What follows belongs to an exercise in optimizing a design on an open flow for small area; a production flow would make more cautious choices.
At most, simulation tests tie the RTL to the original design; equivalence was not proved.
Some runs may be left out. An edit can pass the tests and still lose a function that they never use.
No functional check of the RTL was part of runs 2 and 3.
In runs 7 to 12 the design's own scripts or RTL, not TritonCTS, make the clock network.
The clock port is modelled as an ideal driver, which makes a skipped or thinned clock tree look cheaper than it is; a real chip needs a root buffer or a tree.

run_1/placement_by_type.png
Scale: 4 px per um.
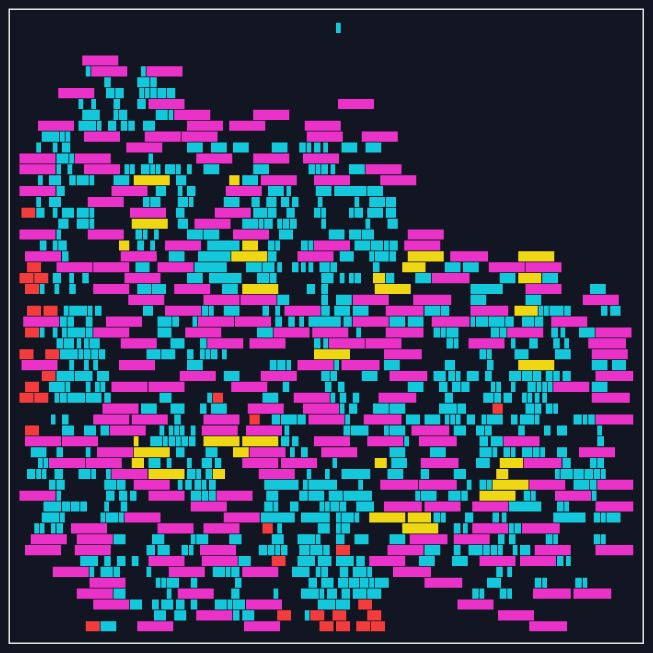
run_1/chip.png
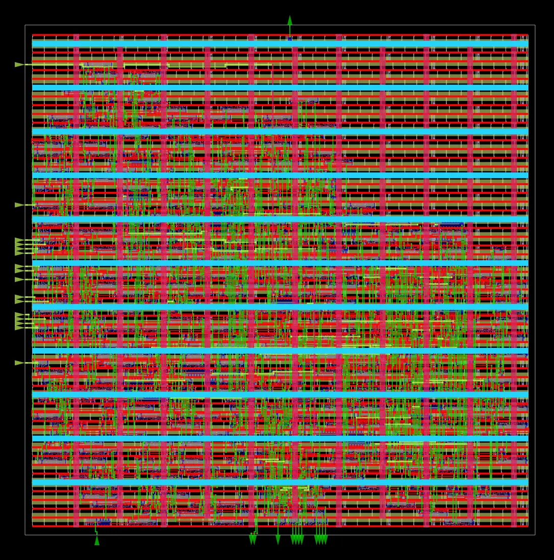
run_1/power_grid.png
Scale: 3 px per um. Pins as bars on the die edge. Tap cells in gray.
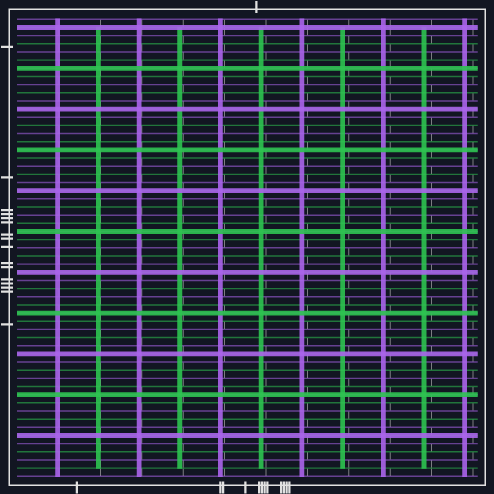
[run.sh]
#!/bin/bash
# synth_recipe.tcl (not shown) runs the flow's synth.tcl, then flattens the netlist and writes it again
# the make line also repeats each setting of config.mk as NAME=value (left out here)
make -C /OpenROAD-flow-scripts/flow DESIGN_CONFIG=/design/flow/config.mk WORK_HOME=/design/flow/orfs CLKGATE_MAP_FILE= SYNTH_SCRIPT=/design/flow/synth_recipe.tcl finish
[config.mk]
export PLATFORM = sky130hd
export DESIGN_NAME = Simple_Processor
export DESIGN_NICKNAME = Simple_Processor
export VERILOG_FILES = /design/flow/design.v
export SDC_FILE = /design/flow/constraint.sdc
export NUM_CORES = 4
export LEC_CHECK = 0
export CAP_MARGIN = 20
export CORE_MARGIN = 2
export CORE_UTILIZATION = 40
export SLEW_MARGIN = 20
[constraint.sdc]
create_clock -name core_clock -period 10.0 [get_ports {clk}]
set_input_delay 2.0000 -clock core_clock [delete_from_list [all_inputs] [get_ports {clk}]]
set_output_delay 2.0000 -clock core_clock [all_outputs]
set_load 0.01 [all_outputs]
[design.v]
`timescale 1ns / 1ps
module full_adder( input logic a ,  b ,  cin ,  output logic  sum ,  cout );
    assign sum = a ^ b ^ cin;
    assign cout = (a & cin)|(b & cin)|(a & b) ;
endmodule
`timescale 1ns / 1ps
module mux_2_to_1(  input logic select, input logic [3:0] input1, input0,  output logic  [3:0]  result );
    assign  result  =  select  ?  input1  :  input0;
endmodule
`timescale 1ns / 1ps
module ALU( input logic [3:0] in1,  in2,  input logic [1:0]  select,  output logic [3:0]  Rel );
    logic [3:0] sum;
    logic [3:0]  sum2;
    logic [3:0]  cout;
    logic [3:0]  cout2;
    full_adder addbit0( in1[0],  in2[0],  1'b0, sum[0],  cout[0] );
    full_adder addbit1( in1[1],  in2[1],  cout[0],  sum[1],  cout[1] );
    full_adder addbit2( in1[2],  in2[2],  cout[1],  sum[2],  cout[2] );
    full_adder addbit3( in1[3],  in2[3],  cout[2],  sum[3],  cout[3] );
    full_adder subtractbit0( in1[0],  ~in2[0],  1'b1,  sum2[0],  cout2[0] );
    full_adder subtractbit1( in1[1],  ~in2[1],  cout2[0],  sum2[1],  cout2[1] );
    full_adder subtractbit2( in1[2],  ~in2[2],  cout2[1],  sum2[2],  cout2[2] );
    full_adder subtractbit3( in1[3],  ~in2[3],  cout2[2],  sum2[3],  cout2[3] );
    always_comb
        begin
            case( select )
            0: Rel = 0;
            1: Rel = sum;
            2: Rel = sum2;
            3: Rel = 0;
            endcase
        end
endmodule
`timescale 1ns / 1ps
module PC(input logic clk , ld , reset , output logic [2:0] result);
    always_ff @( posedge clk , posedge reset )
    if ( reset )
    begin
        result  <= 0;
    end      
    else if ( ld )
    begin
        result  <=  result + 1;
    end
endmodule
`timescale 1ns / 1ps
module IR(input logic clk, ld, reset, switch_en, input logic [11:0] in1, in0,  output logic [11:0] result);
    always_ff @(posedge clk or posedge reset)
      if (reset)
        begin
        result <= 0;
        end
      else
         begin
         if (ld)
         begin
         case (switch_en)
         0: result <= in0;
         1: result <=  in1;
         endcase
         end
      end
endmodule
`timescale 1ns / 1ps
module Instruction_Memory( input logic [2:0] rda, output logic [11:0] rdd);
        always_comb
        case ( rda )
        0: rdd = 12'b000_00_001_0011;  
        1: rdd = 12'b000_00_000_0111;  
        2: rdd = 12'b101_011_000_001;  
        3: rdd = 12'b101_111_001_011;  
        4: rdd = 12'b110_100_000_011;  
        5: rdd = 12'b001_00_100_0101;  
        6: rdd = 12'b000_00_000_0101;  
        7: rdd = 12'b101_111_001_000;  
        endcase
endmodule 
`timescale 1ns / 1ps
module Controller_sp(input logic switch_Enable , clk , reset , debouncer_left_btn , debouncer_right_btn , input logic [11:0] instructions, 
output logic D_rd , D_wr , isExternal,
output logic [1:0] ALUSel , 
output logic wr_en , 
output logic [3:0] D_addr , 
output logic [2:0] RF_addr1 , RF_addr2 , RF_waddr );
    logic cntr_load;
    always_ff @( posedge clk, posedge reset )
    if ( reset )
    begin
        ALUSel <= 0;
        D_rd <= 0;
        D_wr <= 0;
        isExternal <= 0; 
        wr_en <= 0; 
        D_addr <= 0;
        RF_addr1 <= 0;
        RF_addr2 <= 0;
        RF_waddr <= 0;
        cntr_load <= 0;   
    end
    else 
    begin
        if((debouncer_right_btn & switch_Enable) | (debouncer_left_btn & ~switch_Enable))
        begin           
            case( instructions[11:9] )
            3'b000:
            begin    
                isExternal <= 1;
                D_rd <=  1;
                D_wr <=  0;
                wr_en <=  1;
                ALUSel <= 0;
                RF_waddr <= instructions[6:4];
                D_addr <=  instructions[3:0];
                case ( cntr_load )
                0:
                begin
                cntr_load <= 1;
                RF_addr1  <= instructions[6:4];
                end
                1:
                begin
                cntr_load <= 0;
                RF_addr2  <= instructions[6:4];
                end
                endcase                 
            end
            3'b001:
            begin       
                cntr_load <= 1;      
                isExternal <= 0;   
                D_rd <= 0;
                D_wr <= 1;
                ALUSel <= 0;
                wr_en <= 0; 
                D_addr <= instructions[3:0];
                RF_addr1 <= instructions[6:4];
                case ( cntr_load )
                0:
                begin
                cntr_load <= 1;
                RF_addr1 <= instructions[6:4];
                end
                1:
                begin
                cntr_load <= 0;
                RF_addr2 <= instructions[6:4];
                end
                endcase 
            end
            3'b101:
            begin
                isExternal <= 0;
                D_rd <= 0;
                D_wr <= 0;
                ALUSel <= 2'b01;
                wr_en <= 1;
                RF_waddr <= instructions[8:6];
                RF_addr1 <= instructions[2:0];
                RF_addr2 <= instructions[5:3];
            end    
            3'b110:
            begin
                isExternal <= 0; 
                D_rd <= 0;
                D_wr <= 0;
                ALUSel <= 2'b10;
                wr_en <= 1;
                RF_waddr <= instructions[8:6];
                RF_addr1 <= instructions[2:0];
                RF_addr2 <= instructions[5:3];     
            end
            endcase 
         end   
    end
endmodule 
`timescale 1ns / 1ps
module Control_Unit( input logic clk, reset, leftBtnDebounce, rightBtnDebounce, switch_Enable, input logic[11:0] switch,
output logic [3:0] D_addr, 
output logic D_rd , D_wr, 
output logic [2:0] RF_addr1 , RF_addr2 , RF_waddr, 
output logic [1:0] ALUSel,
 output logic isExternal , wr_en);
    logic cntr_load, IR_ld;
    logic [2:0] PC_out;
    logic [2:0] PC_index;
    logic [11:0] instructions;
    logic [11:0] IM_ins;
    logic [11:0] IR_ins;
    assign IR_ld = 1;
    PC pc_counter( clk, leftBtnDebounce, reset, PC_index );        
    Instruction_Memory rom( PC_index , IM_ins );
    IR insforim( clk, IR_ld , reset, switch_Enable , switch, IM_ins, instructions );
    Controller_sp  controller( switch_Enable , clk , reset , leftBtnDebounce , rightBtnDebounce , instructions ,
    D_rd , D_wr , isExternal , ALUSel , wr_en , D_addr , RF_addr1 , RF_addr2 , RF_waddr );
endmodule
`timescale 1ns / 1ps
module Data_Memory(input logic  D_rd , D_wr , clk , reset , input logic [3:0] D_addr , W_data , output logic [3:0] R_data); 
    logic [3:0] data_mem [15:0];
    always_ff @(posedge clk or posedge reset)
    begin
        if (reset)
        begin
          R_data <= 0;
          data_mem[0]  <=  4'h0;
          data_mem[1]  <=  4'h1;
          data_mem[2]  <=  4'h2;
          data_mem[3]  <=  4'h3;
          data_mem[4]  <=  4'h4;
          data_mem[5]  <=  4'h5;
          data_mem[6]  <=  4'h6;
          data_mem[7]  <=  4'h7;
          data_mem[8]  <=  4'h8;
          data_mem[9]  <=  4'h9;
          data_mem[10] <=  4'hA;
          data_mem[11] <=  4'hB;
          data_mem[12] <=  4'hC;
          data_mem[13] <=  4'hD;
          data_mem[14] <=  4'hE;
          data_mem[15] <=  4'hF;
        end
        else
        begin
           if (D_rd)
                R_data  <=  data_mem[D_addr];
           else if (D_wr)
                data_mem [D_addr]  <=  W_data;
        end
    end
endmodule
`timescale 1ns / 1ps
module Register_File(input logic  clk ,  wr_en , reset , input logic [2:0] rda1 , rda2 , wra , input logic  [3:0] wrd , output logic [3:0] rdd1 , rdd2);
    logic cntr_load;
    logic [3:0] data [7:0];
    always_ff @( posedge clk or posedge reset )
    begin
        if ( reset )
        begin
          data[0]  <= 0;
          data[1]  <= 0;
          data[2]  <= 0;
          data[3]  <= 0;
          data[4]  <= 0;
          data[5]  <= 0;
          data[6]  <= 0;
          data[7]  <= 0;
          cntr_load <= 0;
          rdd1 <= 0;
          rdd2 <= 0;
        end
        else
        begin
            if (wr_en)
                data[wra]  <=  wrd;
            rdd1  <=  data[rda1];
            rdd2  <=  data[rda2]; 
        end
    end
endmodule
`timescale 1ns / 1ps
module SevenSegmentDisplay(
    input logic clk, reset,
    input logic [3:0] in3, in2, in1, in0,
    output logic [6:0]seg, output logic dp,
    output logic [3:0] an
    );
    localparam N = 18;
    logic [N-1:0] count;
    always@ (posedge clk or posedge reset)
        if (reset)
            count <= {N{1'b0}};
        else
            count <= count + 1;
    logic [4:0]digit_val;
    logic [3:0]digit_en;
    always@ (*)
     begin
     digit_en = 4'b1111;
     digit_val = in0;
      case(count[N-1:N-2])
       2'b00 :   
        begin
         digit_val = {1'b0, in0};
         digit_en = 4'b1110;
        end
       2'b01:   
        begin
         digit_val = {1'b0, in1};
         digit_en = 4'b1101;
        end
       2'b10:   
        begin
         digit_val = {1'b0, in2};
         digit_en = 4'b1011;
        end
       2'b11:   
        begin
         digit_val = {1'b0, in3};
         digit_en = 4'b0111;
        end
      endcase
     end
    logic [6:0] sseg_LEDs; 
    always @(*)
     begin 
      sseg_LEDs = 7'b1111111;  
      case( digit_val)
       5'd0 : sseg_LEDs = 7'b1000000;  
       5'd1 : sseg_LEDs = 7'b1111001;  
       5'd2 : sseg_LEDs = 7'b0100100;  
       5'd3 : sseg_LEDs = 7'b0110000;  
       5'd4 : sseg_LEDs = 7'b0011001;  
       5'd5 : sseg_LEDs = 7'b0010010;  
       5'd6 : sseg_LEDs = 7'b0000010;  
       5'd7 : sseg_LEDs = 7'b1111000;  
       5'd8 : sseg_LEDs = 7'b0000000;  
       5'd9 : sseg_LEDs = 7'b0010000;  
       5'd10: sseg_LEDs = 7'b0001000;  
       5'd11: sseg_LEDs = 7'b0000011;  
       5'd12: sseg_LEDs = 7'b1000110;  
       5'd13: sseg_LEDs = 7'b0100001;  
       5'd14: sseg_LEDs = 7'b0000110;  
       5'd15: sseg_LEDs = 7'b0001110;  
       5'd16: sseg_LEDs = 7'b0110111;  
       default : sseg_LEDs = 7'b0111111;  
      endcase
    end
    assign an = digit_en;
    assign seg = sseg_LEDs; 
    assign dp = 1'b1;  
endmodule
`timescale 1ns / 1ps
module debouncer(input logic clk, input logic reset, input logic btnL,output logic pulse);
    localparam logic [7:0] DEBOUNCE_CYCLES = 8'd200;
    logic [7:0] timer;
    typedef enum logic [1:0]{S0,S1,S2,S3} states;
    states state, nextState;
    logic gotInput;
    always_ff@(posedge clk or posedge reset)
        if (reset)
        begin
            state <= S0;
            timer <= 0;
        end
        else
        begin    
            state <= nextState;
            if(gotInput)
                timer <= DEBOUNCE_CYCLES;
            else
                timer <= timer - 1;
        end
    always_comb
        case(state)
            S0: if(btnL) 
                begin  
                    nextState = S1;    
                    gotInput = 1;
                end
                else begin nextState = S0; gotInput = 0; end
            S1: begin nextState = S2; gotInput = 0; end
            S2: begin nextState = S3; gotInput = 0; end
            S3: begin if(timer == 0) nextState = S0; else nextState = S3; gotInput = 0; end
            default: begin nextState = S0; gotInput = 0; end
            endcase
    assign pulse = ( state == S1 );
endmodule
module Datapath ( input logic [3:0] Ext_Data, input logic [2:0]  Addr_Src1,  Addr_Src2,  Addr_Dest, input logic  isExternal,  clk,  push_Button,  reset , input logic [1:0] ALUSel, output logic [6:0]seg, 
  output logic dp ,  output logic [3:0] an ,   output logic  [3:0] rdd1);
    logic pulse_for_btn;
    logic [3:0] data;
    logic [3:0] Rel;
    logic [3:0] rdd2;
    mux_2_to_1 select_for_data( isExternal, Ext_Data, Rel, data );
    debouncer debounce( clk, reset, push_Button, pulse_for_btn );
    Register_File register_file ( clk,  pulse_for_btn,  reset ,  Addr_Src1 ,  Addr_Src2 , Addr_Dest , data , rdd1 , rdd2 );
    ALU alu_operation ( rdd1 , rdd2 , ALUSel , Rel ); 
    SevenSegmentDisplay sevenSegment( clk , reset , rdd1 , rdd2 , 4'b0000 , Rel , seg , dp , an );    
endmodule
`timescale 1ns / 1ps
module Simple_Processor(input logic clk, reset,  leftBtn , rightBtn , switchEn, input logic [11:0] switch,
                          output logic [6:0] seg, output logic dp , output logic [3:0] an);
    logic D_wr;
    logic D_rd;
    logic isExternal;
    logic wr_en;
    logic debouncer_left_btn;
    logic debouncer_right_btn;
    logic [1:0] ALUSel;
    logic [3:0] D_addr;
    logic [3:0] Data_mem_read;
    logic [3:0] rdd1;
    logic [2:0] RF_waddr;
    logic [2:0] RF_addr1;
    logic [2:0] RF_addr2;
    debouncer debbouncer_rom( clk , reset , leftBtn , debouncer_left_btn );
    debouncer debouncer_switch( clk , reset , rightBtn , debouncer_right_btn );
    Control_Unit control_unit_sp( clk , reset , debouncer_left_btn , debouncer_right_btn , switchEn , switch , D_addr , D_rd , D_wr , RF_addr1 , RF_addr2 , RF_waddr , ALUSel , isExternal , wr_en );    
    Data_Memory data_memory_sp( D_rd , D_wr , clk , reset , D_addr , rdd1 , Data_mem_read );                                                                                            
    Datapath datapath_sp( Data_mem_read , RF_addr1 , RF_addr2 , RF_waddr , isExternal , clk ,  wr_en , reset , ALUSel , seg , dp , an , rdd1);
endmodule
==> flow_metrics.py, run 1 <==
metrics = {
    "clocking": {
        "hold_buffers": 0,
        "cts_max_level": 4,
        "clockBufferDepth": 2,
        "cts_tree": "yes",
        "cts_root_buf": "clkbuf_16",
        "clk-insertion-delay-late_ns": 0.44,
    },
    "setup_path": {
        "crit_family": "buffers and inverters",
        "reg2reg_depth": 10,
        "cp-end-kind": "primary output",
        "cpMaxStageDelayCell": "a21oi_2",
        "critPathKind": "reg2out",
        "worstSetupStartpointType": "register",
        "critical_path_depth": 11,
    },
    "detailed_routing": {
        "wl_per_cell_um": 16.03,
        "wl_um": 19930,
        "drc": 0,
        "antenna_left": 0,
    },
    "final_layout": {
        "final-seq-area_sq_um": 4795,
        "fin_nets": 952,
        "final_util_pct": 45.44,
        "finalInstanceArea_sq_um": 10640,
        "area_growth_pct": 11.90,
        "diodes": 0,
        "drive_gt1_share_pct": 16.99,
        "n_fill_cell": 2250,
        "multiInputGateArea_sq_um": 4395,
    },
    "die": {
        "num_rows": 56,
        "start_util_pct": 40.61,
        "top_level_ports": 29,
        "die_width_um": 158.1,
    },
    "timing": {
        "period_needed_ns": 6.424,
        "clock_skew_ns": 0.01405,
        "rsz0062_at_grt": "no",
        "max-slew-margin-rel_pct": 35.07,
        "maxSlewViolCount": 0,
        "timing.final.crit_share_pct": 64.24,
        "finalHoldViolCount": 0,
    },
    "synth": {
        "postSynthCellCount": 902,
        "synth.area.top_cells": "dfrtp_1, dfstp_2, mux2_2, nand2_1, o21ai_0",
        "synth_fp_nets": 943,
        "synth_warnings": 11,
        "yosysTopAreaCell": "dfrtp_1",
        "syn_avg_cell_area_sq_um": 10.54,
        "synth-edff-count": 0,
        "synth_seq_area_share_pct": 50.45,
        "async_flop_share_pct": 100.0,
        "ys_types": 65,
        "synthTopCellsByCount": "dfrtp_1, nand2_1, mux2_2",
        "syn_area_sq_um": 9504,
    },
    "global_route": {
        "grt_pass1_vias": 6341,
        "grt_pass1_wl_um": 33300,
        "overflow": 0,
        "antenna_found_initial": 0,
        "grt_max_degree": 131,
    },
    "flow_run": {
        "cap_viol_max_count": 0,
    },
    "min_path": {
        "hold_class": "reg2reg",
    },
    "run_status": {
        "outcome": "finished clean",
    },
    "placement": {
        "portBuffers": 27,
        "placed_cell_area_sq_um": 10040,
    },
}
## Picture notes: placement_by_type.png
[cyan] combinational and other logic | cells: 671
[red] remaining buffers and delay cells | cells: 31
[magenta] sequential cells | cells: 190
[yellow] clock drivers and dummy loads | cells: 32

## Picture notes: chip.png
die area: 25010 sq um
Layout Cells excl Fill: 1243
die height: 158.1 um

## Picture notes: power_grid.png
[green] VDD
[purple] VSS
tap cells: 319
rows: 56
met5 straps: 11
met1 rails: 57
signal pins: 29

[run 1: cells by family (layout without fill, tap and decap cells)]
kind of cell               after synthesis  after routing  synth area share (%)
and+or+nand+nor                        286            286                 14.52
DFF                                    190            190                 50.45
AOI/OAI and AO/OA                      180            180                 11.35
muxes                                  105            105                 13.19
buffers and inverters                   80            102                 3.344
xor gates and xnor gates                36             36                 3.633
adders and majority gates               24             24                 3.476
other                                    1              1               0.03946
[run 1: registers in the layout, summed over array words and instances (netlist names), 4 cells and up]
signal / flops
data_memory_sp.R_data: 4
control_unit_sp.insforim.result: 12
datapath_sp.sevenSegment.count: 18
datapath_sp.register_file.rdd2: 4
datapath_sp.register_file.rdd1: 4
control_unit_sp.controller.D_addr: 4
data_memory_sp.data_mem: 64
datapath_sp.debounce.timer: 8
datapath_sp.register_file.data: 32
debouncer_switch.timer: 8
debbouncer_rom.timer: 8
[run 1: cell type report]
class	count	share of cell area [%]
Tap cell	319	3.753
Timing Repair Buffer	31	2.824
Clock buffer	18	4.035
Clock inverter	14	1.529
Sequential cell	190	45.08
Inverter	39	1.447
Multi-Input combinational cell	632	41.33
[run 1: final timing paths]
| check | start | end | slack [ns] |
|---|---|---|---|
| min | debbouncer_rom.timer[0]$_DFF_PP0_ | debbouncer_rom.timer[0]$_DFF_PP0_ | 0.45 |
| min reg2reg | debbouncer_rom.timer[0]$_DFF_PP0_ | debbouncer_rom.timer[0]$_DFF_PP0_ | 0.45 |
| max reg2reg | datapath_sp.register_file.rdd1[0]$_DFF_PP0_ | datapath_sp.register_file.data[5][3]$_DFFE_PP0P_ | 6.67 |
| min in group asynchronous | reset | datapath_sp.sevenSegment.count[10]$_DFF_PP0_ | 2.12 |
| max | datapath_sp.register_file.rdd1[0]$_DFF_PP0_ | seg[0] | 3.58 |
| max in group asynchronous | reset | data_memory_sp.data_mem[13][1]$_DFFE_PP0P_ | 6.55 |
[run 1: layer usage]
| layer | GRT usage (%) | up-vias | part of all wire [%] |
|---|---|---|---|
| met2 | 27.97 | 104 | 48 |
| li1 | - | 3185 | - |
| met4 | 3.775 | 0 | 0.91 |
| met5 | 0 | - | 0 |
| met3 | 3.969 | 13 | 3.6 |
| met1 | 23.27 | 3180 | 48 |
==> run 2: a larger rewrite; changed files in full <==
==> design.v <==
`timescale 1ns / 1ps
module debouncer(input logic clk, reset, btn, output logic pulse);
    logic [7:0] c;
    logic idle;
    assign idle  = ~(c[7] | c[6] | c[5]);
    assign pulse = ~c[7] & ~c[6] & c[5] & ~c[3];
    always_ff @(posedge clk or posedge reset)
        if (reset)     c <= 8'd0;
        else if (idle) c <= btn ? 8'd55 : 8'd0;
        else           c <= c + 8'd1;
endmodule
module Simple_Processor(input logic clk, reset, leftBtn, rightBtn, switchEn, input logic [11:0] switch,
                        output logic [6:0] seg, output logic dp, output logic [3:0] an);
    logic lp, rp, wp;
    logic l, e, s;           
    debouncer deb_left (clk, reset, leftBtn,  lp);
    debouncer deb_right(clk, reset, rightBtn, rp);
    debouncer deb_wr   (clk, reset, l | e,    wp);    
    logic [2:0] pc;
    always_ff @(posedge clk or posedge reset)
        if (reset)   pc <= 3'd0;
        else if (lp) pc <= pc + 3'd1;
    logic [11:0] rom;
    always_comb
        case (pc)
            3'd0: rom = 12'b000_00_001_0011;
            3'd1: rom = 12'b000_00_000_0111;
            3'd2: rom = 12'b101_011_000_001;
            3'd3: rom = 12'b101_111_001_011;
            3'd4: rom = 12'b110_100_000_011;
            3'd5: rom = 12'b001_00_100_0101;
            3'd6: rom = 12'b000_00_000_0101;
            default: rom = 12'b101_111_001_000;
        endcase
    logic [11:0] ir;
    always_ff @(posedge clk)
        ir <= switchEn ? switch : rom;
    logic exec;
    assign exec = switchEn ? rp : lp;
    logic [2:0] op;
    assign op = ir[11:9];
    logic op_ld, op_st, op_mem, op_alu;
    assign op_ld  = (op == 3'b000);
    assign op_st  = (op == 3'b001);
    assign op_mem = op_ld | op_st;
    assign op_alu = (op == 3'b101) | (op == 3'b110);
    logic cnt;
    logic [2:0] a1, a2, wa;
    logic [3:0] daddr;
    always_ff @(posedge clk or posedge reset)
        if (reset) begin
            l <= 1'b0; e <= 1'b0; s <= 1'b0; cnt <= 1'b0; a1 <= 3'd0; a2 <= 3'd0;
        end else if (exec & (op_mem | op_alu)) begin
            l <= op_ld;
            e <= op[2];
            s <= op[2] ^ op[0];
            if (op_mem) begin
                cnt <= ~cnt;
                if (op_st | ~cnt) a1 <= ir[6:4];
                if (cnt)          a2 <= ir[6:4];
            end else begin
                a1 <= ir[2:0];
                a2 <= ir[5:3];
            end
        end
    always_ff @(posedge clk)
        if (exec) begin
            if (op_mem)         daddr <= ir[3:0];
            if (op_ld | op_alu) wa <= op_ld ? ir[6:4] : ir[8:6];
        end
    logic pend;
    always_ff @(posedge clk or posedge reset)
        if (reset) pend <= 1'b1;
        else       pend <= 1'b0;
    logic [3:0] rdd1, rdd2, alu;
    always_comb
        if (!e)     alu = 4'd0;
        else if (s) alu = rdd1 - rdd2;
        else        alu = rdd1 + rdd2;
    logic [3:0] dm [16];
    logic [3:0] rdata;
    always_ff @(posedge clk)
        for (int i = 0; i < 16; i++)
            if (pend)                            dm[i] <= 4'(i);
            else if (s & ~e & (daddr == 4'(i)))  dm[i] <= rdd1;
    always_ff @(posedge clk or posedge reset)
        if (reset)  rdata <= 4'd0;
        else if (l) rdata <= dm[daddr];
    logic [3:0] wd;
    assign wd = l ? rdata : alu;
    logic [3:0] rf0;
    logic [3:0] rfh [1:7];
    logic [3:0] rf [8];
    always_ff @(posedge clk or posedge reset)
        if (reset)                   rf0 <= 4'd0;
        else if (wp & (wa == 3'd0))  rf0 <= wd;
    always_ff @(posedge clk)
        for (int i = 1; i < 8; i++)
            if (pend)                      rfh[i] <= 4'd0;
            else if (wp & (wa == 3'(i)))   rfh[i] <= wd;
    always_comb begin
        rf[0] = rf0;
        for (int i = 1; i < 8; i++) rf[i] = rfh[i];
    end
    always_ff @(posedge clk or posedge reset)
        if (reset) begin
            rdd1 <= 4'd0; rdd2 <= 4'd0;
        end else begin
            rdd1 <= rf[a1];
            rdd2 <= rf[a2];
        end
    logic [15:0] lf;
    logic [1:0] ph;
    logic z;
    assign z = ~|lf[14:0];
    always_ff @(posedge clk or posedge reset)
        if (reset) begin
            lf <= 16'd0; ph <= 2'd0;
        end else begin
            lf <= {lf[14:0], lf[15] ^ lf[13] ^ lf[12] ^ lf[10] ^ z};
            if (lf[15] & z) ph <= ph + 2'd1;
        end
    logic [3:0] dv;
    always_comb
        case (ph)
            2'd0: dv = alu;
            2'd1: dv = 4'd0;
            2'd2: dv = rdd2;
            default: dv = rdd1;
        endcase
    always_comb
        case (dv)
            4'h0: seg = 7'b1000000;
            4'h1: seg = 7'b1111001;
            4'h2: seg = 7'b0100100;
            4'h3: seg = 7'b0110000;
            4'h4: seg = 7'b0011001;
            4'h5: seg = 7'b0010010;
            4'h6: seg = 7'b0000010;
            4'h7: seg = 7'b1111000;
            4'h8: seg = 7'b0000000;
            4'h9: seg = 7'b0010000;
            4'hA: seg = 7'b0001000;
            4'hB: seg = 7'b0000011;
            4'hC: seg = 7'b1000110;
            4'hD: seg = 7'b0100001;
            4'hE: seg = 7'b0000110;
            default: seg = 7'b0001110;
        endcase
    assign an = ~(4'b0001 << ph);
    assign dp = 1'b1;
endmodule
==> config.mk <==
export PLATFORM = sky130hd
export DESIGN_NAME = Simple_Processor
export DESIGN_NICKNAME = Simple_Processor
export VERILOG_FILES = /design/flow/design.v
export SDC_FILE = /design/flow/constraint.sdc
export NUM_CORES = 4
export LEC_CHECK = 0
export ABC_AREA = 1
export CAP_MARGIN = 20
export CORE_MARGIN = 2
export CORE_UTILIZATION = 40
export SLEW_MARGIN = 20
run_2/logic_types.png
Scale: 4 px per um.
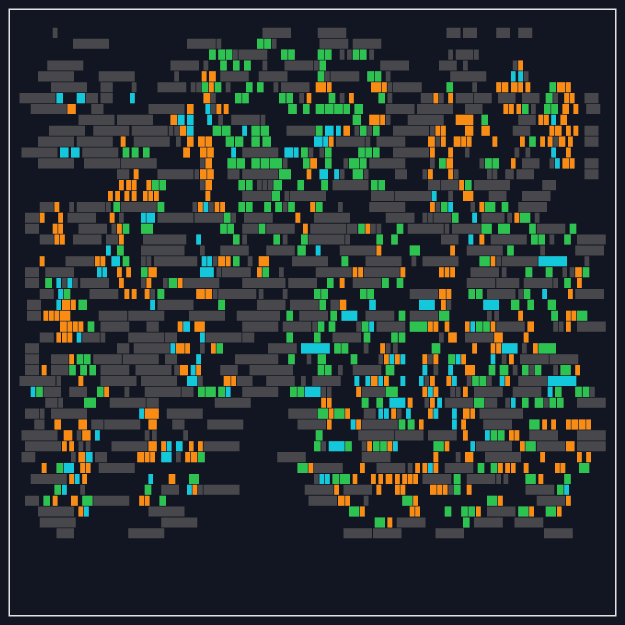
[green] aoi and oai cells | cells: 259 | where: widely spread
[cyan] nor cells | cells: 112
[orange] nand cells | cells: 317

==> run 2 against run 1 <==
Against the previous run:
- still clean
- cell area fell by 7.8%
- highest routed layer unchanged
- die area fell by 8.6%
- sequential cell count fell by 7
- critical path depth rose by 3
==> flow_metrics.py, run 2 <==
metrics = {
    "detailed_routing": {
        "wl_per_cell_um": 14.29,
        "wl_um": 20340,
        "antenna_left": 0,
        "drc": 0,
        "dr.first_iter.drc_count": 513,
    },
    "timing": {
        "clock_skew_ns": 0.01607,
        "rsz0062_at_grt": "no",
        "max-slew-margin-rel_pct": 38.77,
        "timing.final.crit_share_pct": 56.75,
        "holdWs_ns": 0.3790,
        "period_needed_ns": 5.675,
        "finalHoldViolCount": 0,
    },
    "global_route": {
        "grt_max_degree": 73,
        "grt_pass1_vias": 6744,
        "overflow": 0,
        "grt_pass1_wl_um": 33570,
        "antenna_found_initial": 0,
    },
    "final_layout": {
        "diodes": 0,
        "reg_top3": "dm x64, rfh x28, lf x16",
        "fin_nets": 1177,
        "finalInstanceArea_sq_um": 9806,
        "regMostFlops": "dm",
        "largest_register_ffs": 64,
        "final_util_pct": 46.35,
        "final_cells": 1424,
        "drive_gt1_share_pct": 5.744,
    },
    "synth": {
        "synth_flop_cell": "dfxtp_1",
        "synth.area.top_cells": "dfxtp_1, dfrtp_1, nand2_1, inv_1, o21ai_0",
        "synth_seq_area_share_pct": 47.23,
        "synthTopCellsByCount": "nand2_1, inv_1, o21ai_0",
        "yosysTopAreaCell": "dfxtp_1",
        "ys_types": 45,
        "syn_avg_cell_area_sq_um": 7.819,
        "synth-edff-count": 7,
        "synth_fp_nets": 1150,
        "postSynthCellCount": 1109,
        "syn_area_sq_um": 8671,
    },
    "clocking": {
        "cts_tree": "yes",
        "hold_buffers": 0,
        "cts_root_buf": "clkbuf_16",
        "clockBufferDepth": 2,
        "clk-insertion-delay-late_ns": 0.44,
        "clkTransAtPathRegs_ns": 0.07,
        "cts_max_level": 4,
    },
    "min_path": {
        "worstHoldPathCells": 0,
        "hold_class": "reg2reg",
        "min_from": "lf[6]$_DFF_PP0_",
    },
    "die": {
        "num_rows": 53,
        "top_level_ports": 29,
        "die-area_sq_um": 22870,
        "start_util_pct": 40.99,
    },
    "placement": {
        "placed_cell_area_sq_um": 9198,
        "portBuffers": 27,
    },
    "setup_path": {
        "critical_path_required_ns": 8.00,
        "reg2reg_depth": 8,
        "r2r-start": "rdd1[0]$_DFF_PP0_",
        "critical_path_peak_fanout": 14,
        "cp-startpoint": "rdd1[0]$_DFF_PP0_",
        "worstSetupStartpointType": "register",
        "cp-end-kind": "primary output",
    },
    "run_status": {
        "outcome": "finished clean",
    },
    "flow_run": {
        "cap_viol_max_count": 0,
    },
}
run_2/power_grid.png
Scale: 3 px per um. Pins as bars on the die edge. Tap cells in gray.
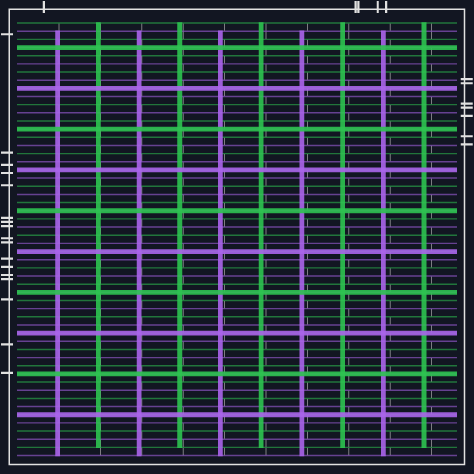
Die Span X: 151.2 um
die height: 151.2 um
Core ar.: 21150 sq um

==> run 2: cell count changes after synthesis, sizes merged, moves of 28 or more <==
cell,delta
nand2,+140
inv,+134
dfxtp,+104
dfrtp,-87
mux2,-72
o21ai,+53
nand3,+33
dfstp,-31
nor2,+28
==> run 2: area by class of cell <==
cell class | instances | area, sq um
clock buffers | 18 | 429.2
fillers | 2127 | 11350
flip-flops and latches | 183 | 4095
repair buffers | 29 | 285.3
clock inverters | 14 | 178.9
inverters | 173 | 649.4
well taps | 275 | 344.1
multi-input cells | 732 | 3824
==> run 2: critical path, stage by stage, from the launching register on <==
cell and delay [ns]:
dfrtp_1 0.43, inv_1 0.47, ha_1 0.29, fa_1 0.44, nor2_1 0.12, nand2_1 0.05
o211ai_1 0.07, o21ai_1 0.17, inv_1 0.18, ha_1 0.18, nand2_1 0.08, o21ai_0 0.09
nand2_1 0.07, nand2_1 0.06, clkdlybuf4s50_1 0.53
==> run 2: metal layers <==
| metal | up-vias | part of all wire [%] | track usage (%) |
|---|---|---|---|
| li1 | 3697 | - | - |
| met1 | 3302 | 49 | 25.91 |
| met2 | 146 | 45 | 30.52 |
| met3 | 19 | 4.8 | 4.066 |
| met4 | 0 | 0.94 | 3.738 |
| met5 | - | 0 | 0 |
==> run 2: kinds of logic (layout without fill, tap and decap cells) <==
logic type / after synthesis / after routing / share of synthesized area [%]
compound gates: 259 / 259 / 16.65
xor+xnor: 16 / 16 / 1.616
fa+ha+maj: 24 / 24 / 3.550
buf+inv: 194 / 234 / 8.672
flops: 183 / 183 / 47.23
other cells: 2 / 2 / 0.08661
simple gates: 431 / 431 / 22.19
==> run 2: worst paths after layout <==
| kind | end | slack (ns) |
|---|---|---|
| setup / recovery | seg[6] | 4.33 |
| hold / removal | lf[7]$_DFF_PP0_ | 0.38 |
| setup reg to reg | rfh[1][2]$_SDFFE_PP0P_ | 7.34 |
| hold reg to reg | lf[7]$_DFF_PP0_ | 0.38 |
| max in group asynchronous | rdd1[1]$_DFF_PP0_ | 7.23 |
| min in group asynchronous | deb_right.c[5]$_DFF_PP0_ | 2.15 |
--- run 3 (diff from run 2) ---
--- a/design.v
+++ b/design.v
@@ -1,2 +1,3 @@
+`default_nettype none
 `timescale 1ns / 1ps
 module debouncer(input logic clk, reset, btn, output logic pulse);
@@ -78,10 +79,19 @@
         else if (s) alu = rdd1 - rdd2;
         else        alu = rdd1 + rdd2;
+    logic st;
+    assign st = s & ~e;
+    logic [3:0] w1, w0;            
+    assign w1 = rdd1 | {4{pend}};
+    assign w0 = rdd1 & ~{4{pend}};
     logic [3:0] dm [16];
     logic [3:0] rdata;
-    always_ff @(posedge clk)
-        for (int i = 0; i < 16; i++)
-            if (pend)                            dm[i] <= 4'(i);
-            else if (s & ~e & (daddr == 4'(i)))  dm[i] <= rdd1;
+    for (genvar i = 0; i < 16; i++) begin : g_dm
+        logic [3:0] wi;
+        for (genvar b = 0; b < 4; b++) begin : g_b
+            assign wi[b] = ((i >> b) & 1) ? w1[b] : w0[b];
+        end
+        always_ff @(posedge clk)
+            if (pend | (st & (daddr == 4'(i)))) dm[i] <= wi;
+    end
     always_ff @(posedge clk or posedge reset)
         if (reset)  rdata <= 4'd0;
@@ -97,6 +107,5 @@
     always_ff @(posedge clk)
         for (int i = 1; i < 8; i++)
-            if (pend)                      rfh[i] <= 4'd0;
-            else if (wp & (wa == 3'(i)))   rfh[i] <= wd;
+            if (pend | (wp & (wa == 3'(i)))) rfh[i] <= wd & ~{4{pend}};
     always_comb begin
         rf[0] = rf0;
@@ -151,2 +160,3 @@
     assign dp = 1'b1;
 endmodule
+`default_nettype wire
==> flow/run.sh (new file) <==
#!/bin/bash
# Layout flow: the standard synthesis, then the combinational logic is
# re-mapped with a stronger ABC area script (registers untouched), then the
# rest of the standard flow (floorplan .. finish) on that netlist.
set -euo pipefail
HERE=$(pwd)
RES=$HERE/orfs/results/$FLOW_PLATFORM/Simple_Processor/base

bash standard.sh synth > std_synth.log 2>&1

cp $RES/1_2_yosys.v $RES/1_2_yosys_std.v
export REMAP_LIB=$FLOW_HOME/platforms/$FLOW_PLATFORM/lib/sky130_fd_sc_hd__tt_025C_1v80.lib
export REMAP_RESULTS=$RES
export REMAP_SCRIPT=$HERE/flow/abc.script
export REMAP_DONT_USE="$(sed -n '/DONT_USE_CELLS/,/^$/p' $FLOW_HOME/platforms/$FLOW_PLATFORM/config.mk | grep -o 'sky130_fd_sc_hd__[A-Za-z0-9_]*' | tr '\n' ' ')"
yosys -c flow/remap.tcl > remap.log 2>&1
touch $RES/1_2_yosys.v

bash standard.sh finish > std_finish.log 2>&1
==> flow/abc.script (new file) <==
strash
&get -n
&fraig -x
&put
scorr
dc2
strash
&get -n
&dch -f
&nf -R 1000 -p
&put
==> flow/remap.tcl (new file) <==
# Re-map the combinational logic of the standard synthesis netlist with a
# stronger ABC area script; registers (and tie cells) are kept as they are.
set lib $::env(REMAP_LIB)
set res $::env(REMAP_RESULTS)
yosys read_liberty -ignore_miss_func $lib
yosys read_verilog $res/1_2_yosys_std.v
yosys hierarchy -top $::env(FLOW_TOP)
yosys blackbox sky130_fd_sc_hd__df* sky130_fd_sc_hd__edf* sky130_fd_sc_hd__conb_1
yosys flatten
yosys delete t:\$scopeinfo
yosys opt_clean -purge
yosys opt
set du {}
foreach c $::env(REMAP_DONT_USE) { lappend du -dont_use $c }
yosys abc -script $::env(REMAP_SCRIPT) -liberty $lib {*}$du
yosys opt_clean -purge
yosys splitnets
yosys opt_clean -purge
yosys hilomap -singleton -hicell sky130_fd_sc_hd__conb_1 HI -locell sky130_fd_sc_hd__conb_1 LO
yosys insbuf -buf sky130_fd_sc_hd__buf_4 A X
# left out here: clean up, hide names made inside functions
yosys tee -o $res/remap_stat.txt stat -liberty $lib
yosys write_verilog -noattr -nohex -nodec $res/1_2_yosys.v
==> standard.sh (new file) <==
#!/bin/bash
# synth_recipe.tcl (not shown) runs the flow's synth.tcl, then flattens the netlist and writes it again
# the make line also repeats each setting of config.mk as NAME=value (left out here)
make -C /OpenROAD-flow-scripts/flow DESIGN_CONFIG=/design/flow/config.mk WORK_HOME=/design/flow/orfs CLKGATE_MAP_FILE= SYNTH_SCRIPT=/design/flow/synth_recipe.tcl "${@:-finish}"
removed: run.sh
run_3/chip.png
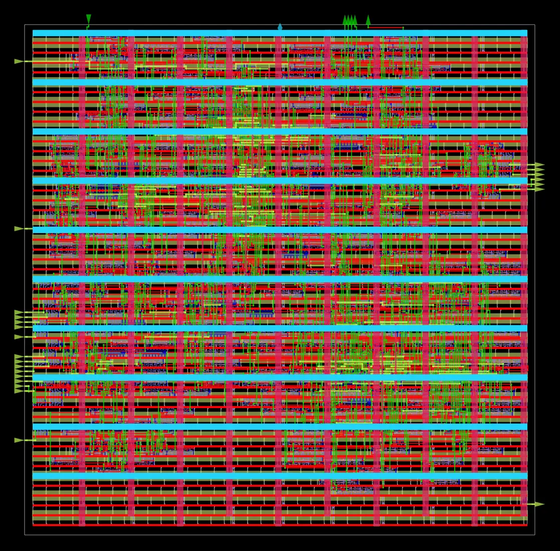
Routed WL: 17340 um
die height: 141.1 um
Layout Cells excl Fill: 896
Core Rows: 50
post-layout util: 46.92%

==> run 3 against run 2 <==
Against the previous run:
- still clean on timing, DRC and antenna
- critical endpoint is now seg[3]
- sequential share of layout area up 16 points
- sequential cell count unchanged
- register-to-register slack worse by 0.10 ns
- synthesized cell count down 46%
- fmax is 1.6% higher
- critical path depth unchanged
- synthesized area down 13%
- via count fell by 28%
==> flow_metrics.py, run 3 <==
metrics = {
    "setup_path": {
        "worstSetupStartpointType": "register",
        "cp_cell_sequence": "nor2_1, nor2_1, nand2_1, nand3_1, nor2b_1, xnor2_1, nand2_1, o21ai_0, nor2_1, nor2_1, o21ai_0, nand2_1, a21o_1, clkdlybuf4s50_1",
        "max_stage_delay_ns": 0.60,
        "cp-startpoint": "rdd2[0]$_DFF_PP0_",
        "critPathArrivalTime_ns": 3.59,
        "crit_top_cell": "nor2_1",
        "r2r-start": "deb_left.c[3]$_DFF_PP0_",
        "critical_path_required_ns": 8.00,
        "cpMaxStageDelayCell": "o21ai_0",
        "cp-end-kind": "primary output",
        "critical_path_peak_fanout": 8,
        "critPathKind": "reg2out",
        "reg2reg_depth": 8,
    },
    "die": {
        "start_util_pct": 40.44,
        "die_width_um": 141.1,
        "die-area_sq_um": 19900,
        "top_level_ports": 29,
        "core_area_sq_um": 18580,
    },
    "final_layout": {
        "final-seq-area_sq_um": 5016,
        "fin_nets": 666,
        "area_growth_pct": 16.04,
        "regMostFlops": "dm",
        "finalInstanceArea_sq_um": 8718,
        "multiInputGateArea_sq_um": 2471,
        "drive_gt1_share_pct": 5.136,
        "layout_common_cells": "edfxtp_1, dfrtp_1, nor2_1, nand2_1, a21oi_1",
        "diodes": 0,
        "layout_commonest_cell": "edfxtp_1",
        "reg_top3": "dm x64, rfh x28, lf x16",
        "n_fill_cell": 1614,
        "largest_register_ffs": 64,
    },
    "timing": {
        "tightest_slew_ns": 0.9231,
        "finalSetupViolations": 0,
        "period_needed_ns": 5.587,
        "clock_skew_ns": 0.007302,
        "max_freq_mhz": 179.0,
        "setup_ws_ns": 4.413,
        "holdWs_ns": 0.3792,
        "finalHoldViolCount": 0,
        "max-slew-margin-rel_pct": 38.46,
        "tns_ns": 0,
        "timing.final.crit_share_pct": 55.87,
        "maxSlewViolCount": 0,
        "rsz0062_at_grt": "no",
    },
    "detailed_routing": {
        "drc": 0,
        "wl_per_cell_um": 19.35,
        "met3_length_um": 1074,
        "wl_met2_um": 8060,
        "antenna_left": 0,
        "highest_layer": "met4",
        "wirelength_met1_um": 7864,
        "num_vias": 5191,
        "vias_per_cell": 5.794,
        "dr.first_iter.drc_count": 680,
        "firstDrtPassIters": 6,
    },
    "clocking": {
        "clkTransAtPathRegs_ns": 0.07,
        "cts_made_buffers": 17,
        "clockBufferDepth": 2,
        "cts-resized-gates": 0,
        "cts_max_level": 4,
        "cts_tree": "yes",
        "cts_root_buf": "clkbuf_16",
        "clk-insertion-delay-late_ns": 0.43,
        "postCtsSetupBuffers": 0,
        "cts.sinks": 183,
        "hold_buffers": 0,
    },
    "min_path": {
        "hold_class": "reg2reg",
        "min_from": "lf[14]$_DFF_PP0_",
        "worstHoldPathCells": 0,
    },
    "global_route": {
        "grt_pass1_vias": 5149,
        "antenna_found_initial": 0,
        "grt_max_degree": 73,
        "overflow": 0,
        "grt_pass1_wl_um": 27840,
        "grt_usage_pct": 18.20,
    },
    "synth": {
        "postSynthCellCount": 601,
        "syn_area_sq_um": 7513,
        "syn_avg_cell_area_sq_um": 12.50,
        "synth_warnings": 5,
        "synth_fp_nets": 618,
    },
    "flow_run": {
        "cap_viol_max_count": 0,
    },
    "placement": {
        "place.gp.congestion": 0.9616,
        "portBuffers": 27,
        "pre_cts_slack_ns": 4.908,
        "placed_cell_area_sq_um": 8092,
        "dpl.cell_count": 864,
        "place_hpwl_um": 12060,
    },
    "run_status": {
        "outcome": "finished clean",
    },
}
run_3/flops_by_reg.png
Scale: 3 px per um.
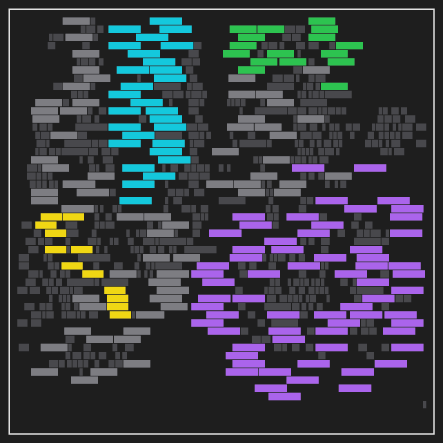
[yellow] `ir` | placed flops: 12 | where: middle left
[green] `lf` | placed flops: 16
[purple] `dm` | placed flops: 64
[cyan] `rfh` | placed flops: 28

## run 3: critical path: cells and delay by family, from the launching register on
family | cells | cell delay [ns]
AND/OR/NAND/NOR | 9 | 1.21
XOR/XNOR | 1 | 0.12
flip-flops | 1 | 0.43
buffers and inverters | 1 | 0.53
AO/OA/AOI/OAI | 3 | 0.88
## run 3: routing by layer
layer,vias to the layer above,track usage (%)
met3,30,4.586
met2,199,28.32
met1,2546,25.31
li1,2416,-
met4,0,5.684
met5,-,0
## run 3: path summary, 6_finish.rpt
check / end / slack, ns
max in group asynchronous: lf[3]$_DFF_PP0_ / 7.23
min in group asynchronous: deb_wr.c[0]$_DFF_PP0_ / 2.15
worst min-delay path: lf[15]$_DFF_PP0_ / 0.38
worst max-delay path: seg[3] / 4.41
worst max register to register: a1[0]$_DFFE_PP0P_ / 7.24
worst min register to register: lf[15]$_DFF_PP0_ / 0.38
## run 3: cell type report
type | count | area share [%]
clock buffer | 19 | 4.966
clock inverter | 13 | 2.224
tap | 234 | 3.358
sequential | 183 | 57.53
multi-input combinational | 411 | 28.34
inverter | 7 | 0.3014
timing repair buffer | 29 | 3.272
--- run 4 (diff from run 3) ---
--- a/design.v
+++ b/design.v
@@ -2,12 +2,13 @@
 `timescale 1ns / 1ps
 module debouncer(input logic clk, reset, btn, output logic pulse);
-    logic [7:0] c;
-    logic idle;
-    assign idle  = ~(c[7] | c[6] | c[5]);
-    assign pulse = ~c[7] & ~c[6] & c[5] & ~c[3];
+    logic [7:0] s;
+    logic idle, last, start;
+    assign idle  = ~(s[0] | s[1] | s[2] | s[3] | s[5] | s[6]);
+    assign last  = s[0] & ~s[1] & ~s[2] & ~s[4] & ~s[6] & ~s[7];
+    assign pulse = ~s[0] & s[1] & ~s[2] & ~s[3] & ~s[5] & ~s[7];
+    assign start = idle & btn;
     always_ff @(posedge clk or posedge reset)
-        if (reset)     c <= 8'd0;
-        else if (idle) c <= btn ? 8'd55 : 8'd0;
-        else           c <= c + 8'd1;
+        if (reset) s <= 8'd0;
+        else       s <= ({s[6:0], s[7] ^ s[2]} & {8{~last}}) | ({8{start}} & 8'd18);
 endmodule
 module Simple_Processor(input logic clk, reset, leftBtn, rightBtn, switchEn, input logic [11:0] switch,
--- a/flow/run.sh
+++ b/flow/run.sh
@@ -17,3 +17,6 @@
 touch $RES/1_2_yosys.v
 
+# smallest buffer on the ports; no dummy loads and clkbuf_8 buffers in the clock tree
+export BUFFER_PORTS_ARGS="-buffer_cell sky130_fd_sc_hd__buf_1"
+export CTS_ARGS="-sink_clustering_enable -repair_clock_nets -dont_use_dummy_load -buf_list sky130_fd_sc_hd__clkbuf_8 -root_buf sky130_fd_sc_hd__clkbuf_8"
 bash standard.sh finish > std_finish.log 2>&1
run_4/flops_by_reg.png
Scale: 3 px per um.
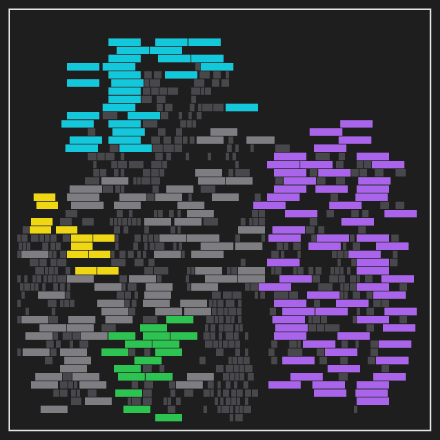
[green] `lf` | placed flops: 16
[yellow] `ir` | placed flops: 12 | where: middle left
[purple] `dm` | placed flops: 64
[cyan] `rfh` | placed flops: 28
not colored: 63

==> run 4 against run 3 <==
Against the previous run:
- critical endpoint unchanged
- critical path type unchanged
- worst hold slack improved by 0.0061 ns
- worst setup slack improved by 0.30 ns
- still clean on timing, DRC and antenna
- synthesized area decreased by 1.6%
- routed wire length is 4.1% lower
- sequential cell count did not move
==> flow_metrics.py, run 4 <==
metrics = {
    "run_status": {
        "outcome": "finished clean",
    },
    "die": {
        "start_util_pct": 41.01,
        "die_width_um": 139.9,
        "die-area_sq_um": 19580,
        "core_area_sq_um": 18020,
        "num_rows": 49,
    },
    "timing": {
        "clock_skew_ns": 0.03612,
        "tightest_slew_ns": 0.9328,
        "rsz0062_at_grt": "no",
        "timing.final.crit_share_pct": 52.87,
        "maxSlewViolCount": 0,
        "max_freq_mhz": 189.1,
        "finalHoldViolCount": 0,
        "tns_ns": 0,
        "holdWs_ns": 0.3853,
        "max-slew-margin-rel_pct": 37.16,
        "finalSetupViolations": 0,
        "setup_ws_ns": 4.713,
        "period_needed_ns": 5.287,
    },
    "clocking": {
        "cts_max_level": 4,
        "postCtsSetupBuffers": 0,
        "clkTransAtPathRegs_ns": 0.09,
        "clk-insertion-delay-late_ns": 0.46,
        "cts-resized-gates": 0,
        "cts_root_buf": "clkbuf_8",
        "clockBufferDepth": 2,
        "cts_tree": "yes",
        "cts_made_buffers": 17,
        "hold_buffers": 0,
        "cts.sinks": 183,
    },
    "final_layout": {
        "largest_register_ffs": 64,
        "layout_commonest_cell": "edfxtp_1",
        "layout_common_cells": "edfxtp_1, dfrtp_1, nor2_1, nand2_1, a21oi_1",
        "n_fill_cell": 1655,
        "area_growth_pct": 8.615,
        "regMostFlops": "dm",
        "drive_gt1_share_pct": 3.360,
        "diodes": 0,
        "reg_top3": "dm x64, rfh x28, lf x16",
        "fin_nets": 644,
    },
    "setup_path": {
        "r2r-start": "rdd2[1]$_DFF_PP0_",
        "critical_path_required_ns": 8.00,
        "cp_cell_sequence": "nor2_1, nor2_1, nand2_1, a21o_1, a21boi_0, o21a_1, nand2_1, o21ai_0, o21ai_0, o31ai_1, o22ai_1, buf_1",
        "reg2reg_slack_ns": 7.48,
        "critPathArrivalTime_ns": 3.29,
        "reg2reg_depth": 11,
        "worstSetupStartpointType": "register",
        "critPathKind": "reg2out",
        "cp-startpoint": "rdd2[1]$_DFF_PP0_",
        "cp-end-kind": "primary output",
        "cpMaxStageDelayCell": "o31ai_1",
        "crit_path_end": "seg[3]",
        "max_stage_delay_ns": 0.47,
        "reg2reg_to": "rfh[5][3]$_DFFE_PP_",
        "critical_path_peak_fanout": 6,
    },
    "global_route": {
        "grt_max_degree": 73,
        "grt_pass1_vias": 4998,
        "antenna_found_initial": 0,
        "grt_usage_pct": 17.83,
        "grt_pass1_wl_um": 27270,
        "overflow": 0,
    },
    "detailed_routing": {
        "drc": 0,
        "antenna_left": 0,
        "firstDrtPassIters": 6,
        "dr.first_iter.drc_count": 609,
        "num_vias": 4951,
        "vias_per_cell": 5.797,
        "wl_per_cell_um": 19.48,
    },
    "placement": {
        "portBuffers": 27,
        "place.gp.congestion": 0.9427,
        "pre_cts_slack_ns": 5.314,
        "place_hpwl_um": 12050,
    },
    "flow_run": {
        "cap_viol_max_count": 0,
    },
    "synth": {
        "synth_fp_nets": 596,
        "postSynthCellCount": 579,
        "syn_avg_cell_area_sq_um": 12.77,
        "synth_warnings": 5,
        "syn_area_sq_um": 7392,
    },
    "min_path": {
        "hold_class": "reg2reg",
        "min_from": "lf[3]$_DFF_PP0_",
    },
}
run_4/chip.png
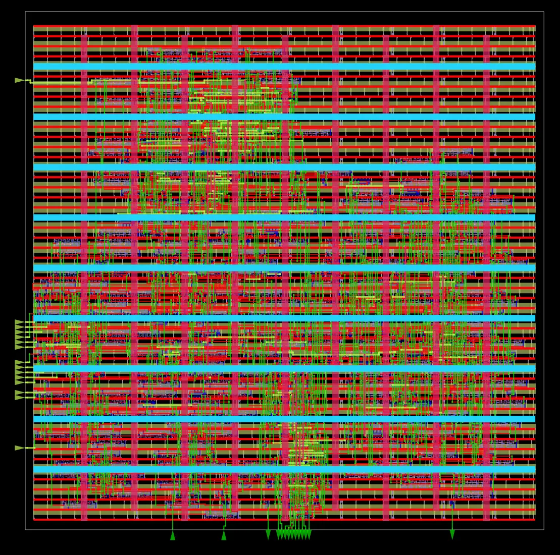
num ports: 29
Routed WL: 16640 um
post-layout util: 44.54%
die height: 139.9 um

## run 4: area by class of cell
class | instances | area [sq um] | share of cell area (%)
clock buffer | 17 | 234.0 | 2.914
tap | 229 | 286.5 | 3.569
timing repair buffer | 29 | 116.4 | 1.449
multi-input combinational | 384 | 2331 | 29.03
inverter | 12 | 45.04 | 0.5610
sequential | 183 | 5016 | 62.47
## run 4: worst max-delay path, delay by kind of cell, from the launching register on
kind / cells / cell delay, ns
DFF: 1 / 0.43
and+or+nand+nor: 4 / 0.36
buffers and inverters: 1 / 0.19
AOI/OAI and AO/OA: 7 / 1.87
## run 4: stage by stage
step / std cells / instance area (sq um)
3_3_place_gp: 837 / 7795
4_1_cts: 854 / 8029
6_report: 854 / 8029
3_5_place_dp: 837 / 7795
2_1_floorplan: 579 / 7392
5_1_grt: 854 / 8029
## run 4: worst min-delay path by stage
| stage | to | slack [ns] | cells after the start |
|---|---|---|---|
| floorplan | deb_left.s[5]$_DFF_PP0_ | 0.35 | 0 |
| global placement | deb_left.s[7]$_DFF_PP0_ | 0.36 | 0 |
| detailed placement | lf[3]$_DFF_PP0_ | 0.36 | 0 |
| CTS | lf[4]$_DFF_PP0_ | 0.39 | 0 |
| global route | deb_left.s[5]$_DFF_PP0_ | 0.39 | 0 |
| finish | lf[4]$_DFF_PP0_ | 0.39 | 0 |
## run 4: routing by layer
metal | share of wire, % | vias up | global-route usage (%)
met4 | 2.4 | 0 | 5.684
met5 | 0 | - | 0
met2 | 50 | 204 | 30.01
met3 | 4.7 | 34 | 3.761
met1 | 43 | 2426 | 23.27
li1 | - | 2287 | -
--- run 5 (diff from run 4) ---
--- a/config.mk
+++ b/config.mk
@@ -9,4 +9,4 @@
 export CAP_MARGIN = 20
 export CORE_MARGIN = 2
-export CORE_UTILIZATION = 40
+export CORE_UTILIZATION = 65
 export SLEW_MARGIN = 20
run_5/congestion.png
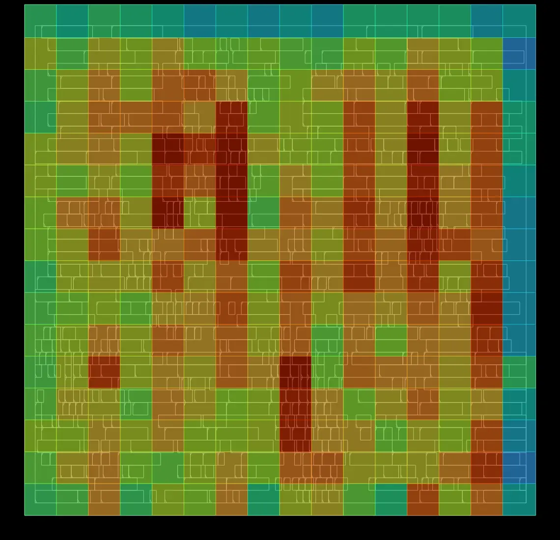
Top Usage Layer GRT: met2
routing usage on met3: 6.312%
met2 usage in global routing: 44.13%
met1 Resource Use GR: 34.81%
post-layout util: 72.09%

==> run 5 against run 4 <==
Against the previous run:
- register-to-register slack improved by 0.11 ns
- via count barely moved
- sequential cell count did not move
- count of clock-buffer cells in the layout did not move
- critical path depth rose by 2
- clock skew fell by 0.012 ns
- non-clock buffer count did not move
- synthesized cell count did not move
- critical endpoint is now seg[6]
==> flow_metrics.py, run 5 <==
metrics = {
    "global_route": {
        "overflow": 0,
        "grt_pass1_vias": 4892,
        "grt_pass1_wl_um": 25310,
        "grt_usage_pct": 26.92,
        "antenna_found_initial": 0,
        "grt_max_degree": 73,
    },
    "min_path": {
        "min_from": "deb_wr.s[4]$_DFF_PP0_",
        "hold_class": "reg2reg",
        "holdPathEnd": "deb_wr.s[5]$_DFF_PP0_",
        "worstHoldPathCells": 0,
    },
    "timing": {
        "finalHoldViolCount": 0,
        "max_freq_mhz": 196.5,
        "finalSetupViolations": 0,
        "holdWs_ns": 0.3842,
        "tns_ns": 0,
        "rsz0062_at_grt": "no",
        "maxSlewViolCount": 0,
        "timing.final.crit_share_pct": 50.88,
        "clock_skew_ns": 0.02408,
        "tightest_slew_ns": 0.9021,
        "max-slew-margin-rel_pct": 39.22,
        "period_needed_ns": 5.088,
    },
    "placement": {
        "placed_cell_area_sq_um": 7684,
        "place.gp.congestion": 0.9736,
        "portBuffers": 27,
        "place_hpwl_um": 11480,
        "dpl.cell_count": 748,
    },
    "setup_path": {
        "reg2reg_depth": 11,
        "critPathArrivalTime_ns": 3.09,
        "reg2reg_to": "rfh[1][3]$_DFFE_PP_",
        "critPathKind": "reg2out",
        "crit_top_cell": "nand2_1",
        "cp-startpoint": "rdd2[0]$_DFF_PP0_",
        "cp_cell_sequence": "nor2_1, nor2_1, nand2_1, a21o_1, nand2_1, xor2_1, nand2_1, o21ai_0, o21ai_0, nor2b_1, and2_0, a21oi_1, a21oi_1, buf_1",
        "worstSetupStartpointType": "register",
        "cp-end-kind": "primary output",
        "critPathBufInv": 1,
        "max_stage_delay_ns": 0.42,
        "r2r-start": "rdd2[0]$_DFF_PP0_",
        "critical_path_required_ns": 8.00,
        "critical_path_peak_fanout": 7,
        "crit_family": "simple AND/OR/NAND/NOR gates",
        "reg2reg_slack_ns": 7.59,
        "cpMaxStageDelayCell": "dfrtp_1",
    },
    "final_layout": {
        "reg_top3": "dm x64, rfh x28, lf x16",
        "fin_nets": 644,
        "diodes": 0,
        "layout_common_cells": "edfxtp_1, dfrtp_1, nor2_1, nand2_1, a21oi_1",
        "drive_gt1_share_pct": 3.360,
        "layout_commonest_cell": "edfxtp_1",
        "largest_register_ffs": 64,
        "n_fill_cell": 750,
        "final_cells": 765,
        "finalInstanceArea_sq_um": 7918,
        "regMostFlops": "dm",
        "area_growth_pct": 7.109,
    },
    "synth": {
        "postSynthCellCount": 579,
        "syn_area_sq_um": 7392,
        "synth_warnings": 5,
        "syn_avg_cell_area_sq_um": 12.77,
        "synth_fp_nets": 596,
    },
    "clocking": {
        "cts_root_buf": "clkbuf_8",
        "postCtsSetupBuffers": 0,
        "clkTransAtPathRegs_ns": 0.08,
        "cts_tree": "yes",
        "cts-resized-gates": 0,
        "clockBufferDepth": 2,
        "hold_buffers": 0,
        "cts.sinks": 183,
        "clk-insertion-delay-late_ns": 0.46,
        "cts_max_level": 4,
        "cts_made_buffers": 17,
    },
    "detailed_routing": {
        "firstDrtPassIters": 8,
        "num_vias": 4954,
        "wl_um": 15820,
        "vias_per_cell": 6.476,
        "dr.first_iter.drc_count": 535,
        "antenna_left": 0,
        "drc": 0,
        "wl_per_cell_um": 20.68,
    },
    "die": {
        "die-height_um": 110.6,
        "num_rows": 38,
        "die-area_sq_um": 12240,
        "core_area_sq_um": 10980,
        "top_level_ports": 29,
        "start_util_pct": 67.30,
        "die_width_um": 110.6,
    },
    "flow_run": {
        "cap_viol_max_count": 0,
    },
    "run_status": {
        "outcome": "finished clean",
    },
}
run_5/flops_by_reg.png
Scale: 4 px per um.
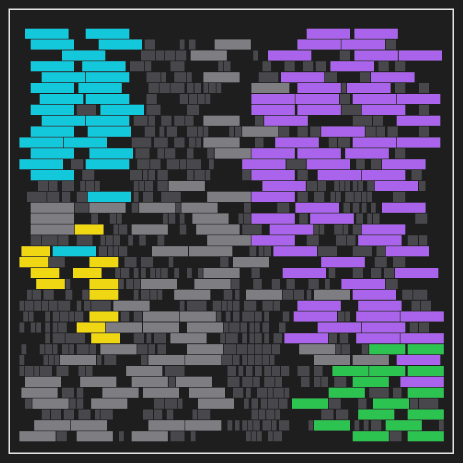
[yellow] `ir` | placed flops: 12 | where: middle left
[purple] `dm` | placed flops: 64
[green] `lf` | placed flops: 16 | where: lower right
[cyan] `rfh` | placed flops: 28 | where: upper left
not colored: 63

## run 5: worst reg2reg max path: stages (launching register included)
cell	delay (ns)
dfrtp_1	0.42
nor2_1	0.06
nor2_1	0.16
nand2_1	0.11
a21o_1	0.18
a21boi_0	0.14
nand2_1	0.13
a21o_1	0.14
nand3_1	0.09
nor2_1	0.17
a21oi_1	0.10
nor2_1	0.46
## run 5: worst max path at each step
stage | to | slack (ns) | cells past startpoint
2_1_floorplan | seg[2] | 5.78 | 12
3_5_place_dp | seg[6] | 5.45 | 14
6_report | seg[6] | 4.91 | 14
3_3_place_gp | seg[0] | 5.65 | 13
4_1_cts | seg[6] | 4.95 | 14
5_1_grt | seg[6] | 4.55 | 14
## run 5: metal layers
metal / part of all wire [%] / routed length (um) / vias up
met1: 41 / 6527 / 2415
met3: 6.3 / 990 / 43
met2: 49 / 7828 / 209
met5: 0 / 0 / -
li1: - / - / 2287
met4: 3.0 / 477 / 0
## run 5: area by class of cell
type / count / area, sq um / area share (%)
clock buffers: 17 / 234.0 / 2.955
inverters: 12 / 45.04 / 0.5689
multi-input cells: 384 / 2331 / 29.44
flip-flops and latches: 183 / 5016 / 63.35
well taps: 140 / 175.2 / 2.212
repair buffers: 29 / 116.4 / 1.470
## run 5: through the flow
step | setup WS, ns
2_1_floorplan | 5.781
3_5_place_dp | 5.446
3_3_place_gp | 5.652
5_1_grt | 4.551
4_1_cts | 4.948
6_report | 4.912
--- run 6 (diff from run 5) ---
--- a/design.v
+++ b/design.v
@@ -1,22 +1,26 @@
 `default_nettype none
 `timescale 1ns / 1ps
-module debouncer(input logic clk, reset, btn, output logic pulse);
+module debouncer(input logic clk, reset, pend, btn, output logic pulse);
     logic [7:0] s;
-    logic idle, last, start;
+    logic idle, last, start, kill;
     assign idle  = ~(s[0] | s[1] | s[2] | s[3] | s[5] | s[6]);
     assign last  = s[0] & ~s[1] & ~s[2] & ~s[4] & ~s[6] & ~s[7];
-    assign pulse = ~s[0] & s[1] & ~s[2] & ~s[3] & ~s[5] & ~s[7];
-    assign start = idle & btn;
-    always_ff @(posedge clk or posedge reset)
-        if (reset) s <= 8'd0;
-        else       s <= ({s[6:0], s[7] ^ s[2]} & {8{~last}}) | ({8{start}} & 8'd18);
+    assign pulse = ~s[0] & s[1] & ~s[2] & ~s[3] & ~s[5] & ~s[7] & ~pend;
+    assign start = (idle | pend) & btn & ~reset;
+    assign kill  = last | pend;
+    always_ff @(posedge clk)
+        s <= ({s[6:0], s[7] ^ s[2]} & {8{~kill}}) | ({8{start}} & 8'd18);
 endmodule
 module Simple_Processor(input logic clk, reset, leftBtn, rightBtn, switchEn, input logic [11:0] switch,
                         output logic [6:0] seg, output logic dp, output logic [3:0] an);
+    logic pend;
+    always_ff @(posedge clk or posedge reset)
+        if (reset) pend <= 1'b1;
+        else       pend <= 1'b0;
     logic lp, rp, wp;
     logic l, e, s;           
-    debouncer deb_left (clk, reset, leftBtn,  lp);
-    debouncer deb_right(clk, reset, rightBtn, rp);
-    debouncer deb_wr   (clk, reset, l | e,    wp);    
+    debouncer deb_left (clk, reset, pend, leftBtn,  lp);
+    debouncer deb_right(clk, reset, pend, rightBtn, rp);
+    debouncer deb_wr   (clk, reset, pend, l | e,    wp);    
     logic [2:0] pc;
     always_ff @(posedge clk or posedge reset)
@@ -71,8 +75,4 @@
             if (op_ld | op_alu) wa <= op_ld ? ir[6:4] : ir[8:6];
         end
-    logic pend;
-    always_ff @(posedge clk or posedge reset)
-        if (reset) pend <= 1'b1;
-        else       pend <= 1'b0;
     logic [3:0] rdd1, rdd2, alu;
     always_comb
@@ -113,11 +113,8 @@
         for (int i = 1; i < 8; i++) rf[i] = rfh[i];
     end
-    always_ff @(posedge clk or posedge reset)
-        if (reset) begin
-            rdd1 <= 4'd0; rdd2 <= 4'd0;
-        end else begin
-            rdd1 <= rf[a1];
-            rdd2 <= rf[a2];
-        end
+    always_ff @(posedge clk) begin
+        rdd1 <= rf[a1];
+        rdd2 <= rf[a2];
+    end
     logic [15:0] lf;
     logic [1:0] ph;
--- a/config.mk
+++ b/config.mk
@@ -9,4 +9,4 @@
 export CAP_MARGIN = 20
 export CORE_MARGIN = 2
-export CORE_UTILIZATION = 65
+export CORE_UTILIZATION = 40
 export SLEW_MARGIN = 20
run_6/logic_types.png
Scale: 4 px per um.
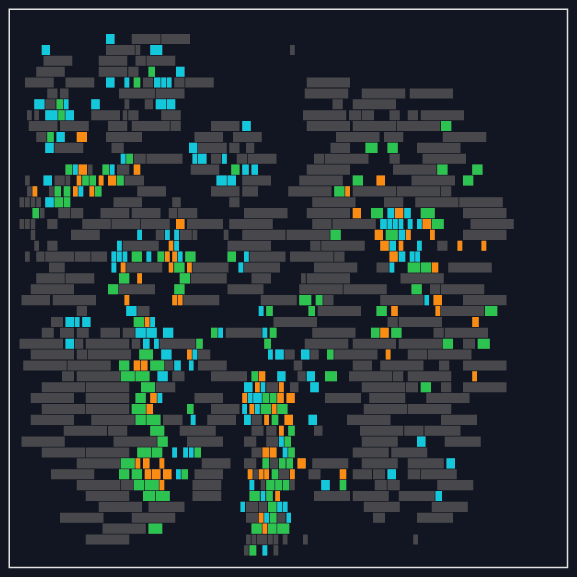
[orange] nand cells | cells: 76
[cyan] nor cells | cells: 116
[green] aoi and oai cells | cells: 111

==> run 6 against run 5 <==
Against the previous run:
- highest routed layer unchanged
- register-to-register slack lost 0.67 ns
- routed wire length grew 0.55%
- first-iteration DRC count shrank 4.3%
- clock skew grew 0.0015 ns
- critical path type unchanged
- still clean on timing, DRC and antenna
- critical endpoint is now seg[0]
- core utilization shrank 28 points
==> flow_metrics.py, run 6 <==
metrics = {
    "die": {
        "num_rows": 49,
        "die-height_um": 139.2,
        "top_level_ports": 29,
        "die-area_sq_um": 19370,
        "start_util_pct": 40.69,
        "die_width_um": 139.2,
        "core_area_sq_um": 17960,
    },
    "setup_path": {
        "critPathArrivalTime_ns": 3.21,
        "crit_family": "compound AO/OA/AOI/OAI gates",
        "reg2reg_slack_ns": 6.92,
        "critPathKind": "reg2out",
        "critical_path_required_ns": 8.00,
        "max_stage_delay_ns": 0.50,
        "critPathBufInv": 1,
        "cpMaxStageDelayCell": "or3_1",
        "reg2reg_to": "wa[1]$_DFFE_PP_",
        "crit_top_cell": "nand2_1",
        "cp_cell_sequence": "nor2_1, nand2_1, a21o_1, a21boi_0, nand2_1, nand2_1, o21ai_0, o21ai_0, or3_1, a21boi_0, a21oi_1, buf_1",
        "worstSetupStartpointType": "register",
        "cp-end-kind": "primary output",
        "cp-startpoint": "s$_DFFE_PP0P_",
        "critical_path_peak_fanout": 9,
        "r2r-start": "deb_left.s[2]$_DFF_P_",
        "crit_path_end": "seg[0]",
        "reg2reg_depth": 6,
        "critical_path_depth": 12,
    },
    "placement": {
        "pre_cts_slack_ns": 5.340,
        "dpl.cell_count": 848,
        "place.gp.congestion": 0.8793,
        "place_hpwl_um": 11250,
        "portBuffers": 27,
    },
    "detailed_routing": {
        "wl_um": 15910,
        "wl_per_cell_um": 18.39,
        "firstDrtPassIters": 5,
        "drc": 0,
        "vias_per_cell": 5.756,
        "num_vias": 4979,
        "dr.first_iter.drc_count": 512,
        "antenna_left": 0,
    },
    "timing": {
        "rsz0062_at_grt": "no",
        "setup_ws_ns": 4.789,
        "max_freq_mhz": 191.9,
        "clock_skew_ns": 0.02561,
        "max-slew-margin-rel_pct": 28.54,
        "tns_ns": 0,
        "period_needed_ns": 5.211,
        "timing.final.crit_share_pct": 52.11,
        "finalSetupViolations": 0,
        "maxSlewViolCount": 0,
        "finalHoldViolCount": 0,
        "tightest_slew_ns": 1.061,
    },
    "clocking": {
        "cts_max_level": 4,
        "postCtsSetupBuffers": 0,
        "cts_made_buffers": 17,
        "clkTransAtPathRegs_ns": 0.08,
        "clockBufferDepth": 2,
        "cts_root_buf": "clkbuf_8",
        "cts.sinks": 183,
        "hold_buffers": 0,
        "cts-resized-gates": 0,
        "cts_tree": "yes",
        "clk-insertion-delay-late_ns": 0.47,
    },
    "global_route": {
        "overflow": 0,
        "grt_max_degree": 56,
        "grt_usage_pct": 16.70,
        "antenna_found_initial": 0,
        "grt_pass1_vias": 4818,
        "grt_pass1_wl_um": 25230,
    },
    "synth": {
        "synth_fp_nets": 606,
        "syn_area_sq_um": 7310,
        "postSynthCellCount": 589,
        "synth_warnings": 5,
        "syn_avg_cell_area_sq_um": 12.41,
    },
    "final_layout": {
        "fin_nets": 655,
        "diodes": 0,
        "layout_commonest_cell": "edfxtp_1",
        "layout_common_cells": "edfxtp_1, nor2_1, dfxtp_1, nand2_1, dfrtp_1",
        "regMostFlops": "dm",
        "final_cells": 865,
        "reg_top3": "dm x64, rfh x28, lf x16",
        "area_growth_pct": 8.816,
        "n_fill_cell": 1631,
        "drive_gt1_share_pct": 3.302,
        "largest_register_ffs": 64,
    },
    "flow_run": {
        "cap_viol_max_count": 0,
    },
    "min_path": {
        "hold_class": "reg2reg",
    },
    "run_status": {
        "outcome": "finished clean",
    },
}
run_6/flops_by_reg.png
Scale: 3 px per um.
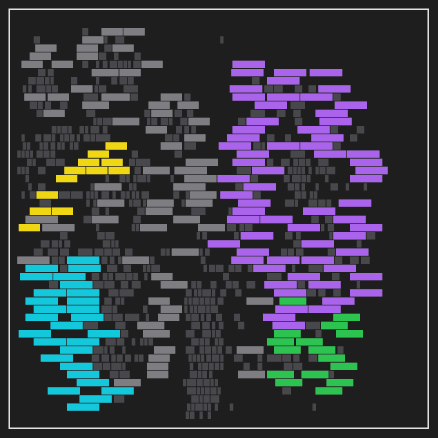
[yellow] `ir` | placed flops: 12 | where: middle left
[green] `lf` | placed flops: 16 | where: lower right
[cyan] `rfh` | placed flops: 28 | where: lower left
[purple] `dm` | placed flops: 64
not colored: 63

[run 6: per-layer routing]
layer	vias up	routed length, um	track usage, %
met4	0	393	6.911
li1	2334	-	-
met1	2405	6961	21.71
met2	200	7660	26.94
met5	-	0	0
met3	40	894	4.109
[run 6: worst min-delay path by stage]
| stage | endpoint | slack [ns] | from | depth (start not counted) |
|---|---|---|---|---|
| after floorplan | lf[2]$_DFF_PP0_ | 0.35 | lf[1]$_DFF_PP0_ | 0 |
| after global placement | lf[1]$_DFF_PP0_ | 0.36 | lf[0]$_DFF_PP0_ | 0 |
| after detailed placement | lf[1]$_DFF_PP0_ | 0.36 | lf[0]$_DFF_PP0_ | 0 |
| after CTS | lf[1]$_DFF_PP0_ | 0.38 | lf[0]$_DFF_PP0_ | 0 |
| after global routing | lf[1]$_DFF_PP0_ | 0.38 | lf[0]$_DFF_PP0_ | 0 |
| final | lf[6]$_DFF_PP0_ | 0.37 | lf[5]$_DFF_PP0_ | 0 |
[run 6: worst reg2reg max path: stages, from the launching register on]
cell and delay, ns:
dfxtp_1 0.33, or4_1 0.54, nor3b_1 0.54, nor2_1 0.08, a21oi_1 0.24, and3_1 0.33
a21boi_0 0.66
[run 6: stage by stage]
stage,hold slack (ns),cell area [sq um],utilization (%)
2_1_floorplan,0.3540,7310,-
3_3_place_gp,0.3618,7720,42.98
3_5_place_dp,0.3597,7720,42.98
4_1_cts,0.3782,7954,44.28
5_1_grt,0.3816,7954,44.28
6_report,0.3683,7954,44.28
[run 6: area by class of cell]
cell class | instances | area (sq um) | share of cell area (%)
repair buffers | 30 | 123.9 | 1.557
inverters | 8 | 30.03 | 0.3775
multi-input cells | 398 | 2424 | 30.47
clock buffers | 17 | 234.0 | 2.942
well taps | 229 | 286.5 | 3.602
flip-flops and latches | 183 | 4856 | 61.05
--- run 7 (diff from run 6) ---
--- a/flow/run.sh
+++ b/flow/run.sh
@@ -17,6 +17,7 @@
 touch $RES/1_2_yosys.v
 
-# smallest buffer on the ports; no dummy loads and clkbuf_8 buffers in the clock tree
+# smallest buffer on the ports; clock tree built by flow/pre_cts.tcl
 export BUFFER_PORTS_ARGS="-buffer_cell sky130_fd_sc_hd__buf_1"
-export CTS_ARGS="-sink_clustering_enable -repair_clock_nets -dont_use_dummy_load -buf_list sky130_fd_sc_hd__clkbuf_8 -root_buf sky130_fd_sc_hd__clkbuf_8"
+export PRE_CTS_TCL=$HERE/flow/pre_cts.tcl
+export MY_CTS_LEAVES=10
 bash standard.sh finish > std_finish.log 2>&1
==> flow/mktree.tcl (new file) <==
# Manual clock tree: the clock port drives one root buffer, which drives
# NLEAF leaf buffers; each leaf drives one cluster of registers (k-means on
# register positions). Buffers are placed at their cluster's centre of mass;
# detailed placement legalizes them afterwards.
proc mk_clock_tree { nleaf rootm leafm } {
  set block [ord::get_db_block]
  set db [ord::get_db]
  set clk [$block findNet clk]
  set sinks {}
  foreach it [$clk getITerms] {
    set inst [$it getInst]
    set loc [$inst getLocation]
    lappend sinks [list $it [lindex $loc 0] [lindex $loc 1]]
  }
  set n [llength $sinks]
  puts "mk_clock_tree: $n sinks, $nleaf leaves"
  # k-means: init centres spread along sorted x then y
  set srt [lsort -real -index 1 $sinks]
  set cx {}; set cy {}
  for {set k 0} {$k < $nleaf} {incr k} {
    set s [lindex $srt [expr {int(($k + 0.5) * $n / $nleaf)}]]
    lappend cx [lindex $s 1]; lappend cy [lindex $s 2]
  }
  set cap [expr {int(ceil(double($n) / $nleaf)) + 2}]
  for {set iter 0} {$iter < 30} {incr iter} {
    # balanced assignment: greedy by distance with a capacity per cluster
    set pairs {}
    set i 0
    foreach s $sinks {
      for {set k 0} {$k < $nleaf} {incr k} {
        set d [expr {abs([lindex $s 1] - [lindex $cx $k]) + abs([lindex $s 2] - [lindex $cy $k])}]
        lappend pairs [list $d $i $k]
      }
      incr i
    }
    set pairs [lsort -real -index 0 $pairs]
    set asg [lrepeat $n -1]
    set cnt [lrepeat $nleaf 0]
    foreach p $pairs {
      lassign $p d i k
      if {[lindex $asg $i] >= 0} continue
      if {[lindex $cnt $k] >= $cap} continue
      lset asg $i $k
      lset cnt $k [expr {[lindex $cnt $k] + 1}]
    }
    set sx [lrepeat $nleaf 0.0]; set sy [lrepeat $nleaf 0.0]
    set i 0
    foreach s $sinks {
      set k [lindex $asg $i]
      lset sx $k [expr {[lindex $sx $k] + [lindex $s 1]}]
      lset sy $k [expr {[lindex $sy $k] + [lindex $s 2]}]
      incr i
    }
    for {set k 0} {$k < $nleaf} {incr k} {
      set c [lindex $cnt $k]
      if {$c > 0} {
        lset cx $k [expr {[lindex $sx $k] / $c}]
        lset cy $k [expr {[lindex $sy $k] / $c}]
      }
    }
  }
  puts "mk_clock_tree: cluster sizes $cnt"
  set lib_root [$db findMaster $rootm]
  set lib_leaf [$db findMaster $leafm]
  # root buffer at the centre of the leaves
  set rx 0.0; set ry 0.0
  for {set k 0} {$k < $nleaf} {incr k} { set rx [expr {$rx + [lindex $cx $k]}]; set ry [expr {$ry + [lindex $cy $k]}] }
  set rx [expr {int($rx / $nleaf)}]; set ry [expr {int($ry / $nleaf)}]
  set root [odb::dbInst_create $block $lib_root clkbuf_root]
  $root setLocation $rx $ry
  $root setPlacementStatus PLACED
  set rootnet [odb::dbNet_create $block clknet_root]
  $rootnet setSigType CLOCK
  [$root findITerm A] connect $clk
  [$root findITerm X] connect $rootnet
  for {set k 0} {$k < $nleaf} {incr k} {
    set b [odb::dbInst_create $block $lib_leaf clkbuf_leaf_$k]
    $b setLocation [expr {int([lindex $cx $k])}] [expr {int([lindex $cy $k])}]
    $b setPlacementStatus PLACED
    set net [odb::dbNet_create $block clknet_leaf_$k]
    $net setSigType CLOCK
    [$b findITerm A] connect $rootnet
    [$b findITerm X] connect $net
    set nets($k) $net
  }
  set i 0
  foreach s $sinks {
    set it [lindex $s 0]
    $it disconnect
    $it connect $nets([lindex $asg $i])
    incr i
  }
}
==> flow/pre_cts.tcl (new file) <==
# Runs before ORFS's CTS step: builds the clock tree by hand (one root
# buffer, leaf buffers on k-means clusters of the registers) and then stands
# in for TritonCTS, so the rest of ORFS's cts.tcl (timing repair, detailed
# placement, checks) runs on this tree.
source [file join [file dirname [info script]] mktree.tcl]
mk_clock_tree $::env(MY_CTS_LEAVES) sky130_fd_sc_hd__clkbuf_8 sky130_fd_sc_hd__clkbuf_8
set_propagated_clock [all_clocks]
rename clock_tree_synthesis __tritoncts
proc clock_tree_synthesis {args} { puts "clock tree built by flow/pre_cts.tcl; TritonCTS not run" }
--- a/config.mk
+++ b/config.mk
@@ -9,4 +9,4 @@
 export CAP_MARGIN = 20
 export CORE_MARGIN = 2
-export CORE_UTILIZATION = 40
+export CORE_UTILIZATION = 65
 export SLEW_MARGIN = 20
run_7/chip.png
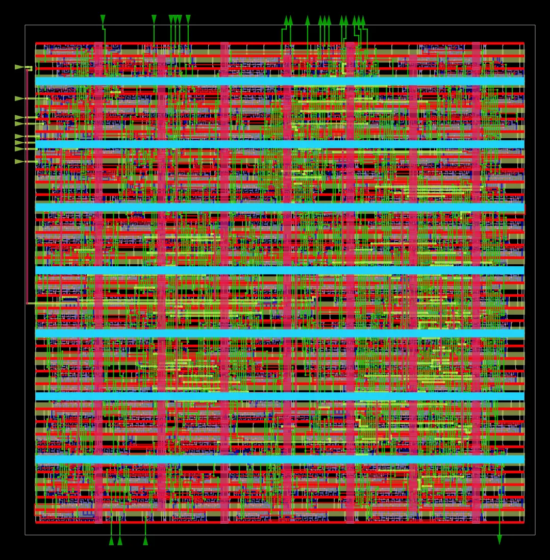
Layout Cells excl Fill: 770
post-route cell area: 7760 sq um

==> run 7 against run 6 <==
Against the previous run:
- global-route usage up 9.5 points
- routed wire length decreased by 0.28%
- critical path depth grew 1
- register-to-register slack barely moved
- critical endpoint is now seg[1]
==> flow_metrics.py, run 7 <==
metrics = {
    "global_route": {
        "grt_pass1_vias": 4755,
        "grt_max_degree": 57,
        "grt_usage_pct": 26.19,
        "grt_pass1_wl_um": 24430,
        "antenna_found_initial": 0,
        "overflow": 0,
    },
    "detailed_routing": {
        "wl_per_cell_um": 20.60,
        "vias_per_cell": 6.510,
        "dr.first_iter.drc_count": 541,
        "wl_um": 15870,
        "drc": 0,
        "num_vias": 5013,
        "firstDrtPassIters": 5,
        "antenna_left": 0,
    },
    "die": {
        "die_width_um": 110.0,
        "core_area_sq_um": 10890,
        "die-height_um": 110.0,
        "top_level_ports": 29,
        "start_util_pct": 67.13,
        "num_rows": 38,
        "die-area_sq_um": 12110,
    },
    "min_path": {
        "holdPathEnd": "lf[1]$_DFF_PP0_",
        "min_from": "lf[0]$_DFF_PP0_",
        "hold_class": "reg2reg",
        "worstHoldPathCells": 0,
    },
    "timing": {
        "period_needed_ns": 5.233,
        "tns_ns": 0,
        "holdWs_ns": 0.3631,
        "max_freq_mhz": 191.1,
        "finalHoldViolCount": 0,
        "rsz0062_at_grt": "no",
        "finalSetupViolations": 0,
        "timing.final.crit_share_pct": 52.33,
        "max-slew-margin-rel_pct": 25.79,
        "tightest_slew_ns": 1.102,
        "maxSlewViolCount": 0,
        "clock_skew_ns": 0.03297,
    },
    "clocking": {
        "hold_buffers": 0,
        "clk-insertion-delay-late_ns": 0.44,
        "cts-resized-gates": 0,
        "postCtsSetupBuffers": 0,
        "clkTransAtPathRegs_ns": 0.12,
    },
    "synth": {
        "syn_area_sq_um": 7310,
        "synth_fp_nets": 606,
        "postSynthCellCount": 589,
        "synth_warnings": 5,
        "syn_avg_cell_area_sq_um": 12.41,
    },
    "final_layout": {
        "drive_gt1_share_pct": 2.381,
        "multiInputGateArea_sq_um": 2424,
        "regMostFlops": "dm",
        "reg_top3": "dm x64, rfh x28, lf x16",
        "n_fill_cell": 762,
        "area_growth_pct": 6.162,
        "layout_commonest_cell": "edfxtp_1",
        "largest_register_ffs": 64,
        "diodes": 0,
        "layout_common_cells": "edfxtp_1, nor2_1, dfxtp_1, nand2_1, dfrtp_1",
        "final-seq-area_sq_um": 4856,
        "fin_nets": 649,
    },
    "setup_path": {
        "cp-end-kind": "primary output",
        "critical_path_peak_fanout": 11,
        "reg2reg_slack_ns": 6.92,
        "critPathKind": "reg2out",
        "reg2reg_depth": 7,
        "worstSetupStartpointType": "register",
        "r2r-start": "pend$_DFF_PP1_",
        "reg2reg_to": "wa[2]$_DFFE_PP_",
        "critical_path_required_ns": 8.00,
        "critPathArrivalTime_ns": 3.23,
    },
    "placement": {
        "dpl.cell_count": 759,
        "place.gp.congestion": 0.9227,
        "placed_cell_area_sq_um": 7609,
        "place_hpwl_um": 11250,
        "portBuffers": 27,
    },
    "run_status": {
        "outcome": "finished clean",
    },
    "flow_run": {
        "cap_viol_max_count": 0,
    },
}
run_7/flops_by_reg.png
Scale: 4 px per um.
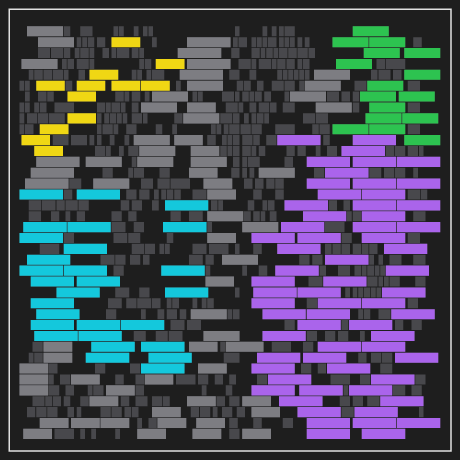
[purple] `dm` | placed flops: 64
[green] `lf` | placed flops: 16 | where: upper right
[yellow] `ir` | placed flops: 12 | where: upper left
[cyan] `rfh` | placed flops: 28

==> run 7: worst max-delay path: stages, from the launching register on <==
cell and delay (ns):
dfxtp_1 0.37, nor2_1 0.11, nor2_1 0.07, nand2_1 0.08, a21o_1 0.13, a21boi_0 0.30, nand2_1 0.15, a21o_1 0.21
nand3_1 0.10, o21ai_0 0.09, o21ai_0 0.42, o21ai_0 0.28, o32ai_1 0.30, buf_1 0.18
==> run 7: how the worst max path moves through the flow <==
| stage | start | endpoint | slack (ns) |
|---|---|---|---|
| detailed placement | rdd2[0]$_DFF_P_ | seg[1] | 5.33 |
| floorplan | rdd2[0]$_DFF_P_ | seg[0] | 5.68 |
| global route | rdd2[0]$_DFF_P_ | seg[1] | 4.54 |
| global placement | rdd2[0]$_DFF_P_ | seg[0] | 5.48 |
| CTS | rdd2[0]$_DFF_P_ | seg[1] | 4.83 |
| finish | rdd2[0]$_DFF_P_ | seg[1] | 4.77 |
==> run 7: area by class of cell <==
cell class,count,share of cell area (%)
Timing Repair Buffer,30,1.596
Buffer,11,1.951
Sequential cell,183,62.58
Multi-Input combinational cell,398,31.23
Tap cell,140,2.257
Inverter,8,0.3870
==> run 7: stage by stage <==
stage	util (%)	setup WS [ns]
final	71.27	4.767
after detailed placement	69.88	5.329
after floorplan	-	5.678
after global placement	69.88	5.482
after global routing	71.27	4.543
after CTS	71.27	4.829
==> run 7: per-layer routing <==
layer	track usage, %	share of wire, %	vias to the layer above
met3	2.763	6.2	33
met5	0	0	-
met2	43.65	49	215
met1	36.00	42	2435
li1	-	-	2330
met4	9.584	3.1	0
--- run 8 (diff from run 7) ---
--- a/flow/run.sh
+++ b/flow/run.sh
@@ -20,4 +20,4 @@
 export BUFFER_PORTS_ARGS="-buffer_cell sky130_fd_sc_hd__buf_1"
 export PRE_CTS_TCL=$HERE/flow/pre_cts.tcl
-export MY_CTS_LEAVES=10
+export MY_CTS_LEAVES=13
 bash standard.sh finish > std_finish.log 2>&1
--- a/config.mk
+++ b/config.mk
@@ -9,4 +9,4 @@
 export CAP_MARGIN = 20
 export CORE_MARGIN = 2
-export CORE_UTILIZATION = 65
+export CORE_UTILIZATION = 80
 export SLEW_MARGIN = 20
run_8/power_grid.png
Scale: 4 px per um. Pins as bars on the die edge. Tap cells in gray.
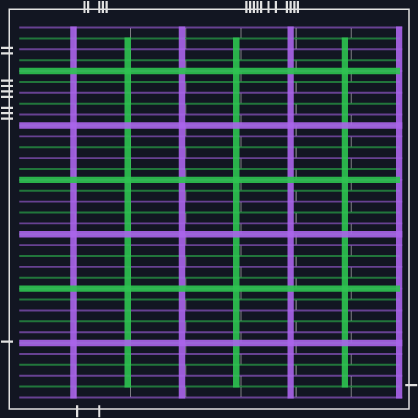
[green] VDD
[purple] VSS
met1 rails: 35
rows: 34

==> run 8 against run 7 <==
Against the previous run:
- still clean
- cell area about the same
- register-to-register slack got worse by 0.16 ns
- sequential cell count unchanged
- worst hold slack improved by 0.015 ns
- synthesized cell count unchanged
- sequential share of layout area about the same
- final cell count decreased by 3.8%
- critical endpoint is now seg[0]
==> flow_metrics.py, run 8 <==
metrics = {
    "final_layout": {
        "layout_common_cells": "edfxtp_1, nor2_1, dfxtp_1, nand2_1, dfrtp_1",
        "regMostFlops": "dm",
        "reg_top3": "dm x64, rfh x28, lf x16",
        "area_growth_pct": 6.179,
        "multiInputGateArea_sq_um": 2424,
        "fin_nets": 652,
        "n_fill_cell": 409,
        "drive_gt1_share_pct": 2.844,
        "largest_register_ffs": 64,
        "final-seq-area_sq_um": 4856,
    },
    "setup_path": {
        "cp-end-kind": "primary output",
        "critPathArrivalTime_ns": 3.24,
        "critPathKind": "reg2out",
        "cp_cell_sequence": "nor2_1, nor2_1, xnor2_1, xor2_1, o21a_1, nand2_1, o21ai_0, o21ai_0, or3_1, a21boi_0, a21oi_1, buf_1",
        "max_stage_delay_ns": 0.51,
        "reg2reg_slack_ns": 6.76,
        "cpMaxStageDelayCell": "or3_1",
        "crit_family": "compound AO/OA/AOI/OAI gates",
        "worstSetupStartpointType": "register",
        "critical_path_peak_fanout": 9,
        "critical_path_required_ns": 8.00,
        "critPathBufInv": 1,
        "critical_path_depth": 12,
    },
    "timing": {
        "max-slew-margin-rel_pct": 34.76,
        "maxSlewViolCount": 0,
        "tns_ns": 0,
        "finalSetupViolations": 0,
        "clock_skew_ns": 0.03136,
        "tightest_slew_ns": 0.9684,
        "max_freq_mhz": 190.9,
        "timing.final.crit_share_pct": 52.39,
        "holdWs_ns": 0.3784,
        "period_needed_ns": 5.239,
        "finalHoldViolCount": 0,
    },
    "detailed_routing": {
        "antenna_left": 0,
        "drc": 0,
        "dr.first_iter.drc_count": 681,
        "vias_per_cell": 7.100,
        "num_vias": 5261,
        "wl_um": 16920,
        "wl_per_cell_um": 22.84,
        "firstDrtPassIters": 6,
    },
    "min_path": {
        "worstHoldPathCells": 0,
        "hold_class": "reg2reg",
    },
    "clocking": {
        "clk-insertion-delay-late_ns": 0.44,
        "hold_buffers": 0,
        "cts-resized-gates": 0,
        "postCtsSetupBuffers": 0,
        "clkTransAtPathRegs_ns": 0.08,
    },
    "global_route": {
        "grt_pass1_vias": 5039,
        "grt_usage_pct": 34.65,
        "grt_pass1_wl_um": 26720,
        "antenna_found_initial": 0,
        "grt_max_degree": 56,
        "overflow": 0,
    },
    "synth": {
        "synth_warnings": 5,
        "syn_avg_cell_area_sq_um": 12.41,
        "postSynthCellCount": 589,
        "synth_fp_nets": 606,
        "syn_area_sq_um": 7310,
    },
    "die": {
        "start_util_pct": 83.01,
        "num_rows": 34,
        "die-area_sq_um": 9917,
        "top_level_ports": 29,
        "die-height_um": 99.59,
        "core_area_sq_um": 8806,
    },
    "run_status": {
        "outcome": "finished clean",
    },
    "flow_run": {
        "cap_viol_max_count": 0,
    },
    "placement": {
        "place.gp.congestion": 1.014,
        "portBuffers": 27,
        "place_hpwl_um": 12330,
    },
}
run_8/logic_types.png
Scale: 6 px per um.
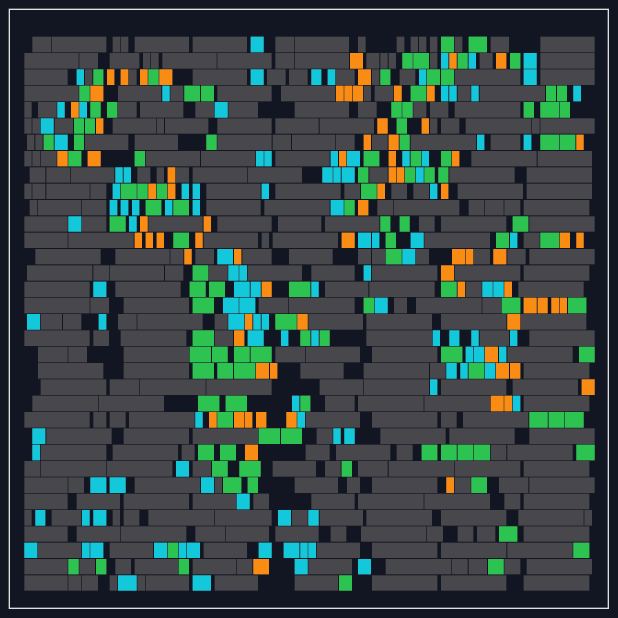
most common cell after layout, fill and taps aside: edfxtp_1
multi-input gate share of total cell area: 31.23%
Layout Cells excl Fill: 741

run 8: changes by cell type in the layout (fill, tap and decap cells not counted), sizes merged:
| cell | before | now |
|---|---|---|
| clkbuf | 11 | 14 |
run 8: final cells by class:
cell class | instances | area share [%]
flip-flops and latches | 183 | 62.57
multi-input cells | 398 | 31.23
plain buffers | 14 | 2.483
well taps | 108 | 1.741
repair buffers | 30 | 1.596
inverters | 8 | 0.3869
run 8: final timing paths:
path	to	start
max	seg[0]	rdd2[0]$_DFF_P_
min	lf[12]$_DFF_PP0_	lf[11]$_DFF_PP0_
max reg2reg	wa[2]$_DFFE_PP_	deb_left.s[2]$_DFF_P_
min reg2reg	lf[12]$_DFF_PP0_	lf[11]$_DFF_PP0_
max in group asynchronous	lf[0]$_DFF_PP0_	reset
min in group asynchronous	rf0[3]$_DFFE_PP0P_	reset
run 8: layer usage:
metal | share of wire, % | track usage (%)
met5 | 0 | 0
met4 | 3.3 | 9.800
met3 | 9.3 | 3.443
met2 | 51 | 61.33
met1 | 37 | 46.42
run 8: through the flow:
stage	utilization [%]	worst slack (ns)	instance area [sq um]	cells
2_1_floorplan	-	5.678	7310	589
3_3_place_gp	85.95	5.493	7569	727
3_5_place_dp	85.95	5.276	7569	727
4_1_cts	88.14	4.805	7761	741
5_1_grt	88.14	4.486	7761	741
6_report	88.14	4.761	7761	741
--- run 9 (diff from run 8) ---
--- a/config.mk
+++ b/config.mk
@@ -9,4 +9,4 @@
 export CAP_MARGIN = 20
 export CORE_MARGIN = 2
-export CORE_UTILIZATION = 80
+export CORE_UTILIZATION = 70
 export SLEW_MARGIN = 20
run_9/placement_by_type.png
Scale: 6 px per um.
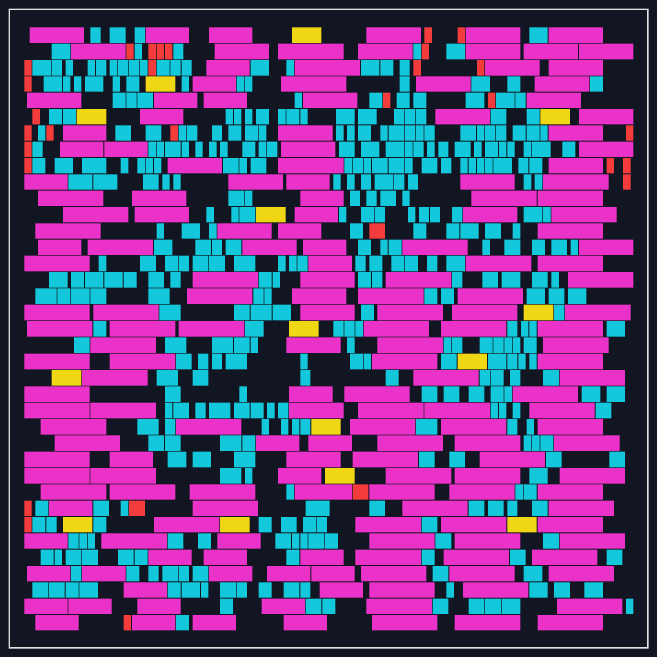
[cyan] combinational and other logic | cells: 406
[magenta] sequential cells | cells: 183
[yellow] clock drivers | cells: 14
[red] remaining buffers and delay cells | cells: 30

==> run 9 against run 8 <==
Against the previous run:
- routed wire length fell by 8.4%
- register-to-register slack got worse by 0.02 ns
- via count fell by 4.6%
- highest routed layer unchanged
- sequential cell count did not move
- first-iteration DRC count fell by 11%
- critical path type unchanged
- worst hold slack improved by 0.010 ns
- final cell count rose by 3.8%
- worst setup slack improved by 0.026 ns
- core utilization fell by 12 points
- synthesized cell count did not move
==> flow_metrics.py, run 9 <==
metrics = {
    "setup_path": {
        "reg2reg_depth": 6,
        "reg2reg_to": "wa[0]$_DFFE_PP_",
        "max_stage_delay_ns": 0.49,
        "cp-end-kind": "primary output",
        "crit_top_cell": "nand2_1",
        "critPathKind": "reg2out",
        "cpMaxStageDelayCell": "or3_1",
        "cp_cell_sequence": "nor2_1, nor2_1, nand2_1, a21o_1, a21boi_0, nand2_1, nand2_1, o21ai_0, o21ai_0, or3_1, a21boi_0, a21oi_1, buf_1",
        "critPathArrivalTime_ns": 3.21,
        "reg2reg_slack_ns": 6.74,
        "critical_path_required_ns": 8.00,
        "worstSetupStartpointType": "register",
        "critical_path_peak_fanout": 9,
        "r2r-start": "deb_left.s[2]$_DFF_P_",
    },
    "detailed_routing": {
        "num_vias": 5017,
        "wl_um": 15510,
        "drc": 0,
        "antenna_left": 0,
        "dr.first_iter.drc_count": 603,
        "vias_per_cell": 6.524,
        "firstDrtPassIters": 5,
    },
    "timing": {
        "rsz0062_at_grt": "no",
        "tns_ns": 0,
        "setup_ws_ns": 4.787,
        "timing.final.crit_share_pct": 52.13,
        "max_freq_mhz": 191.8,
        "maxSlewViolCount": 0,
        "finalSetupViolations": 0,
        "period_needed_ns": 5.213,
        "tightest_slew_ns": 0.9616,
        "finalHoldViolCount": 0,
        "clock_skew_ns": 0.02153,
        "max-slew-margin-rel_pct": 35.22,
    },
    "clocking": {
        "postCtsSetupBuffers": 0,
        "cts-resized-gates": 0,
        "clkTransAtPathRegs_ns": 0.09,
        "clk-insertion-delay-late_ns": 0.45,
        "hold_buffers": 0,
    },
    "die": {
        "start_util_pct": 71.44,
        "die_width_um": 106.2,
        "core_area_sq_um": 10230,
        "top_level_ports": 29,
        "die-height_um": 106.2,
        "die-area_sq_um": 11280,
        "num_rows": 37,
    },
    "placement": {
        "pre_cts_slack_ns": 5.277,
        "place_hpwl_um": 11170,
        "portBuffers": 27,
        "place.gp.congestion": 0.9871,
    },
    "synth": {
        "syn_area_sq_um": 7310,
        "synth_warnings": 5,
        "synth_fp_nets": 606,
        "postSynthCellCount": 589,
        "syn_avg_cell_area_sq_um": 12.41,
    },
    "min_path": {
        "hold_class": "reg2reg",
        "holdPathEnd": "lf[2]$_DFF_PP0_",
        "min_from": "lf[1]$_DFF_PP0_",
        "worstHoldPathCells": 0,
    },
    "global_route": {
        "overflow": 0,
        "grt_max_degree": 57,
        "grt_pass1_vias": 4803,
        "grt_pass1_wl_um": 24720,
        "antenna_found_initial": 0,
    },
    "final_layout": {
        "layout_commonest_cell": "edfxtp_1",
        "fin_nets": 652,
        "largest_register_ffs": 64,
        "reg_top3": "dm x64, rfh x28, lf x16",
        "diodes": 0,
        "n_fill_cell": 698,
        "regMostFlops": "dm",
        "layout_common_cells": "edfxtp_1, nor2_1, dfxtp_1, nand2_1, dfrtp_1",
        "drive_gt1_share_pct": 2.844,
        "area_growth_pct": 6.659,
    },
    "run_status": {
        "outcome": "finished clean",
    },
    "flow_run": {
        "cap_viol_max_count": 0,
    },
}
run_9/congestion.png
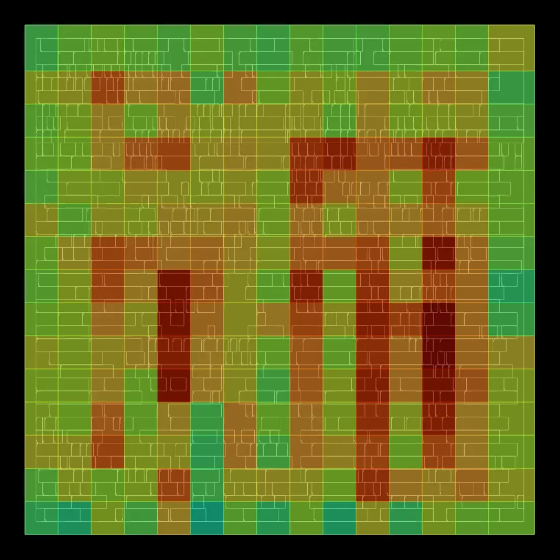
post-layout util: 76.20%
WL/cell: 20.16 um
Total GRT Usage: 27.83%
routing usage on met3: 1.778%
met1 Resource Use GR: 39.54%

## run 9: cell type report
cell class / count / area [sq um] / area share (%)
Sequential cell: 183 / 4856 / 62.29
Inverter: 8 / 30.03 / 0.3852
Timing Repair Buffer: 30 / 123.9 / 1.589
Multi-Input combinational cell: 398 / 2424 / 31.09
Tap cell: 136 / 170.2 / 2.183
Buffer: 14 / 192.7 / 2.472
## run 9: worst max path at each step
stage / cells after the start / slack [ns] / endpoint / start
6_report: 13 / 4.79 / seg[0] / rdd2[0]$_DFF_P_
4_1_cts: 13 / 4.80 / seg[0] / rdd2[0]$_DFF_P_
3_5_place_dp: 13 / 5.28 / seg[0] / rdd2[0]$_DFF_P_
2_1_floorplan: 11 / 5.68 / seg[0] / rdd2[0]$_DFF_P_
5_1_grt: 13 / 4.43 / seg[0] / rdd2[0]$_DFF_P_
3_3_place_gp: 13 / 5.46 / seg[0] / rdd2[0]$_DFF_P_
## run 9: routing by layer
| layer | global-route usage (%) | vias to the layer above | wire, um |
|---|---|---|---|
| li1 | - | 2325 | - |
| met1 | 39.54 | 2418 | 6297 |
| met2 | 47.48 | 236 | 7622 |
| met3 | 1.778 | 38 | 1083 |
| met4 | 7.425 | 0 | 503 |
| met5 | 0 | - | 0 |
## run 9: per-stage QoR
step / util [%] / cells / hold slack (ns) / cell area, sq um
after floorplan: - / 589 / 0.3540 / 7310
after global placement: 74.32 / 755 / 0.3619 / 7604
after detailed placement: 74.32 / 755 / 0.3649 / 7604
after CTS: 76.20 / 769 / 0.3885 / 7796
after global routing: 76.20 / 769 / 0.3967 / 7796
final: 76.20 / 769 / 0.3884 / 7796
## run 9: critical path: cells and delay by family (launching register included)
kind / cells / cell delay [ns]
AO/OA/AOI/OAI: 6 / 1.13
AND/OR/NAND/NOR: 6 / 1.06
flip-flops: 1 / 0.43
buffers and inverters: 1 / 0.17
--- run 10 (diff from run 9) ---
--- a/config.mk
+++ b/config.mk
@@ -7,6 +7,6 @@
 export LEC_CHECK = 0
 export ABC_AREA = 1
-export CAP_MARGIN = 20
+export CAP_MARGIN = 0
 export CORE_MARGIN = 2
 export CORE_UTILIZATION = 70
-export SLEW_MARGIN = 20
+export SLEW_MARGIN = 0
run_10/chip.png
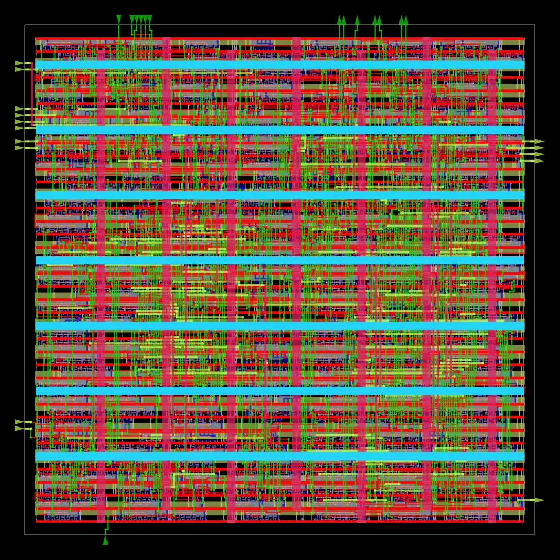
Core Rows: 37
die height: 106.2 um
Layout Cells excl Fill: 769
Die Span X: 106.2 um

==> run 10 against run 9 <==
Against the previous run:
- highest routed layer unchanged
- global-route usage unchanged
- synthesized area unchanged
- still clean
- clock skew unchanged
- critical path depth unchanged
- cell area unchanged
- core utilization unchanged
- worst setup slack unchanged
- critical path type unchanged
==> flow_metrics.py, run 10 <==
metrics = {
    "run_status": {
        "outcome": "finished clean",
    },
    "global_route": {
        "grt_pass1_vias": 4803,
        "overflow": 0,
        "grt_max_degree": 57,
        "grt_usage_pct": 27.83,
        "antenna_found_initial": 0,
        "grt_pass1_wl_um": 24720,
    },
    "final_layout": {
        "area_growth_pct": 6.659,
        "diodes": 0,
        "layout_common_cells": "edfxtp_1, nor2_1, dfxtp_1, nand2_1, dfrtp_1",
        "fin_nets": 652,
        "final_util_pct": 76.20,
        "layout_commonest_cell": "edfxtp_1",
        "largest_register_ffs": 64,
        "reg_top3": "dm x64, rfh x28, lf x16",
        "drive_gt1_share_pct": 2.844,
        "regMostFlops": "dm",
    },
    "detailed_routing": {
        "num_vias": 5017,
        "vias_per_cell": 6.524,
        "wl_um": 15510,
        "wl_per_cell_um": 20.16,
        "antenna_left": 0,
        "dr.first_iter.drc_count": 603,
        "drc": 0,
        "firstDrtPassIters": 5,
    },
    "clocking": {
        "hold_buffers": 0,
        "clk-insertion-delay-late_ns": 0.45,
        "clkTransAtPathRegs_ns": 0.09,
        "postCtsSetupBuffers": 0,
        "cts-resized-gates": 0,
    },
    "setup_path": {
        "max_stage_delay_ns": 0.49,
        "worstSetupStartpointType": "register",
        "critPathArrivalTime_ns": 3.21,
        "cpMaxStageDelayCell": "or3_1",
        "critical_path_required_ns": 8.00,
        "critical_path_peak_fanout": 9,
        "cp_cell_sequence": "nor2_1, nor2_1, nand2_1, a21o_1, a21boi_0, nand2_1, nand2_1, o21ai_0, o21ai_0, or3_1, a21boi_0, a21oi_1, buf_1",
        "cp-end-kind": "primary output",
        "crit_top_cell": "nand2_1",
        "critPathKind": "reg2out",
    },
    "placement": {
        "portBuffers": 27,
        "pre_cts_slack_ns": 5.277,
        "place.gp.congestion": 0.9871,
        "dpl.cell_count": 755,
        "place_hpwl_um": 11170,
    },
    "flow_run": {
        "cap_viol_max_count": 0,
    },
    "synth": {
        "syn_avg_cell_area_sq_um": 12.41,
        "syn_area_sq_um": 7310,
        "postSynthCellCount": 589,
        "synth_fp_nets": 606,
        "synth_warnings": 5,
    },
    "timing": {
        "tightest_slew_ns": 0.9616,
        "finalSetupViolations": 0,
        "max-slew-margin-rel_pct": 35.22,
        "finalHoldViolCount": 0,
        "clock_skew_ns": 0.02153,
        "tns_ns": 0,
        "holdWs_ns": 0.3884,
        "setup_ws_ns": 4.787,
        "period_needed_ns": 5.213,
        "timing.final.crit_share_pct": 52.13,
        "rsz0062_at_grt": "no",
        "max_freq_mhz": 191.8,
        "maxSlewViolCount": 0,
    },
    "die": {
        "top_level_ports": 29,
        "die-area_sq_um": 11280,
        "core_area_sq_um": 10230,
        "start_util_pct": 71.44,
    },
    "min_path": {
        "hold_class": "reg2reg",
    },
}
run_10/flops_by_reg.png
Scale: 4 px per um.
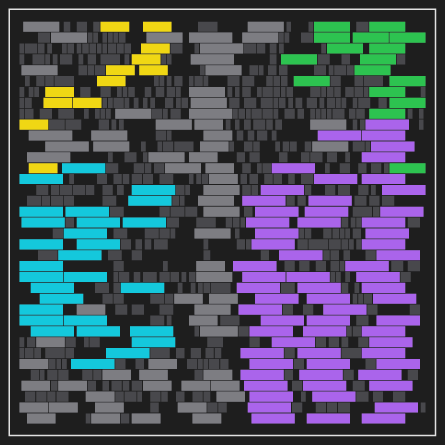
[purple] `dm` | placed flops: 64
[yellow] `ir` | placed flops: 12 | where: upper left
[green] `lf` | placed flops: 16 | where: upper right
[cyan] `rfh` | placed flops: 28
not colored: 63

==> run 10: cell type report <==
type	instances	area (sq um)
multi-input cells	398	2424
repair buffers	30	123.9
inverters	8	30.03
fillers	698	2435
flip-flops and latches	183	4856
plain buffers	14	192.7
well taps	136	170.2
==> run 10: per-stage QoR <==
stage / instance area (sq um)
2_1_floorplan: 7310
3_3_place_gp: 7604
3_5_place_dp: 7604
4_1_cts: 7796
5_1_grt: 7796
6_report: 7796
==> run 10: worst max-delay path: cells and delay by family, from the launching register on <==
kind	cells	cell delay, ns
compound gates	6	1.13
buf+inv	1	0.17
simple gates	6	1.06
flops	1	0.43
==> run 10: per-layer routing <==
| layer | GRT usage [%] | vias up | wire, um |
|---|---|---|---|
| li1 | - | 2325 | - |
| met1 | 39.54 | 2418 | 6297 |
| met2 | 47.48 | 236 | 7622 |
| met3 | 1.778 | 38 | 1083 |
| met4 | 7.425 | 0 | 503 |
| met5 | 0 | - | 0 |
==> run 10: worst paths after layout <==
kind                                            start  slack, ns  depth (start not counted)                  to
worst min-delay path                  lf[1]$_DFF_PP0_       0.39                          0     lf[2]$_DFF_PP0_
max in group asynchronous                       reset       7.90                          3   ph[1]$_DFFE_PP0P_
worst min register to register        lf[1]$_DFF_PP0_       0.39                          0     lf[2]$_DFF_PP0_
worst max register to register  deb_left.s[2]$_DFF_P_       6.74                          6     wa[0]$_DFFE_PP_
worst max-delay path                  rdd2[0]$_DFF_P_       4.79                         13              seg[0]
min in group asynchronous                       reset       1.71                          3  rf0[2]$_DFFE_PP0P_
--- run 11 (diff from run 10) ---
==> flow/run.sh (replaced) <==
#!/bin/bash
# Layout flow: the standard synthesis; then the combinational logic is
# re-mapped with stronger ABC area scripts (registers untouched, the smaller
# of two recipes is kept); then the rest of the standard flow (floorplan
# .. finish) on that netlist, with buf_1 port buffers and a hand-built clock
# tree (flow/pre_cts.tcl).
set -euo pipefail
HERE=$(pwd)
RES=$HERE/orfs/results/$FLOW_PLATFORM/Simple_Processor/base

bash standard.sh synth > std_synth.log 2>&1

cp $RES/1_2_yosys.v $RES/1_2_yosys_std.v
export REMAP_LIB=$FLOW_HOME/platforms/$FLOW_PLATFORM/lib/sky130_fd_sc_hd__tt_025C_1v80.lib
export REMAP_DONT_USE="$(sed -n '/DONT_USE_CELLS/,/^$/p' $FLOW_HOME/platforms/$FLOW_PLATFORM/config.mk | grep -o 'sky130_fd_sc_hd__[A-Za-z0-9_]*' | tr '\n' ' ')"
remap() {  # in out script log
  REMAP_IN=$1 REMAP_OUT=$2 REMAP_STAT=$2.stat REMAP_SCRIPT=$HERE/flow/$3 yosys -c flow/remap.tcl > $4 2>&1
  grep "Chip area" $2.stat | awk '{print $NF}'
}
A=$(remap $RES/1_2_yosys_std.v $RES/remap_a.v abc_d4.script remap_a.log)
remap $RES/1_2_yosys_std.v $RES/remap_b1.v abc_c1.script remap_b1.log > /dev/null
B=$(remap $RES/remap_b1.v $RES/remap_b.v abc_d4.script remap_b.log)
echo "remap areas: a=$A b=$B" > remap_choice.log
if awk "BEGIN{exit !($A <= $B)}"; then cp $RES/remap_a.v $RES/1_2_yosys.v; else cp $RES/remap_b.v $RES/1_2_yosys.v; fi
touch $RES/1_2_yosys.v

# smallest buffer on the ports; clock tree built by flow/pre_cts.tcl
export BUFFER_PORTS_ARGS="-buffer_cell sky130_fd_sc_hd__buf_1"
export PRE_CTS_TCL=$HERE/flow/pre_cts.tcl
export MY_CTS_LEAVES=13
bash standard.sh finish > std_finish.log 2>&1
==> flow/abc_c1.script (new file) <==
strash
&get -n
&fraig -x
&put
scorr
dc2
strash
&get -n
&dch -f
&nf -R 1000 -p
&put
==> flow/abc_d4.script (new file) <==
strash
&get -n
&fraig -x
&put
scorr
dc2
strash
&get -n
&dch -f
&nf -R 1000 -p -E 2
&put
==> flow/remap.tcl (replaced) <==
# Re-map the combinational logic of a synthesized netlist with an ABC area
# script; registers (and tie cells) are kept as they are, with their names.
# env: REMAP_LIB, REMAP_IN, REMAP_OUT, REMAP_STAT, REMAP_SCRIPT, REMAP_DONT_USE, FLOW_TOP
set lib $::env(REMAP_LIB)
yosys read_liberty -ignore_miss_func $lib
yosys read_verilog $::env(REMAP_IN)
yosys hierarchy -top $::env(FLOW_TOP)
yosys blackbox sky130_fd_sc_hd__df* sky130_fd_sc_hd__edf* sky130_fd_sc_hd__conb_1
yosys flatten
yosys delete t:\$scopeinfo
yosys opt_clean -purge
yosys opt
set du {}
foreach c $::env(REMAP_DONT_USE) { lappend du -dont_use $c }
yosys abc -script $::env(REMAP_SCRIPT) -liberty $lib {*}$du
yosys opt_clean -purge
yosys splitnets
yosys opt_clean -purge
yosys hilomap -singleton -hicell sky130_fd_sc_hd__conb_1 HI -locell sky130_fd_sc_hd__conb_1 LO
yosys insbuf -buf sky130_fd_sc_hd__buf_4 A X
# left out here: clean up, hide names made inside functions
yosys tee -o $::env(REMAP_STAT) stat -liberty $lib
yosys write_verilog -noattr -nohex -nodec $::env(REMAP_OUT)
--- a/config.mk
+++ b/config.mk
@@ -7,6 +7,7 @@
 export LEC_CHECK = 0
 export ABC_AREA = 1
-export CAP_MARGIN = 0
+export CAP_MARGIN = 20
 export CORE_MARGIN = 2
 export CORE_UTILIZATION = 70
-export SLEW_MARGIN = 0
+export GPL_TIMING_DRIVEN = 0
+export SLEW_MARGIN = 20
removed: flow/abc.script
run_11/chip.png
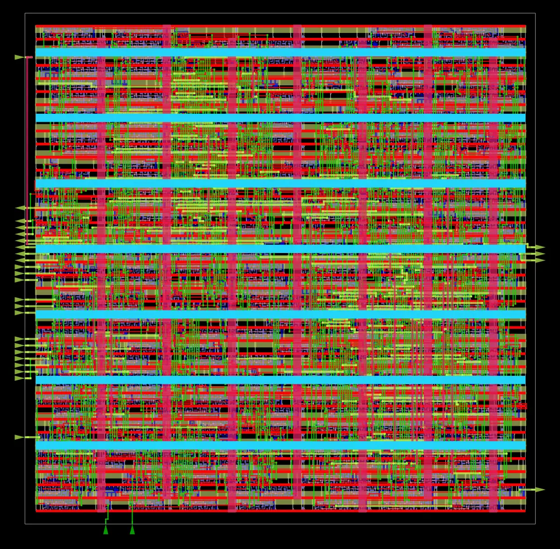
die height: 106.1 um
post-route cell area: 7759 sq um
Routed WL: 16110 um
die area: 11250 sq um

==> run 11 against run 10 <==
Against the previous run:
- worst setup slack got worse by 0.085 ns
- first-iteration DRC count shrank 15%
- core utilization decreased by 0.37 points
- critical path depth up 2
- die area down 0.24%
- sequential share of layout area up 0.30 points
- register-to-register slack gained 0.50 ns
- routed wire length rose by 3.9%
- global-route usage up 1.3 points
- synthesized area is 0.26% lower
- largest cell class unchanged
==> flow_metrics.py, run 11 <==
metrics = {
    "detailed_routing": {
        "wl_per_cell_um": 21.23,
        "firstDrtPassIters": 5,
        "dr.first_iter.drc_count": 512,
        "drc": 0,
        "antenna_left": 0,
        "wl_met2_um": 7604,
        "num_vias": 5064,
        "met3_length_um": 1542,
        "vias_per_cell": 6.672,
        "highest_layer": "met4",
        "wirelength_met1_um": 6493,
    },
    "die": {
        "top_level_ports": 29,
        "start_util_pct": 71.26,
        "core_area_sq_um": 10230,
        "die_width_um": 106.1,
    },
    "final_layout": {
        "largest_register_ffs": 64,
        "diodes": 0,
        "layout_commonest_cell": "edfxtp_1",
        "area_growth_pct": 6.418,
        "multiInputGateArea_sq_um": 2389,
        "fin_nets": 642,
        "n_fill_cell": 611,
        "final-seq-area_sq_um": 4856,
        "reg_top3": "dm x64, rfh x28, lf x16",
        "layout_common_cells": "edfxtp_1, nor2_1, dfxtp_1, nand2_1, dfrtp_1",
        "drive_gt1_share_pct": 2.729,
        "regMostFlops": "dm",
    },
    "clocking": {
        "cts-resized-gates": 0,
        "hold_buffers": 0,
        "clkTransAtPathRegs_ns": 0.10,
        "postCtsSetupBuffers": 0,
        "clk-insertion-delay-late_ns": 0.46,
    },
    "placement": {
        "place_hpwl_um": 11700,
        "place.gp.congestion": 0.9152,
        "placed_cell_area_sq_um": 7566,
        "pre_cts_slack_ns": 5.109,
        "portBuffers": 27,
    },
    "setup_path": {
        "critical_path_required_ns": 8.00,
        "cp-end-kind": "primary output",
        "critPathArrivalTime_ns": 3.30,
        "worstSetupStartpointType": "register",
        "critical_path_peak_fanout": 8,
        "critPathKind": "reg2out",
    },
    "global_route": {
        "grt_pass1_vias": 4885,
        "grt_pass1_wl_um": 25780,
        "antenna_found_initial": 0,
        "grt_max_degree": 57,
        "overflow": 0,
        "grt_usage_pct": 29.15,
    },
    "timing": {
        "finalSetupViolations": 0,
        "clock_skew_ns": 0.03798,
        "max-slew-margin-rel_pct": 27.92,
        "maxSlewViolCount": 0,
        "max_freq_mhz": 188.7,
        "finalHoldViolCount": 0,
        "rsz0062_at_grt": "no",
        "setup_ws_ns": 4.702,
        "tns_ns": 0,
        "timing.final.crit_share_pct": 52.98,
        "period_needed_ns": 5.298,
        "tightest_slew_ns": 1.070,
    },
    "synth": {
        "syn_area_sq_um": 7291,
        "postSynthCellCount": 582,
        "synth_warnings": 5,
        "syn_avg_cell_area_sq_um": 12.53,
        "synth_fp_nets": 599,
    },
    "min_path": {
        "hold_class": "reg2reg",
    },
    "run_status": {
        "outcome": "finished clean",
    },
}
run_11/flops_by_reg.png
Scale: 4 px per um.
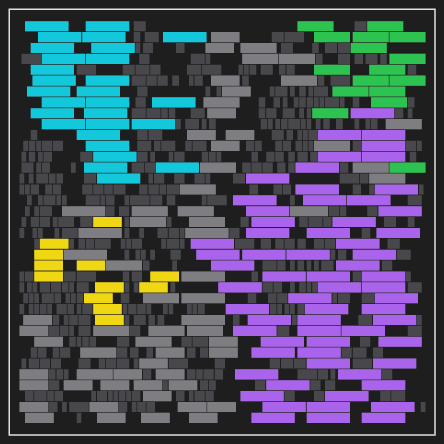
[cyan] `rfh` | placed flops: 28 | where: upper left
[green] `lf` | placed flops: 16 | where: upper right
[purple] `dm` | placed flops: 64
[yellow] `ir` | placed flops: 12
not colored: 63

[run 11: worst max-delay path: stages, from the launching register on]
cell and delay (ns):
dfrtp_1 0.47, o21bai_1 0.20, a21oi_1 0.07, a21oi_1 0.23, nand2_1 0.09, a21oi_1 0.22
o21ai_0 0.10, a21oi_1 0.18, nand2_1 0.07, nand2_1 0.10, o21ai_0 0.38, nand2_1 0.22
clkinv_1 0.10, a21oi_1 0.14, a21oi_1 0.08, buf_1 0.17
[run 11: path summary, 6_finish.rpt]
| check | start | endpoint | slack, ns | depth (start not counted) |
|---|---|---|---|---|
| max in group asynchronous | reset | lf[13]$_DFF_PP0_ | 7.85 | 2 |
| hold reg to reg | lf[6]$_DFF_PP0_ | lf[7]$_DFF_PP0_ | 0.38 | 0 |
| min in group asynchronous | reset | pc[1]$_DFFE_PP0P_ | 1.65 | 2 |
| setup reg to reg | pend$_DFF_PP1_ | a2[1]$_DFFE_PP0P_ | 7.24 | 8 |
| hold / removal | lf[6]$_DFF_PP0_ | lf[7]$_DFF_PP0_ | 0.38 | 0 |
| setup / recovery | s$_DFFE_PP0P_ | seg[0] | 4.70 | 15 |
[run 11: through the flow]
step | hold WS, ns | util [%] | cells
2_1_floorplan | 0.3540 | - | 582
3_3_place_gp | 0.3581 | 73.91 | 745
3_5_place_dp | 0.3657 | 73.95 | 745
4_1_cts | 0.3845 | 75.83 | 759
5_1_grt | 0.3939 | 75.83 | 759
6_report | 0.3832 | 75.83 | 759
[run 11: final cells by class]
cell class / count / area share (%)
Multi-Input combinational cell: 386 / 30.79
Buffer: 14 / 2.483
Inverter: 13 / 0.6451
Tap cell: 136 / 2.193
Sequential cell: 183 / 62.59
Timing Repair Buffer: 27 / 1.306
[run 11: metal layers]
layer,track usage (%),up-vias
met2,47.51,295
met1,41.95,2421
met5,0,-
met4,8.459,0
li1,-,2308
met3,3.740,40
--- run 12 (diff from run 11) ---
==> flow/run.sh (replaced) <==
#!/bin/bash
# Layout flow: the standard synthesis; then the combinational logic is
# re-mapped with stronger ABC area scripts (registers untouched, the smallest
# of a few recipes is kept); then the rest of the standard flow (floorplan
# .. finish) on that netlist, with buf_1 port buffers and a hand-built clock
# tree (flow/pre_cts.tcl).
set -euo pipefail
HERE=$(pwd)
RES=$HERE/orfs/results/$FLOW_PLATFORM/Simple_Processor/base

bash standard.sh synth > std_synth.log 2>&1

cp $RES/1_2_yosys.v $RES/1_2_yosys_std.v
export REMAP_LIB=$FLOW_HOME/platforms/$FLOW_PLATFORM/lib/sky130_fd_sc_hd__tt_025C_1v80.lib
export REMAP_DONT_USE="$(sed -n '/DONT_USE_CELLS/,/^$/p' $FLOW_HOME/platforms/$FLOW_PLATFORM/config.mk | grep -o 'sky130_fd_sc_hd__[A-Za-z0-9_]*' | tr '\n' ' ')"
remap() {  # in out script log -> prints the area
  REMAP_IN=$1 REMAP_OUT=$2 REMAP_STAT=$2.stat REMAP_SCRIPT=$HERE/flow/$3 yosys -c flow/remap.tcl > $4 2>&1
  grep "Chip area" $2.stat | awk '{print $NF}'
}
# recipes: each a chain of ABC scripts applied in turn; the smallest result is kept
RECIPES=("d4" "c1 d4" "c1" "a2" "b1" "a2 d4" "d4 c1" "b1 d4")
BEST=""; BESTA=1e99; n=0
for r in "${RECIPES[@]}"; do
  n=$((n+1)); IN=$RES/1_2_yosys_std.v; k=0
  for s in $r; do
    k=$((k+1)); OUT=$RES/remap_${n}_$k.v
    A=$(remap $IN $OUT abc_$s.script remap_${n}_$k.log)
    IN=$OUT
  done
  echo "recipe $n ($r): $A" >> remap_choice.log
  if awk "BEGIN{exit !($A < $BESTA)}"; then BESTA=$A; BEST=$IN; fi
done
echo "kept $BEST ($BESTA)" >> remap_choice.log
cp $BEST $RES/1_2_yosys.v
touch $RES/1_2_yosys.v

# smallest buffer on the ports; clock tree built by flow/pre_cts.tcl
export BUFFER_PORTS_ARGS="-buffer_cell sky130_fd_sc_hd__buf_1"
export PRE_CTS_TCL=$HERE/flow/pre_cts.tcl
export MY_CTS_LEAVES=13
export MY_CTS_SLACK=0
bash standard.sh finish > std_finish.log 2>&1
==> flow/abc_a2.script (new file) <==
strash
&get -n
&fraig -x
&put
scorr
dc2
dretime
strash
&get -n
&dch -f
&nf -R 1000
&put
==> flow/abc_b1.script (new file) <==
strash
&get -n
&st
&dch -f
&nf -R 1000
&put
mfs2
strash
&get -n
&st
&dch -f
&nf -R 1000
&put
--- a/flow/mktree.tcl
+++ b/flow/mktree.tcl
@@ -22,5 +22,5 @@
     lappend cx [lindex $s 1]; lappend cy [lindex $s 2]
   }
-  set cap [expr {int(ceil(double($n) / $nleaf)) + 2}]
+  set cap [expr {int(ceil(double($n) / $nleaf)) + $::env(MY_CTS_SLACK)}]
   for {set iter 0} {$iter < 30} {incr iter} {
     # balanced assignment: greedy by distance with a capacity per cluster
run_12/chip.png
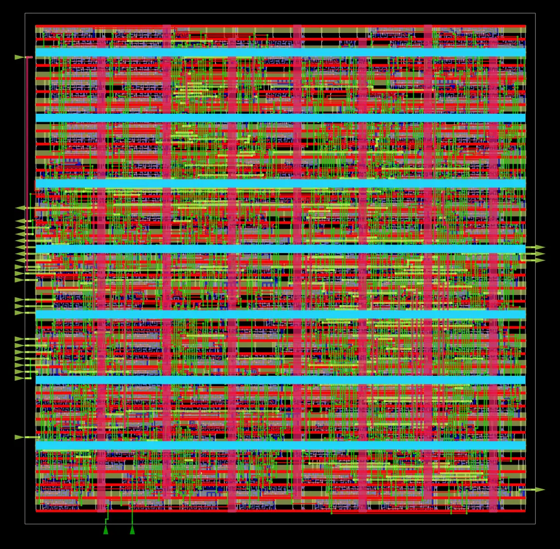
post-layout util: 75.83%
Layout Cells excl Fill: 759

==> run 12 against run 11 <==
Against the previous run:
- largest cell class unchanged
- sequential share of layout area is the same
- global-route usage is 0.18 points lower
- critical endpoint unchanged
- register-to-register slack hardly changed
- critical path type unchanged
- worst setup slack better by 0.031 ns
- die area unchanged
==> flow_metrics.py, run 12 <==
metrics = {
    "timing": {
        "max-slew-margin-rel_pct": 28.73,
        "finalHoldViolCount": 0,
        "maxSlewViolCount": 0,
        "period_needed_ns": 5.268,
        "timing.final.crit_share_pct": 52.68,
        "rsz0062_at_grt": "no",
        "clock_skew_ns": 0.02455,
        "finalSetupViolations": 0,
        "tns_ns": 0,
        "tightest_slew_ns": 1.058,
        "max_freq_mhz": 189.8,
    },
    "detailed_routing": {
        "vias_per_cell": 6.685,
        "wl_per_cell_um": 21.12,
        "dr.first_iter.drc_count": 587,
        "firstDrtPassIters": 5,
        "num_vias": 5074,
        "wl_um": 16030,
        "drc": 0,
        "antenna_left": 0,
    },
    "setup_path": {
        "cp_cell_sequence": "o21bai_1, a21oi_1, a21oi_1, nand2_1, a21oi_1, o21ai_0, a21oi_1, nand2_1, nand2_1, o21ai_0, nand2_1, clkinv_1, a21oi_1, a21oi_1, buf_1",
        "critPathBufInv": 2,
        "critPathKind": "reg2out",
        "critical_path_required_ns": 8.00,
        "critical_path_peak_fanout": 8,
        "worstSetupStartpointType": "register",
        "cpMaxStageDelayCell": "dfrtp_1",
        "max_stage_delay_ns": 0.46,
        "crit_family": "compound AO/OA/AOI/OAI gates",
        "cp-end-kind": "primary output",
        "critPathArrivalTime_ns": 3.27,
        "crit_top_cell": "a21oi_1",
    },
    "final_layout": {
        "diodes": 0,
        "area_growth_pct": 6.418,
        "regMostFlops": "dm",
        "layout_common_cells": "edfxtp_1, nor2_1, dfxtp_1, nand2_1, dfrtp_1",
        "layout_commonest_cell": "edfxtp_1",
        "finalInstanceArea_sq_um": 7759,
        "reg_top3": "dm x64, rfh x28, lf x16",
        "n_fill_cell": 618,
        "final-seq-area_sq_um": 4856,
        "fin_nets": 642,
        "multiInputGateArea_sq_um": 2389,
        "drive_gt1_share_pct": 2.729,
        "largest_register_ffs": 64,
    },
    "global_route": {
        "antenna_found_initial": 0,
        "overflow": 0,
        "grt_usage_pct": 28.97,
        "grt_max_degree": 57,
        "grt_pass1_wl_um": 25590,
        "grt_pass1_vias": 4882,
    },
    "die": {
        "core_area_sq_um": 10230,
        "die_width_um": 106.1,
        "top_level_ports": 29,
        "start_util_pct": 71.26,
        "die-height_um": 106.1,
        "die-area_sq_um": 11250,
        "num_rows": 37,
    },
    "clocking": {
        "cts-resized-gates": 0,
        "postCtsSetupBuffers": 0,
        "hold_buffers": 0,
        "clk-insertion-delay-late_ns": 0.44,
        "clkTransAtPathRegs_ns": 0.09,
    },
    "synth": {
        "synth_fp_nets": 599,
        "postSynthCellCount": 582,
        "syn_area_sq_um": 7291,
        "syn_avg_cell_area_sq_um": 12.53,
        "synth_warnings": 5,
    },
    "placement": {
        "place.gp.congestion": 0.9152,
        "placed_cell_area_sq_um": 7566,
        "place_hpwl_um": 11700,
        "portBuffers": 27,
    },
    "min_path": {
        "hold_class": "reg2reg",
    },
    "flow_run": {
        "cap_viol_max_count": 0,
    },
    "run_status": {
        "outcome": "finished clean",
    },
}
run_12/logic_types.png
Scale: 6 px per um.
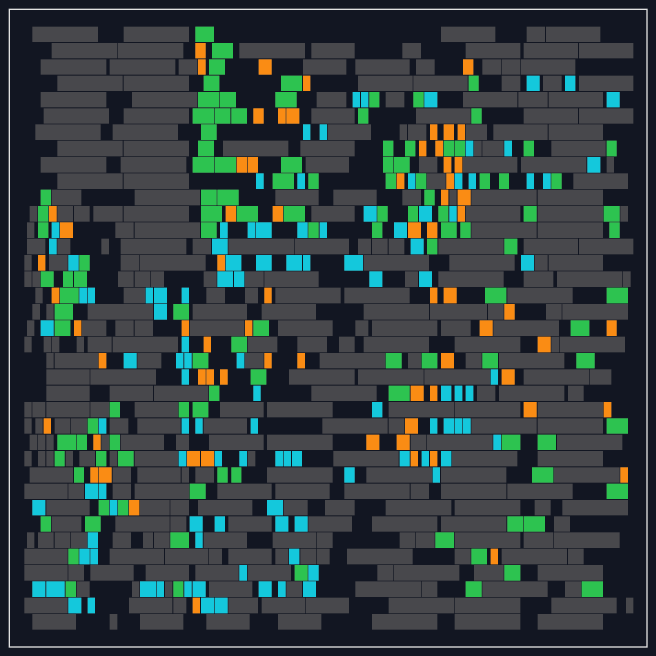
[cyan] nor cells | cells: 110
[green] aoi and oai cells | cells: 114 | where: widely spread
[orange] nand cells | cells: 69

run 12: cell counts in the layout (fill, tap and decap cells not counted):
No cell type changed its count.
run 12: path summary, 6_finish.rpt:
kind	start	to	slack, ns	depth (start not counted)
setup / recovery	s$_DFFE_PP0P_	seg[0]	4.73	15
hold / removal	lf[6]$_DFF_PP0_	lf[7]$_DFF_PP0_	0.39	0
setup reg to reg	pend$_DFF_PP1_	a2[0]$_DFFE_PP0P_	7.24	8
hold reg to reg	lf[6]$_DFF_PP0_	lf[7]$_DFF_PP0_	0.39	0
max in group asynchronous	reset	lf[8]$_DFF_PP0_	7.89	2
min in group asynchronous	reset	l$_DFFE_PP0P_	1.67	2
run 12: area by class of cell:
cell class                 count  share of cell area, %
timing repair buffer          27                  1.306
multi-input combinational    386                  30.79
sequential                   183                  62.59
tap                          136                  2.193
buffer                        14                  2.483
inverter                      13                 0.6451
run 12: per-stage QoR:
stage                     util, %  std cells  hold WS, ns  setup WS [ns]
final                       75.83        759       0.3856          4.732
after global routing        75.83        759       0.3960          4.385
after CTS                   75.83        759       0.3858          4.617
after detailed placement    73.95        745       0.3657          5.109
after global placement      73.91        745       0.3581          5.286
after floorplan                 -        582       0.3540          5.743
run 12: routing by layer:
layer	up-vias	GRT usage (%)	share of wire, %
li1	2307	-	-
met1	2464	41.54	41
met2	260	46.87	47
met3	43	3.740	8.6
met4	0	9.398	3.3
met5	-	0	0

## separate check: timing with driven ports
In the flow no input, the clock included, has a driving cell. The finished layouts below were timed again as built, in two steps.
Step 1, drivers: a clkbuf_16 drives clk and a buf_2 each remaining input, both assumed.
Step 2, shift: input delay + t, output delay - t, t = (earliest + latest rising clock arrival at the registers) / 2. This alone moves slack from input paths to output paths.
a / b / c = ideal ports / drivers / drivers and shift; a / b = the first two.
| run | t, ns | setup slack, ns | worst hold slack (ns) | worst setup path at the end | clock arrival spread, ns |
|---|---|---|---|---|---|
| run 1 | 0.478 | 3.576 / 3.531 / 4.009 | 0.447 / 0.447 / 0.447 | register to output | 0.017 / 0.017 |
| run 2 | 0.469 | 4.325 / 4.283 / 4.752 | 0.379 / 0.379 / 0.379 | register to output | 0.016 / 0.016 |
| run 3 | 0.471 | 4.413 / 4.369 / 4.839 | 0.379 / 0.379 / 0.379 | register to output | 0.008 / 0.009 |
| run 4 | 0.483 | 4.713 / 4.674 / 5.156 | 0.385 / 0.385 / 0.385 | register to output | 0.038 / 0.039 |
| run 5 | 0.486 | 4.912 / 4.875 / 5.361 | 0.384 / 0.384 / 0.384 | register to output | 0.025 / 0.024 |
| run 6 | 0.486 | 4.789 / 4.754 / 5.240 | 0.368 / 0.368 / 0.368 | register to output | 0.029 / 0.029 |
| run 7 | 0.456 | 4.767 / 4.732 / 5.187 | 0.363 / 0.363 / 0.363 | register to output | 0.033 / 0.033 |
| run 8 | 0.465 | 4.761 / 4.728 / 5.192 | 0.378 / 0.378 / 0.378 | register to output | 0.037 / 0.037 |
| run 9 | 0.476 | 4.787 / 4.751 / 5.227 | 0.388 / 0.388 / 0.388 | register to output | 0.022 / 0.022 |
| run 10 | 0.476 | 4.787 / 4.751 / 5.227 | 0.388 / 0.388 / 0.388 | register to output | 0.022 / 0.022 |
| run 11 | 0.471 | 4.702 / 4.668 / 5.138 | 0.383 / 0.383 / 0.383 | register to output | 0.039 / 0.039 |
| run 12 | 0.465 | 4.732 / 4.700 / 5.164 | 0.386 / 0.386 / 0.386 | register to output | 0.025 / 0.025 |
After both steps setup and hold are still met in every run listed.
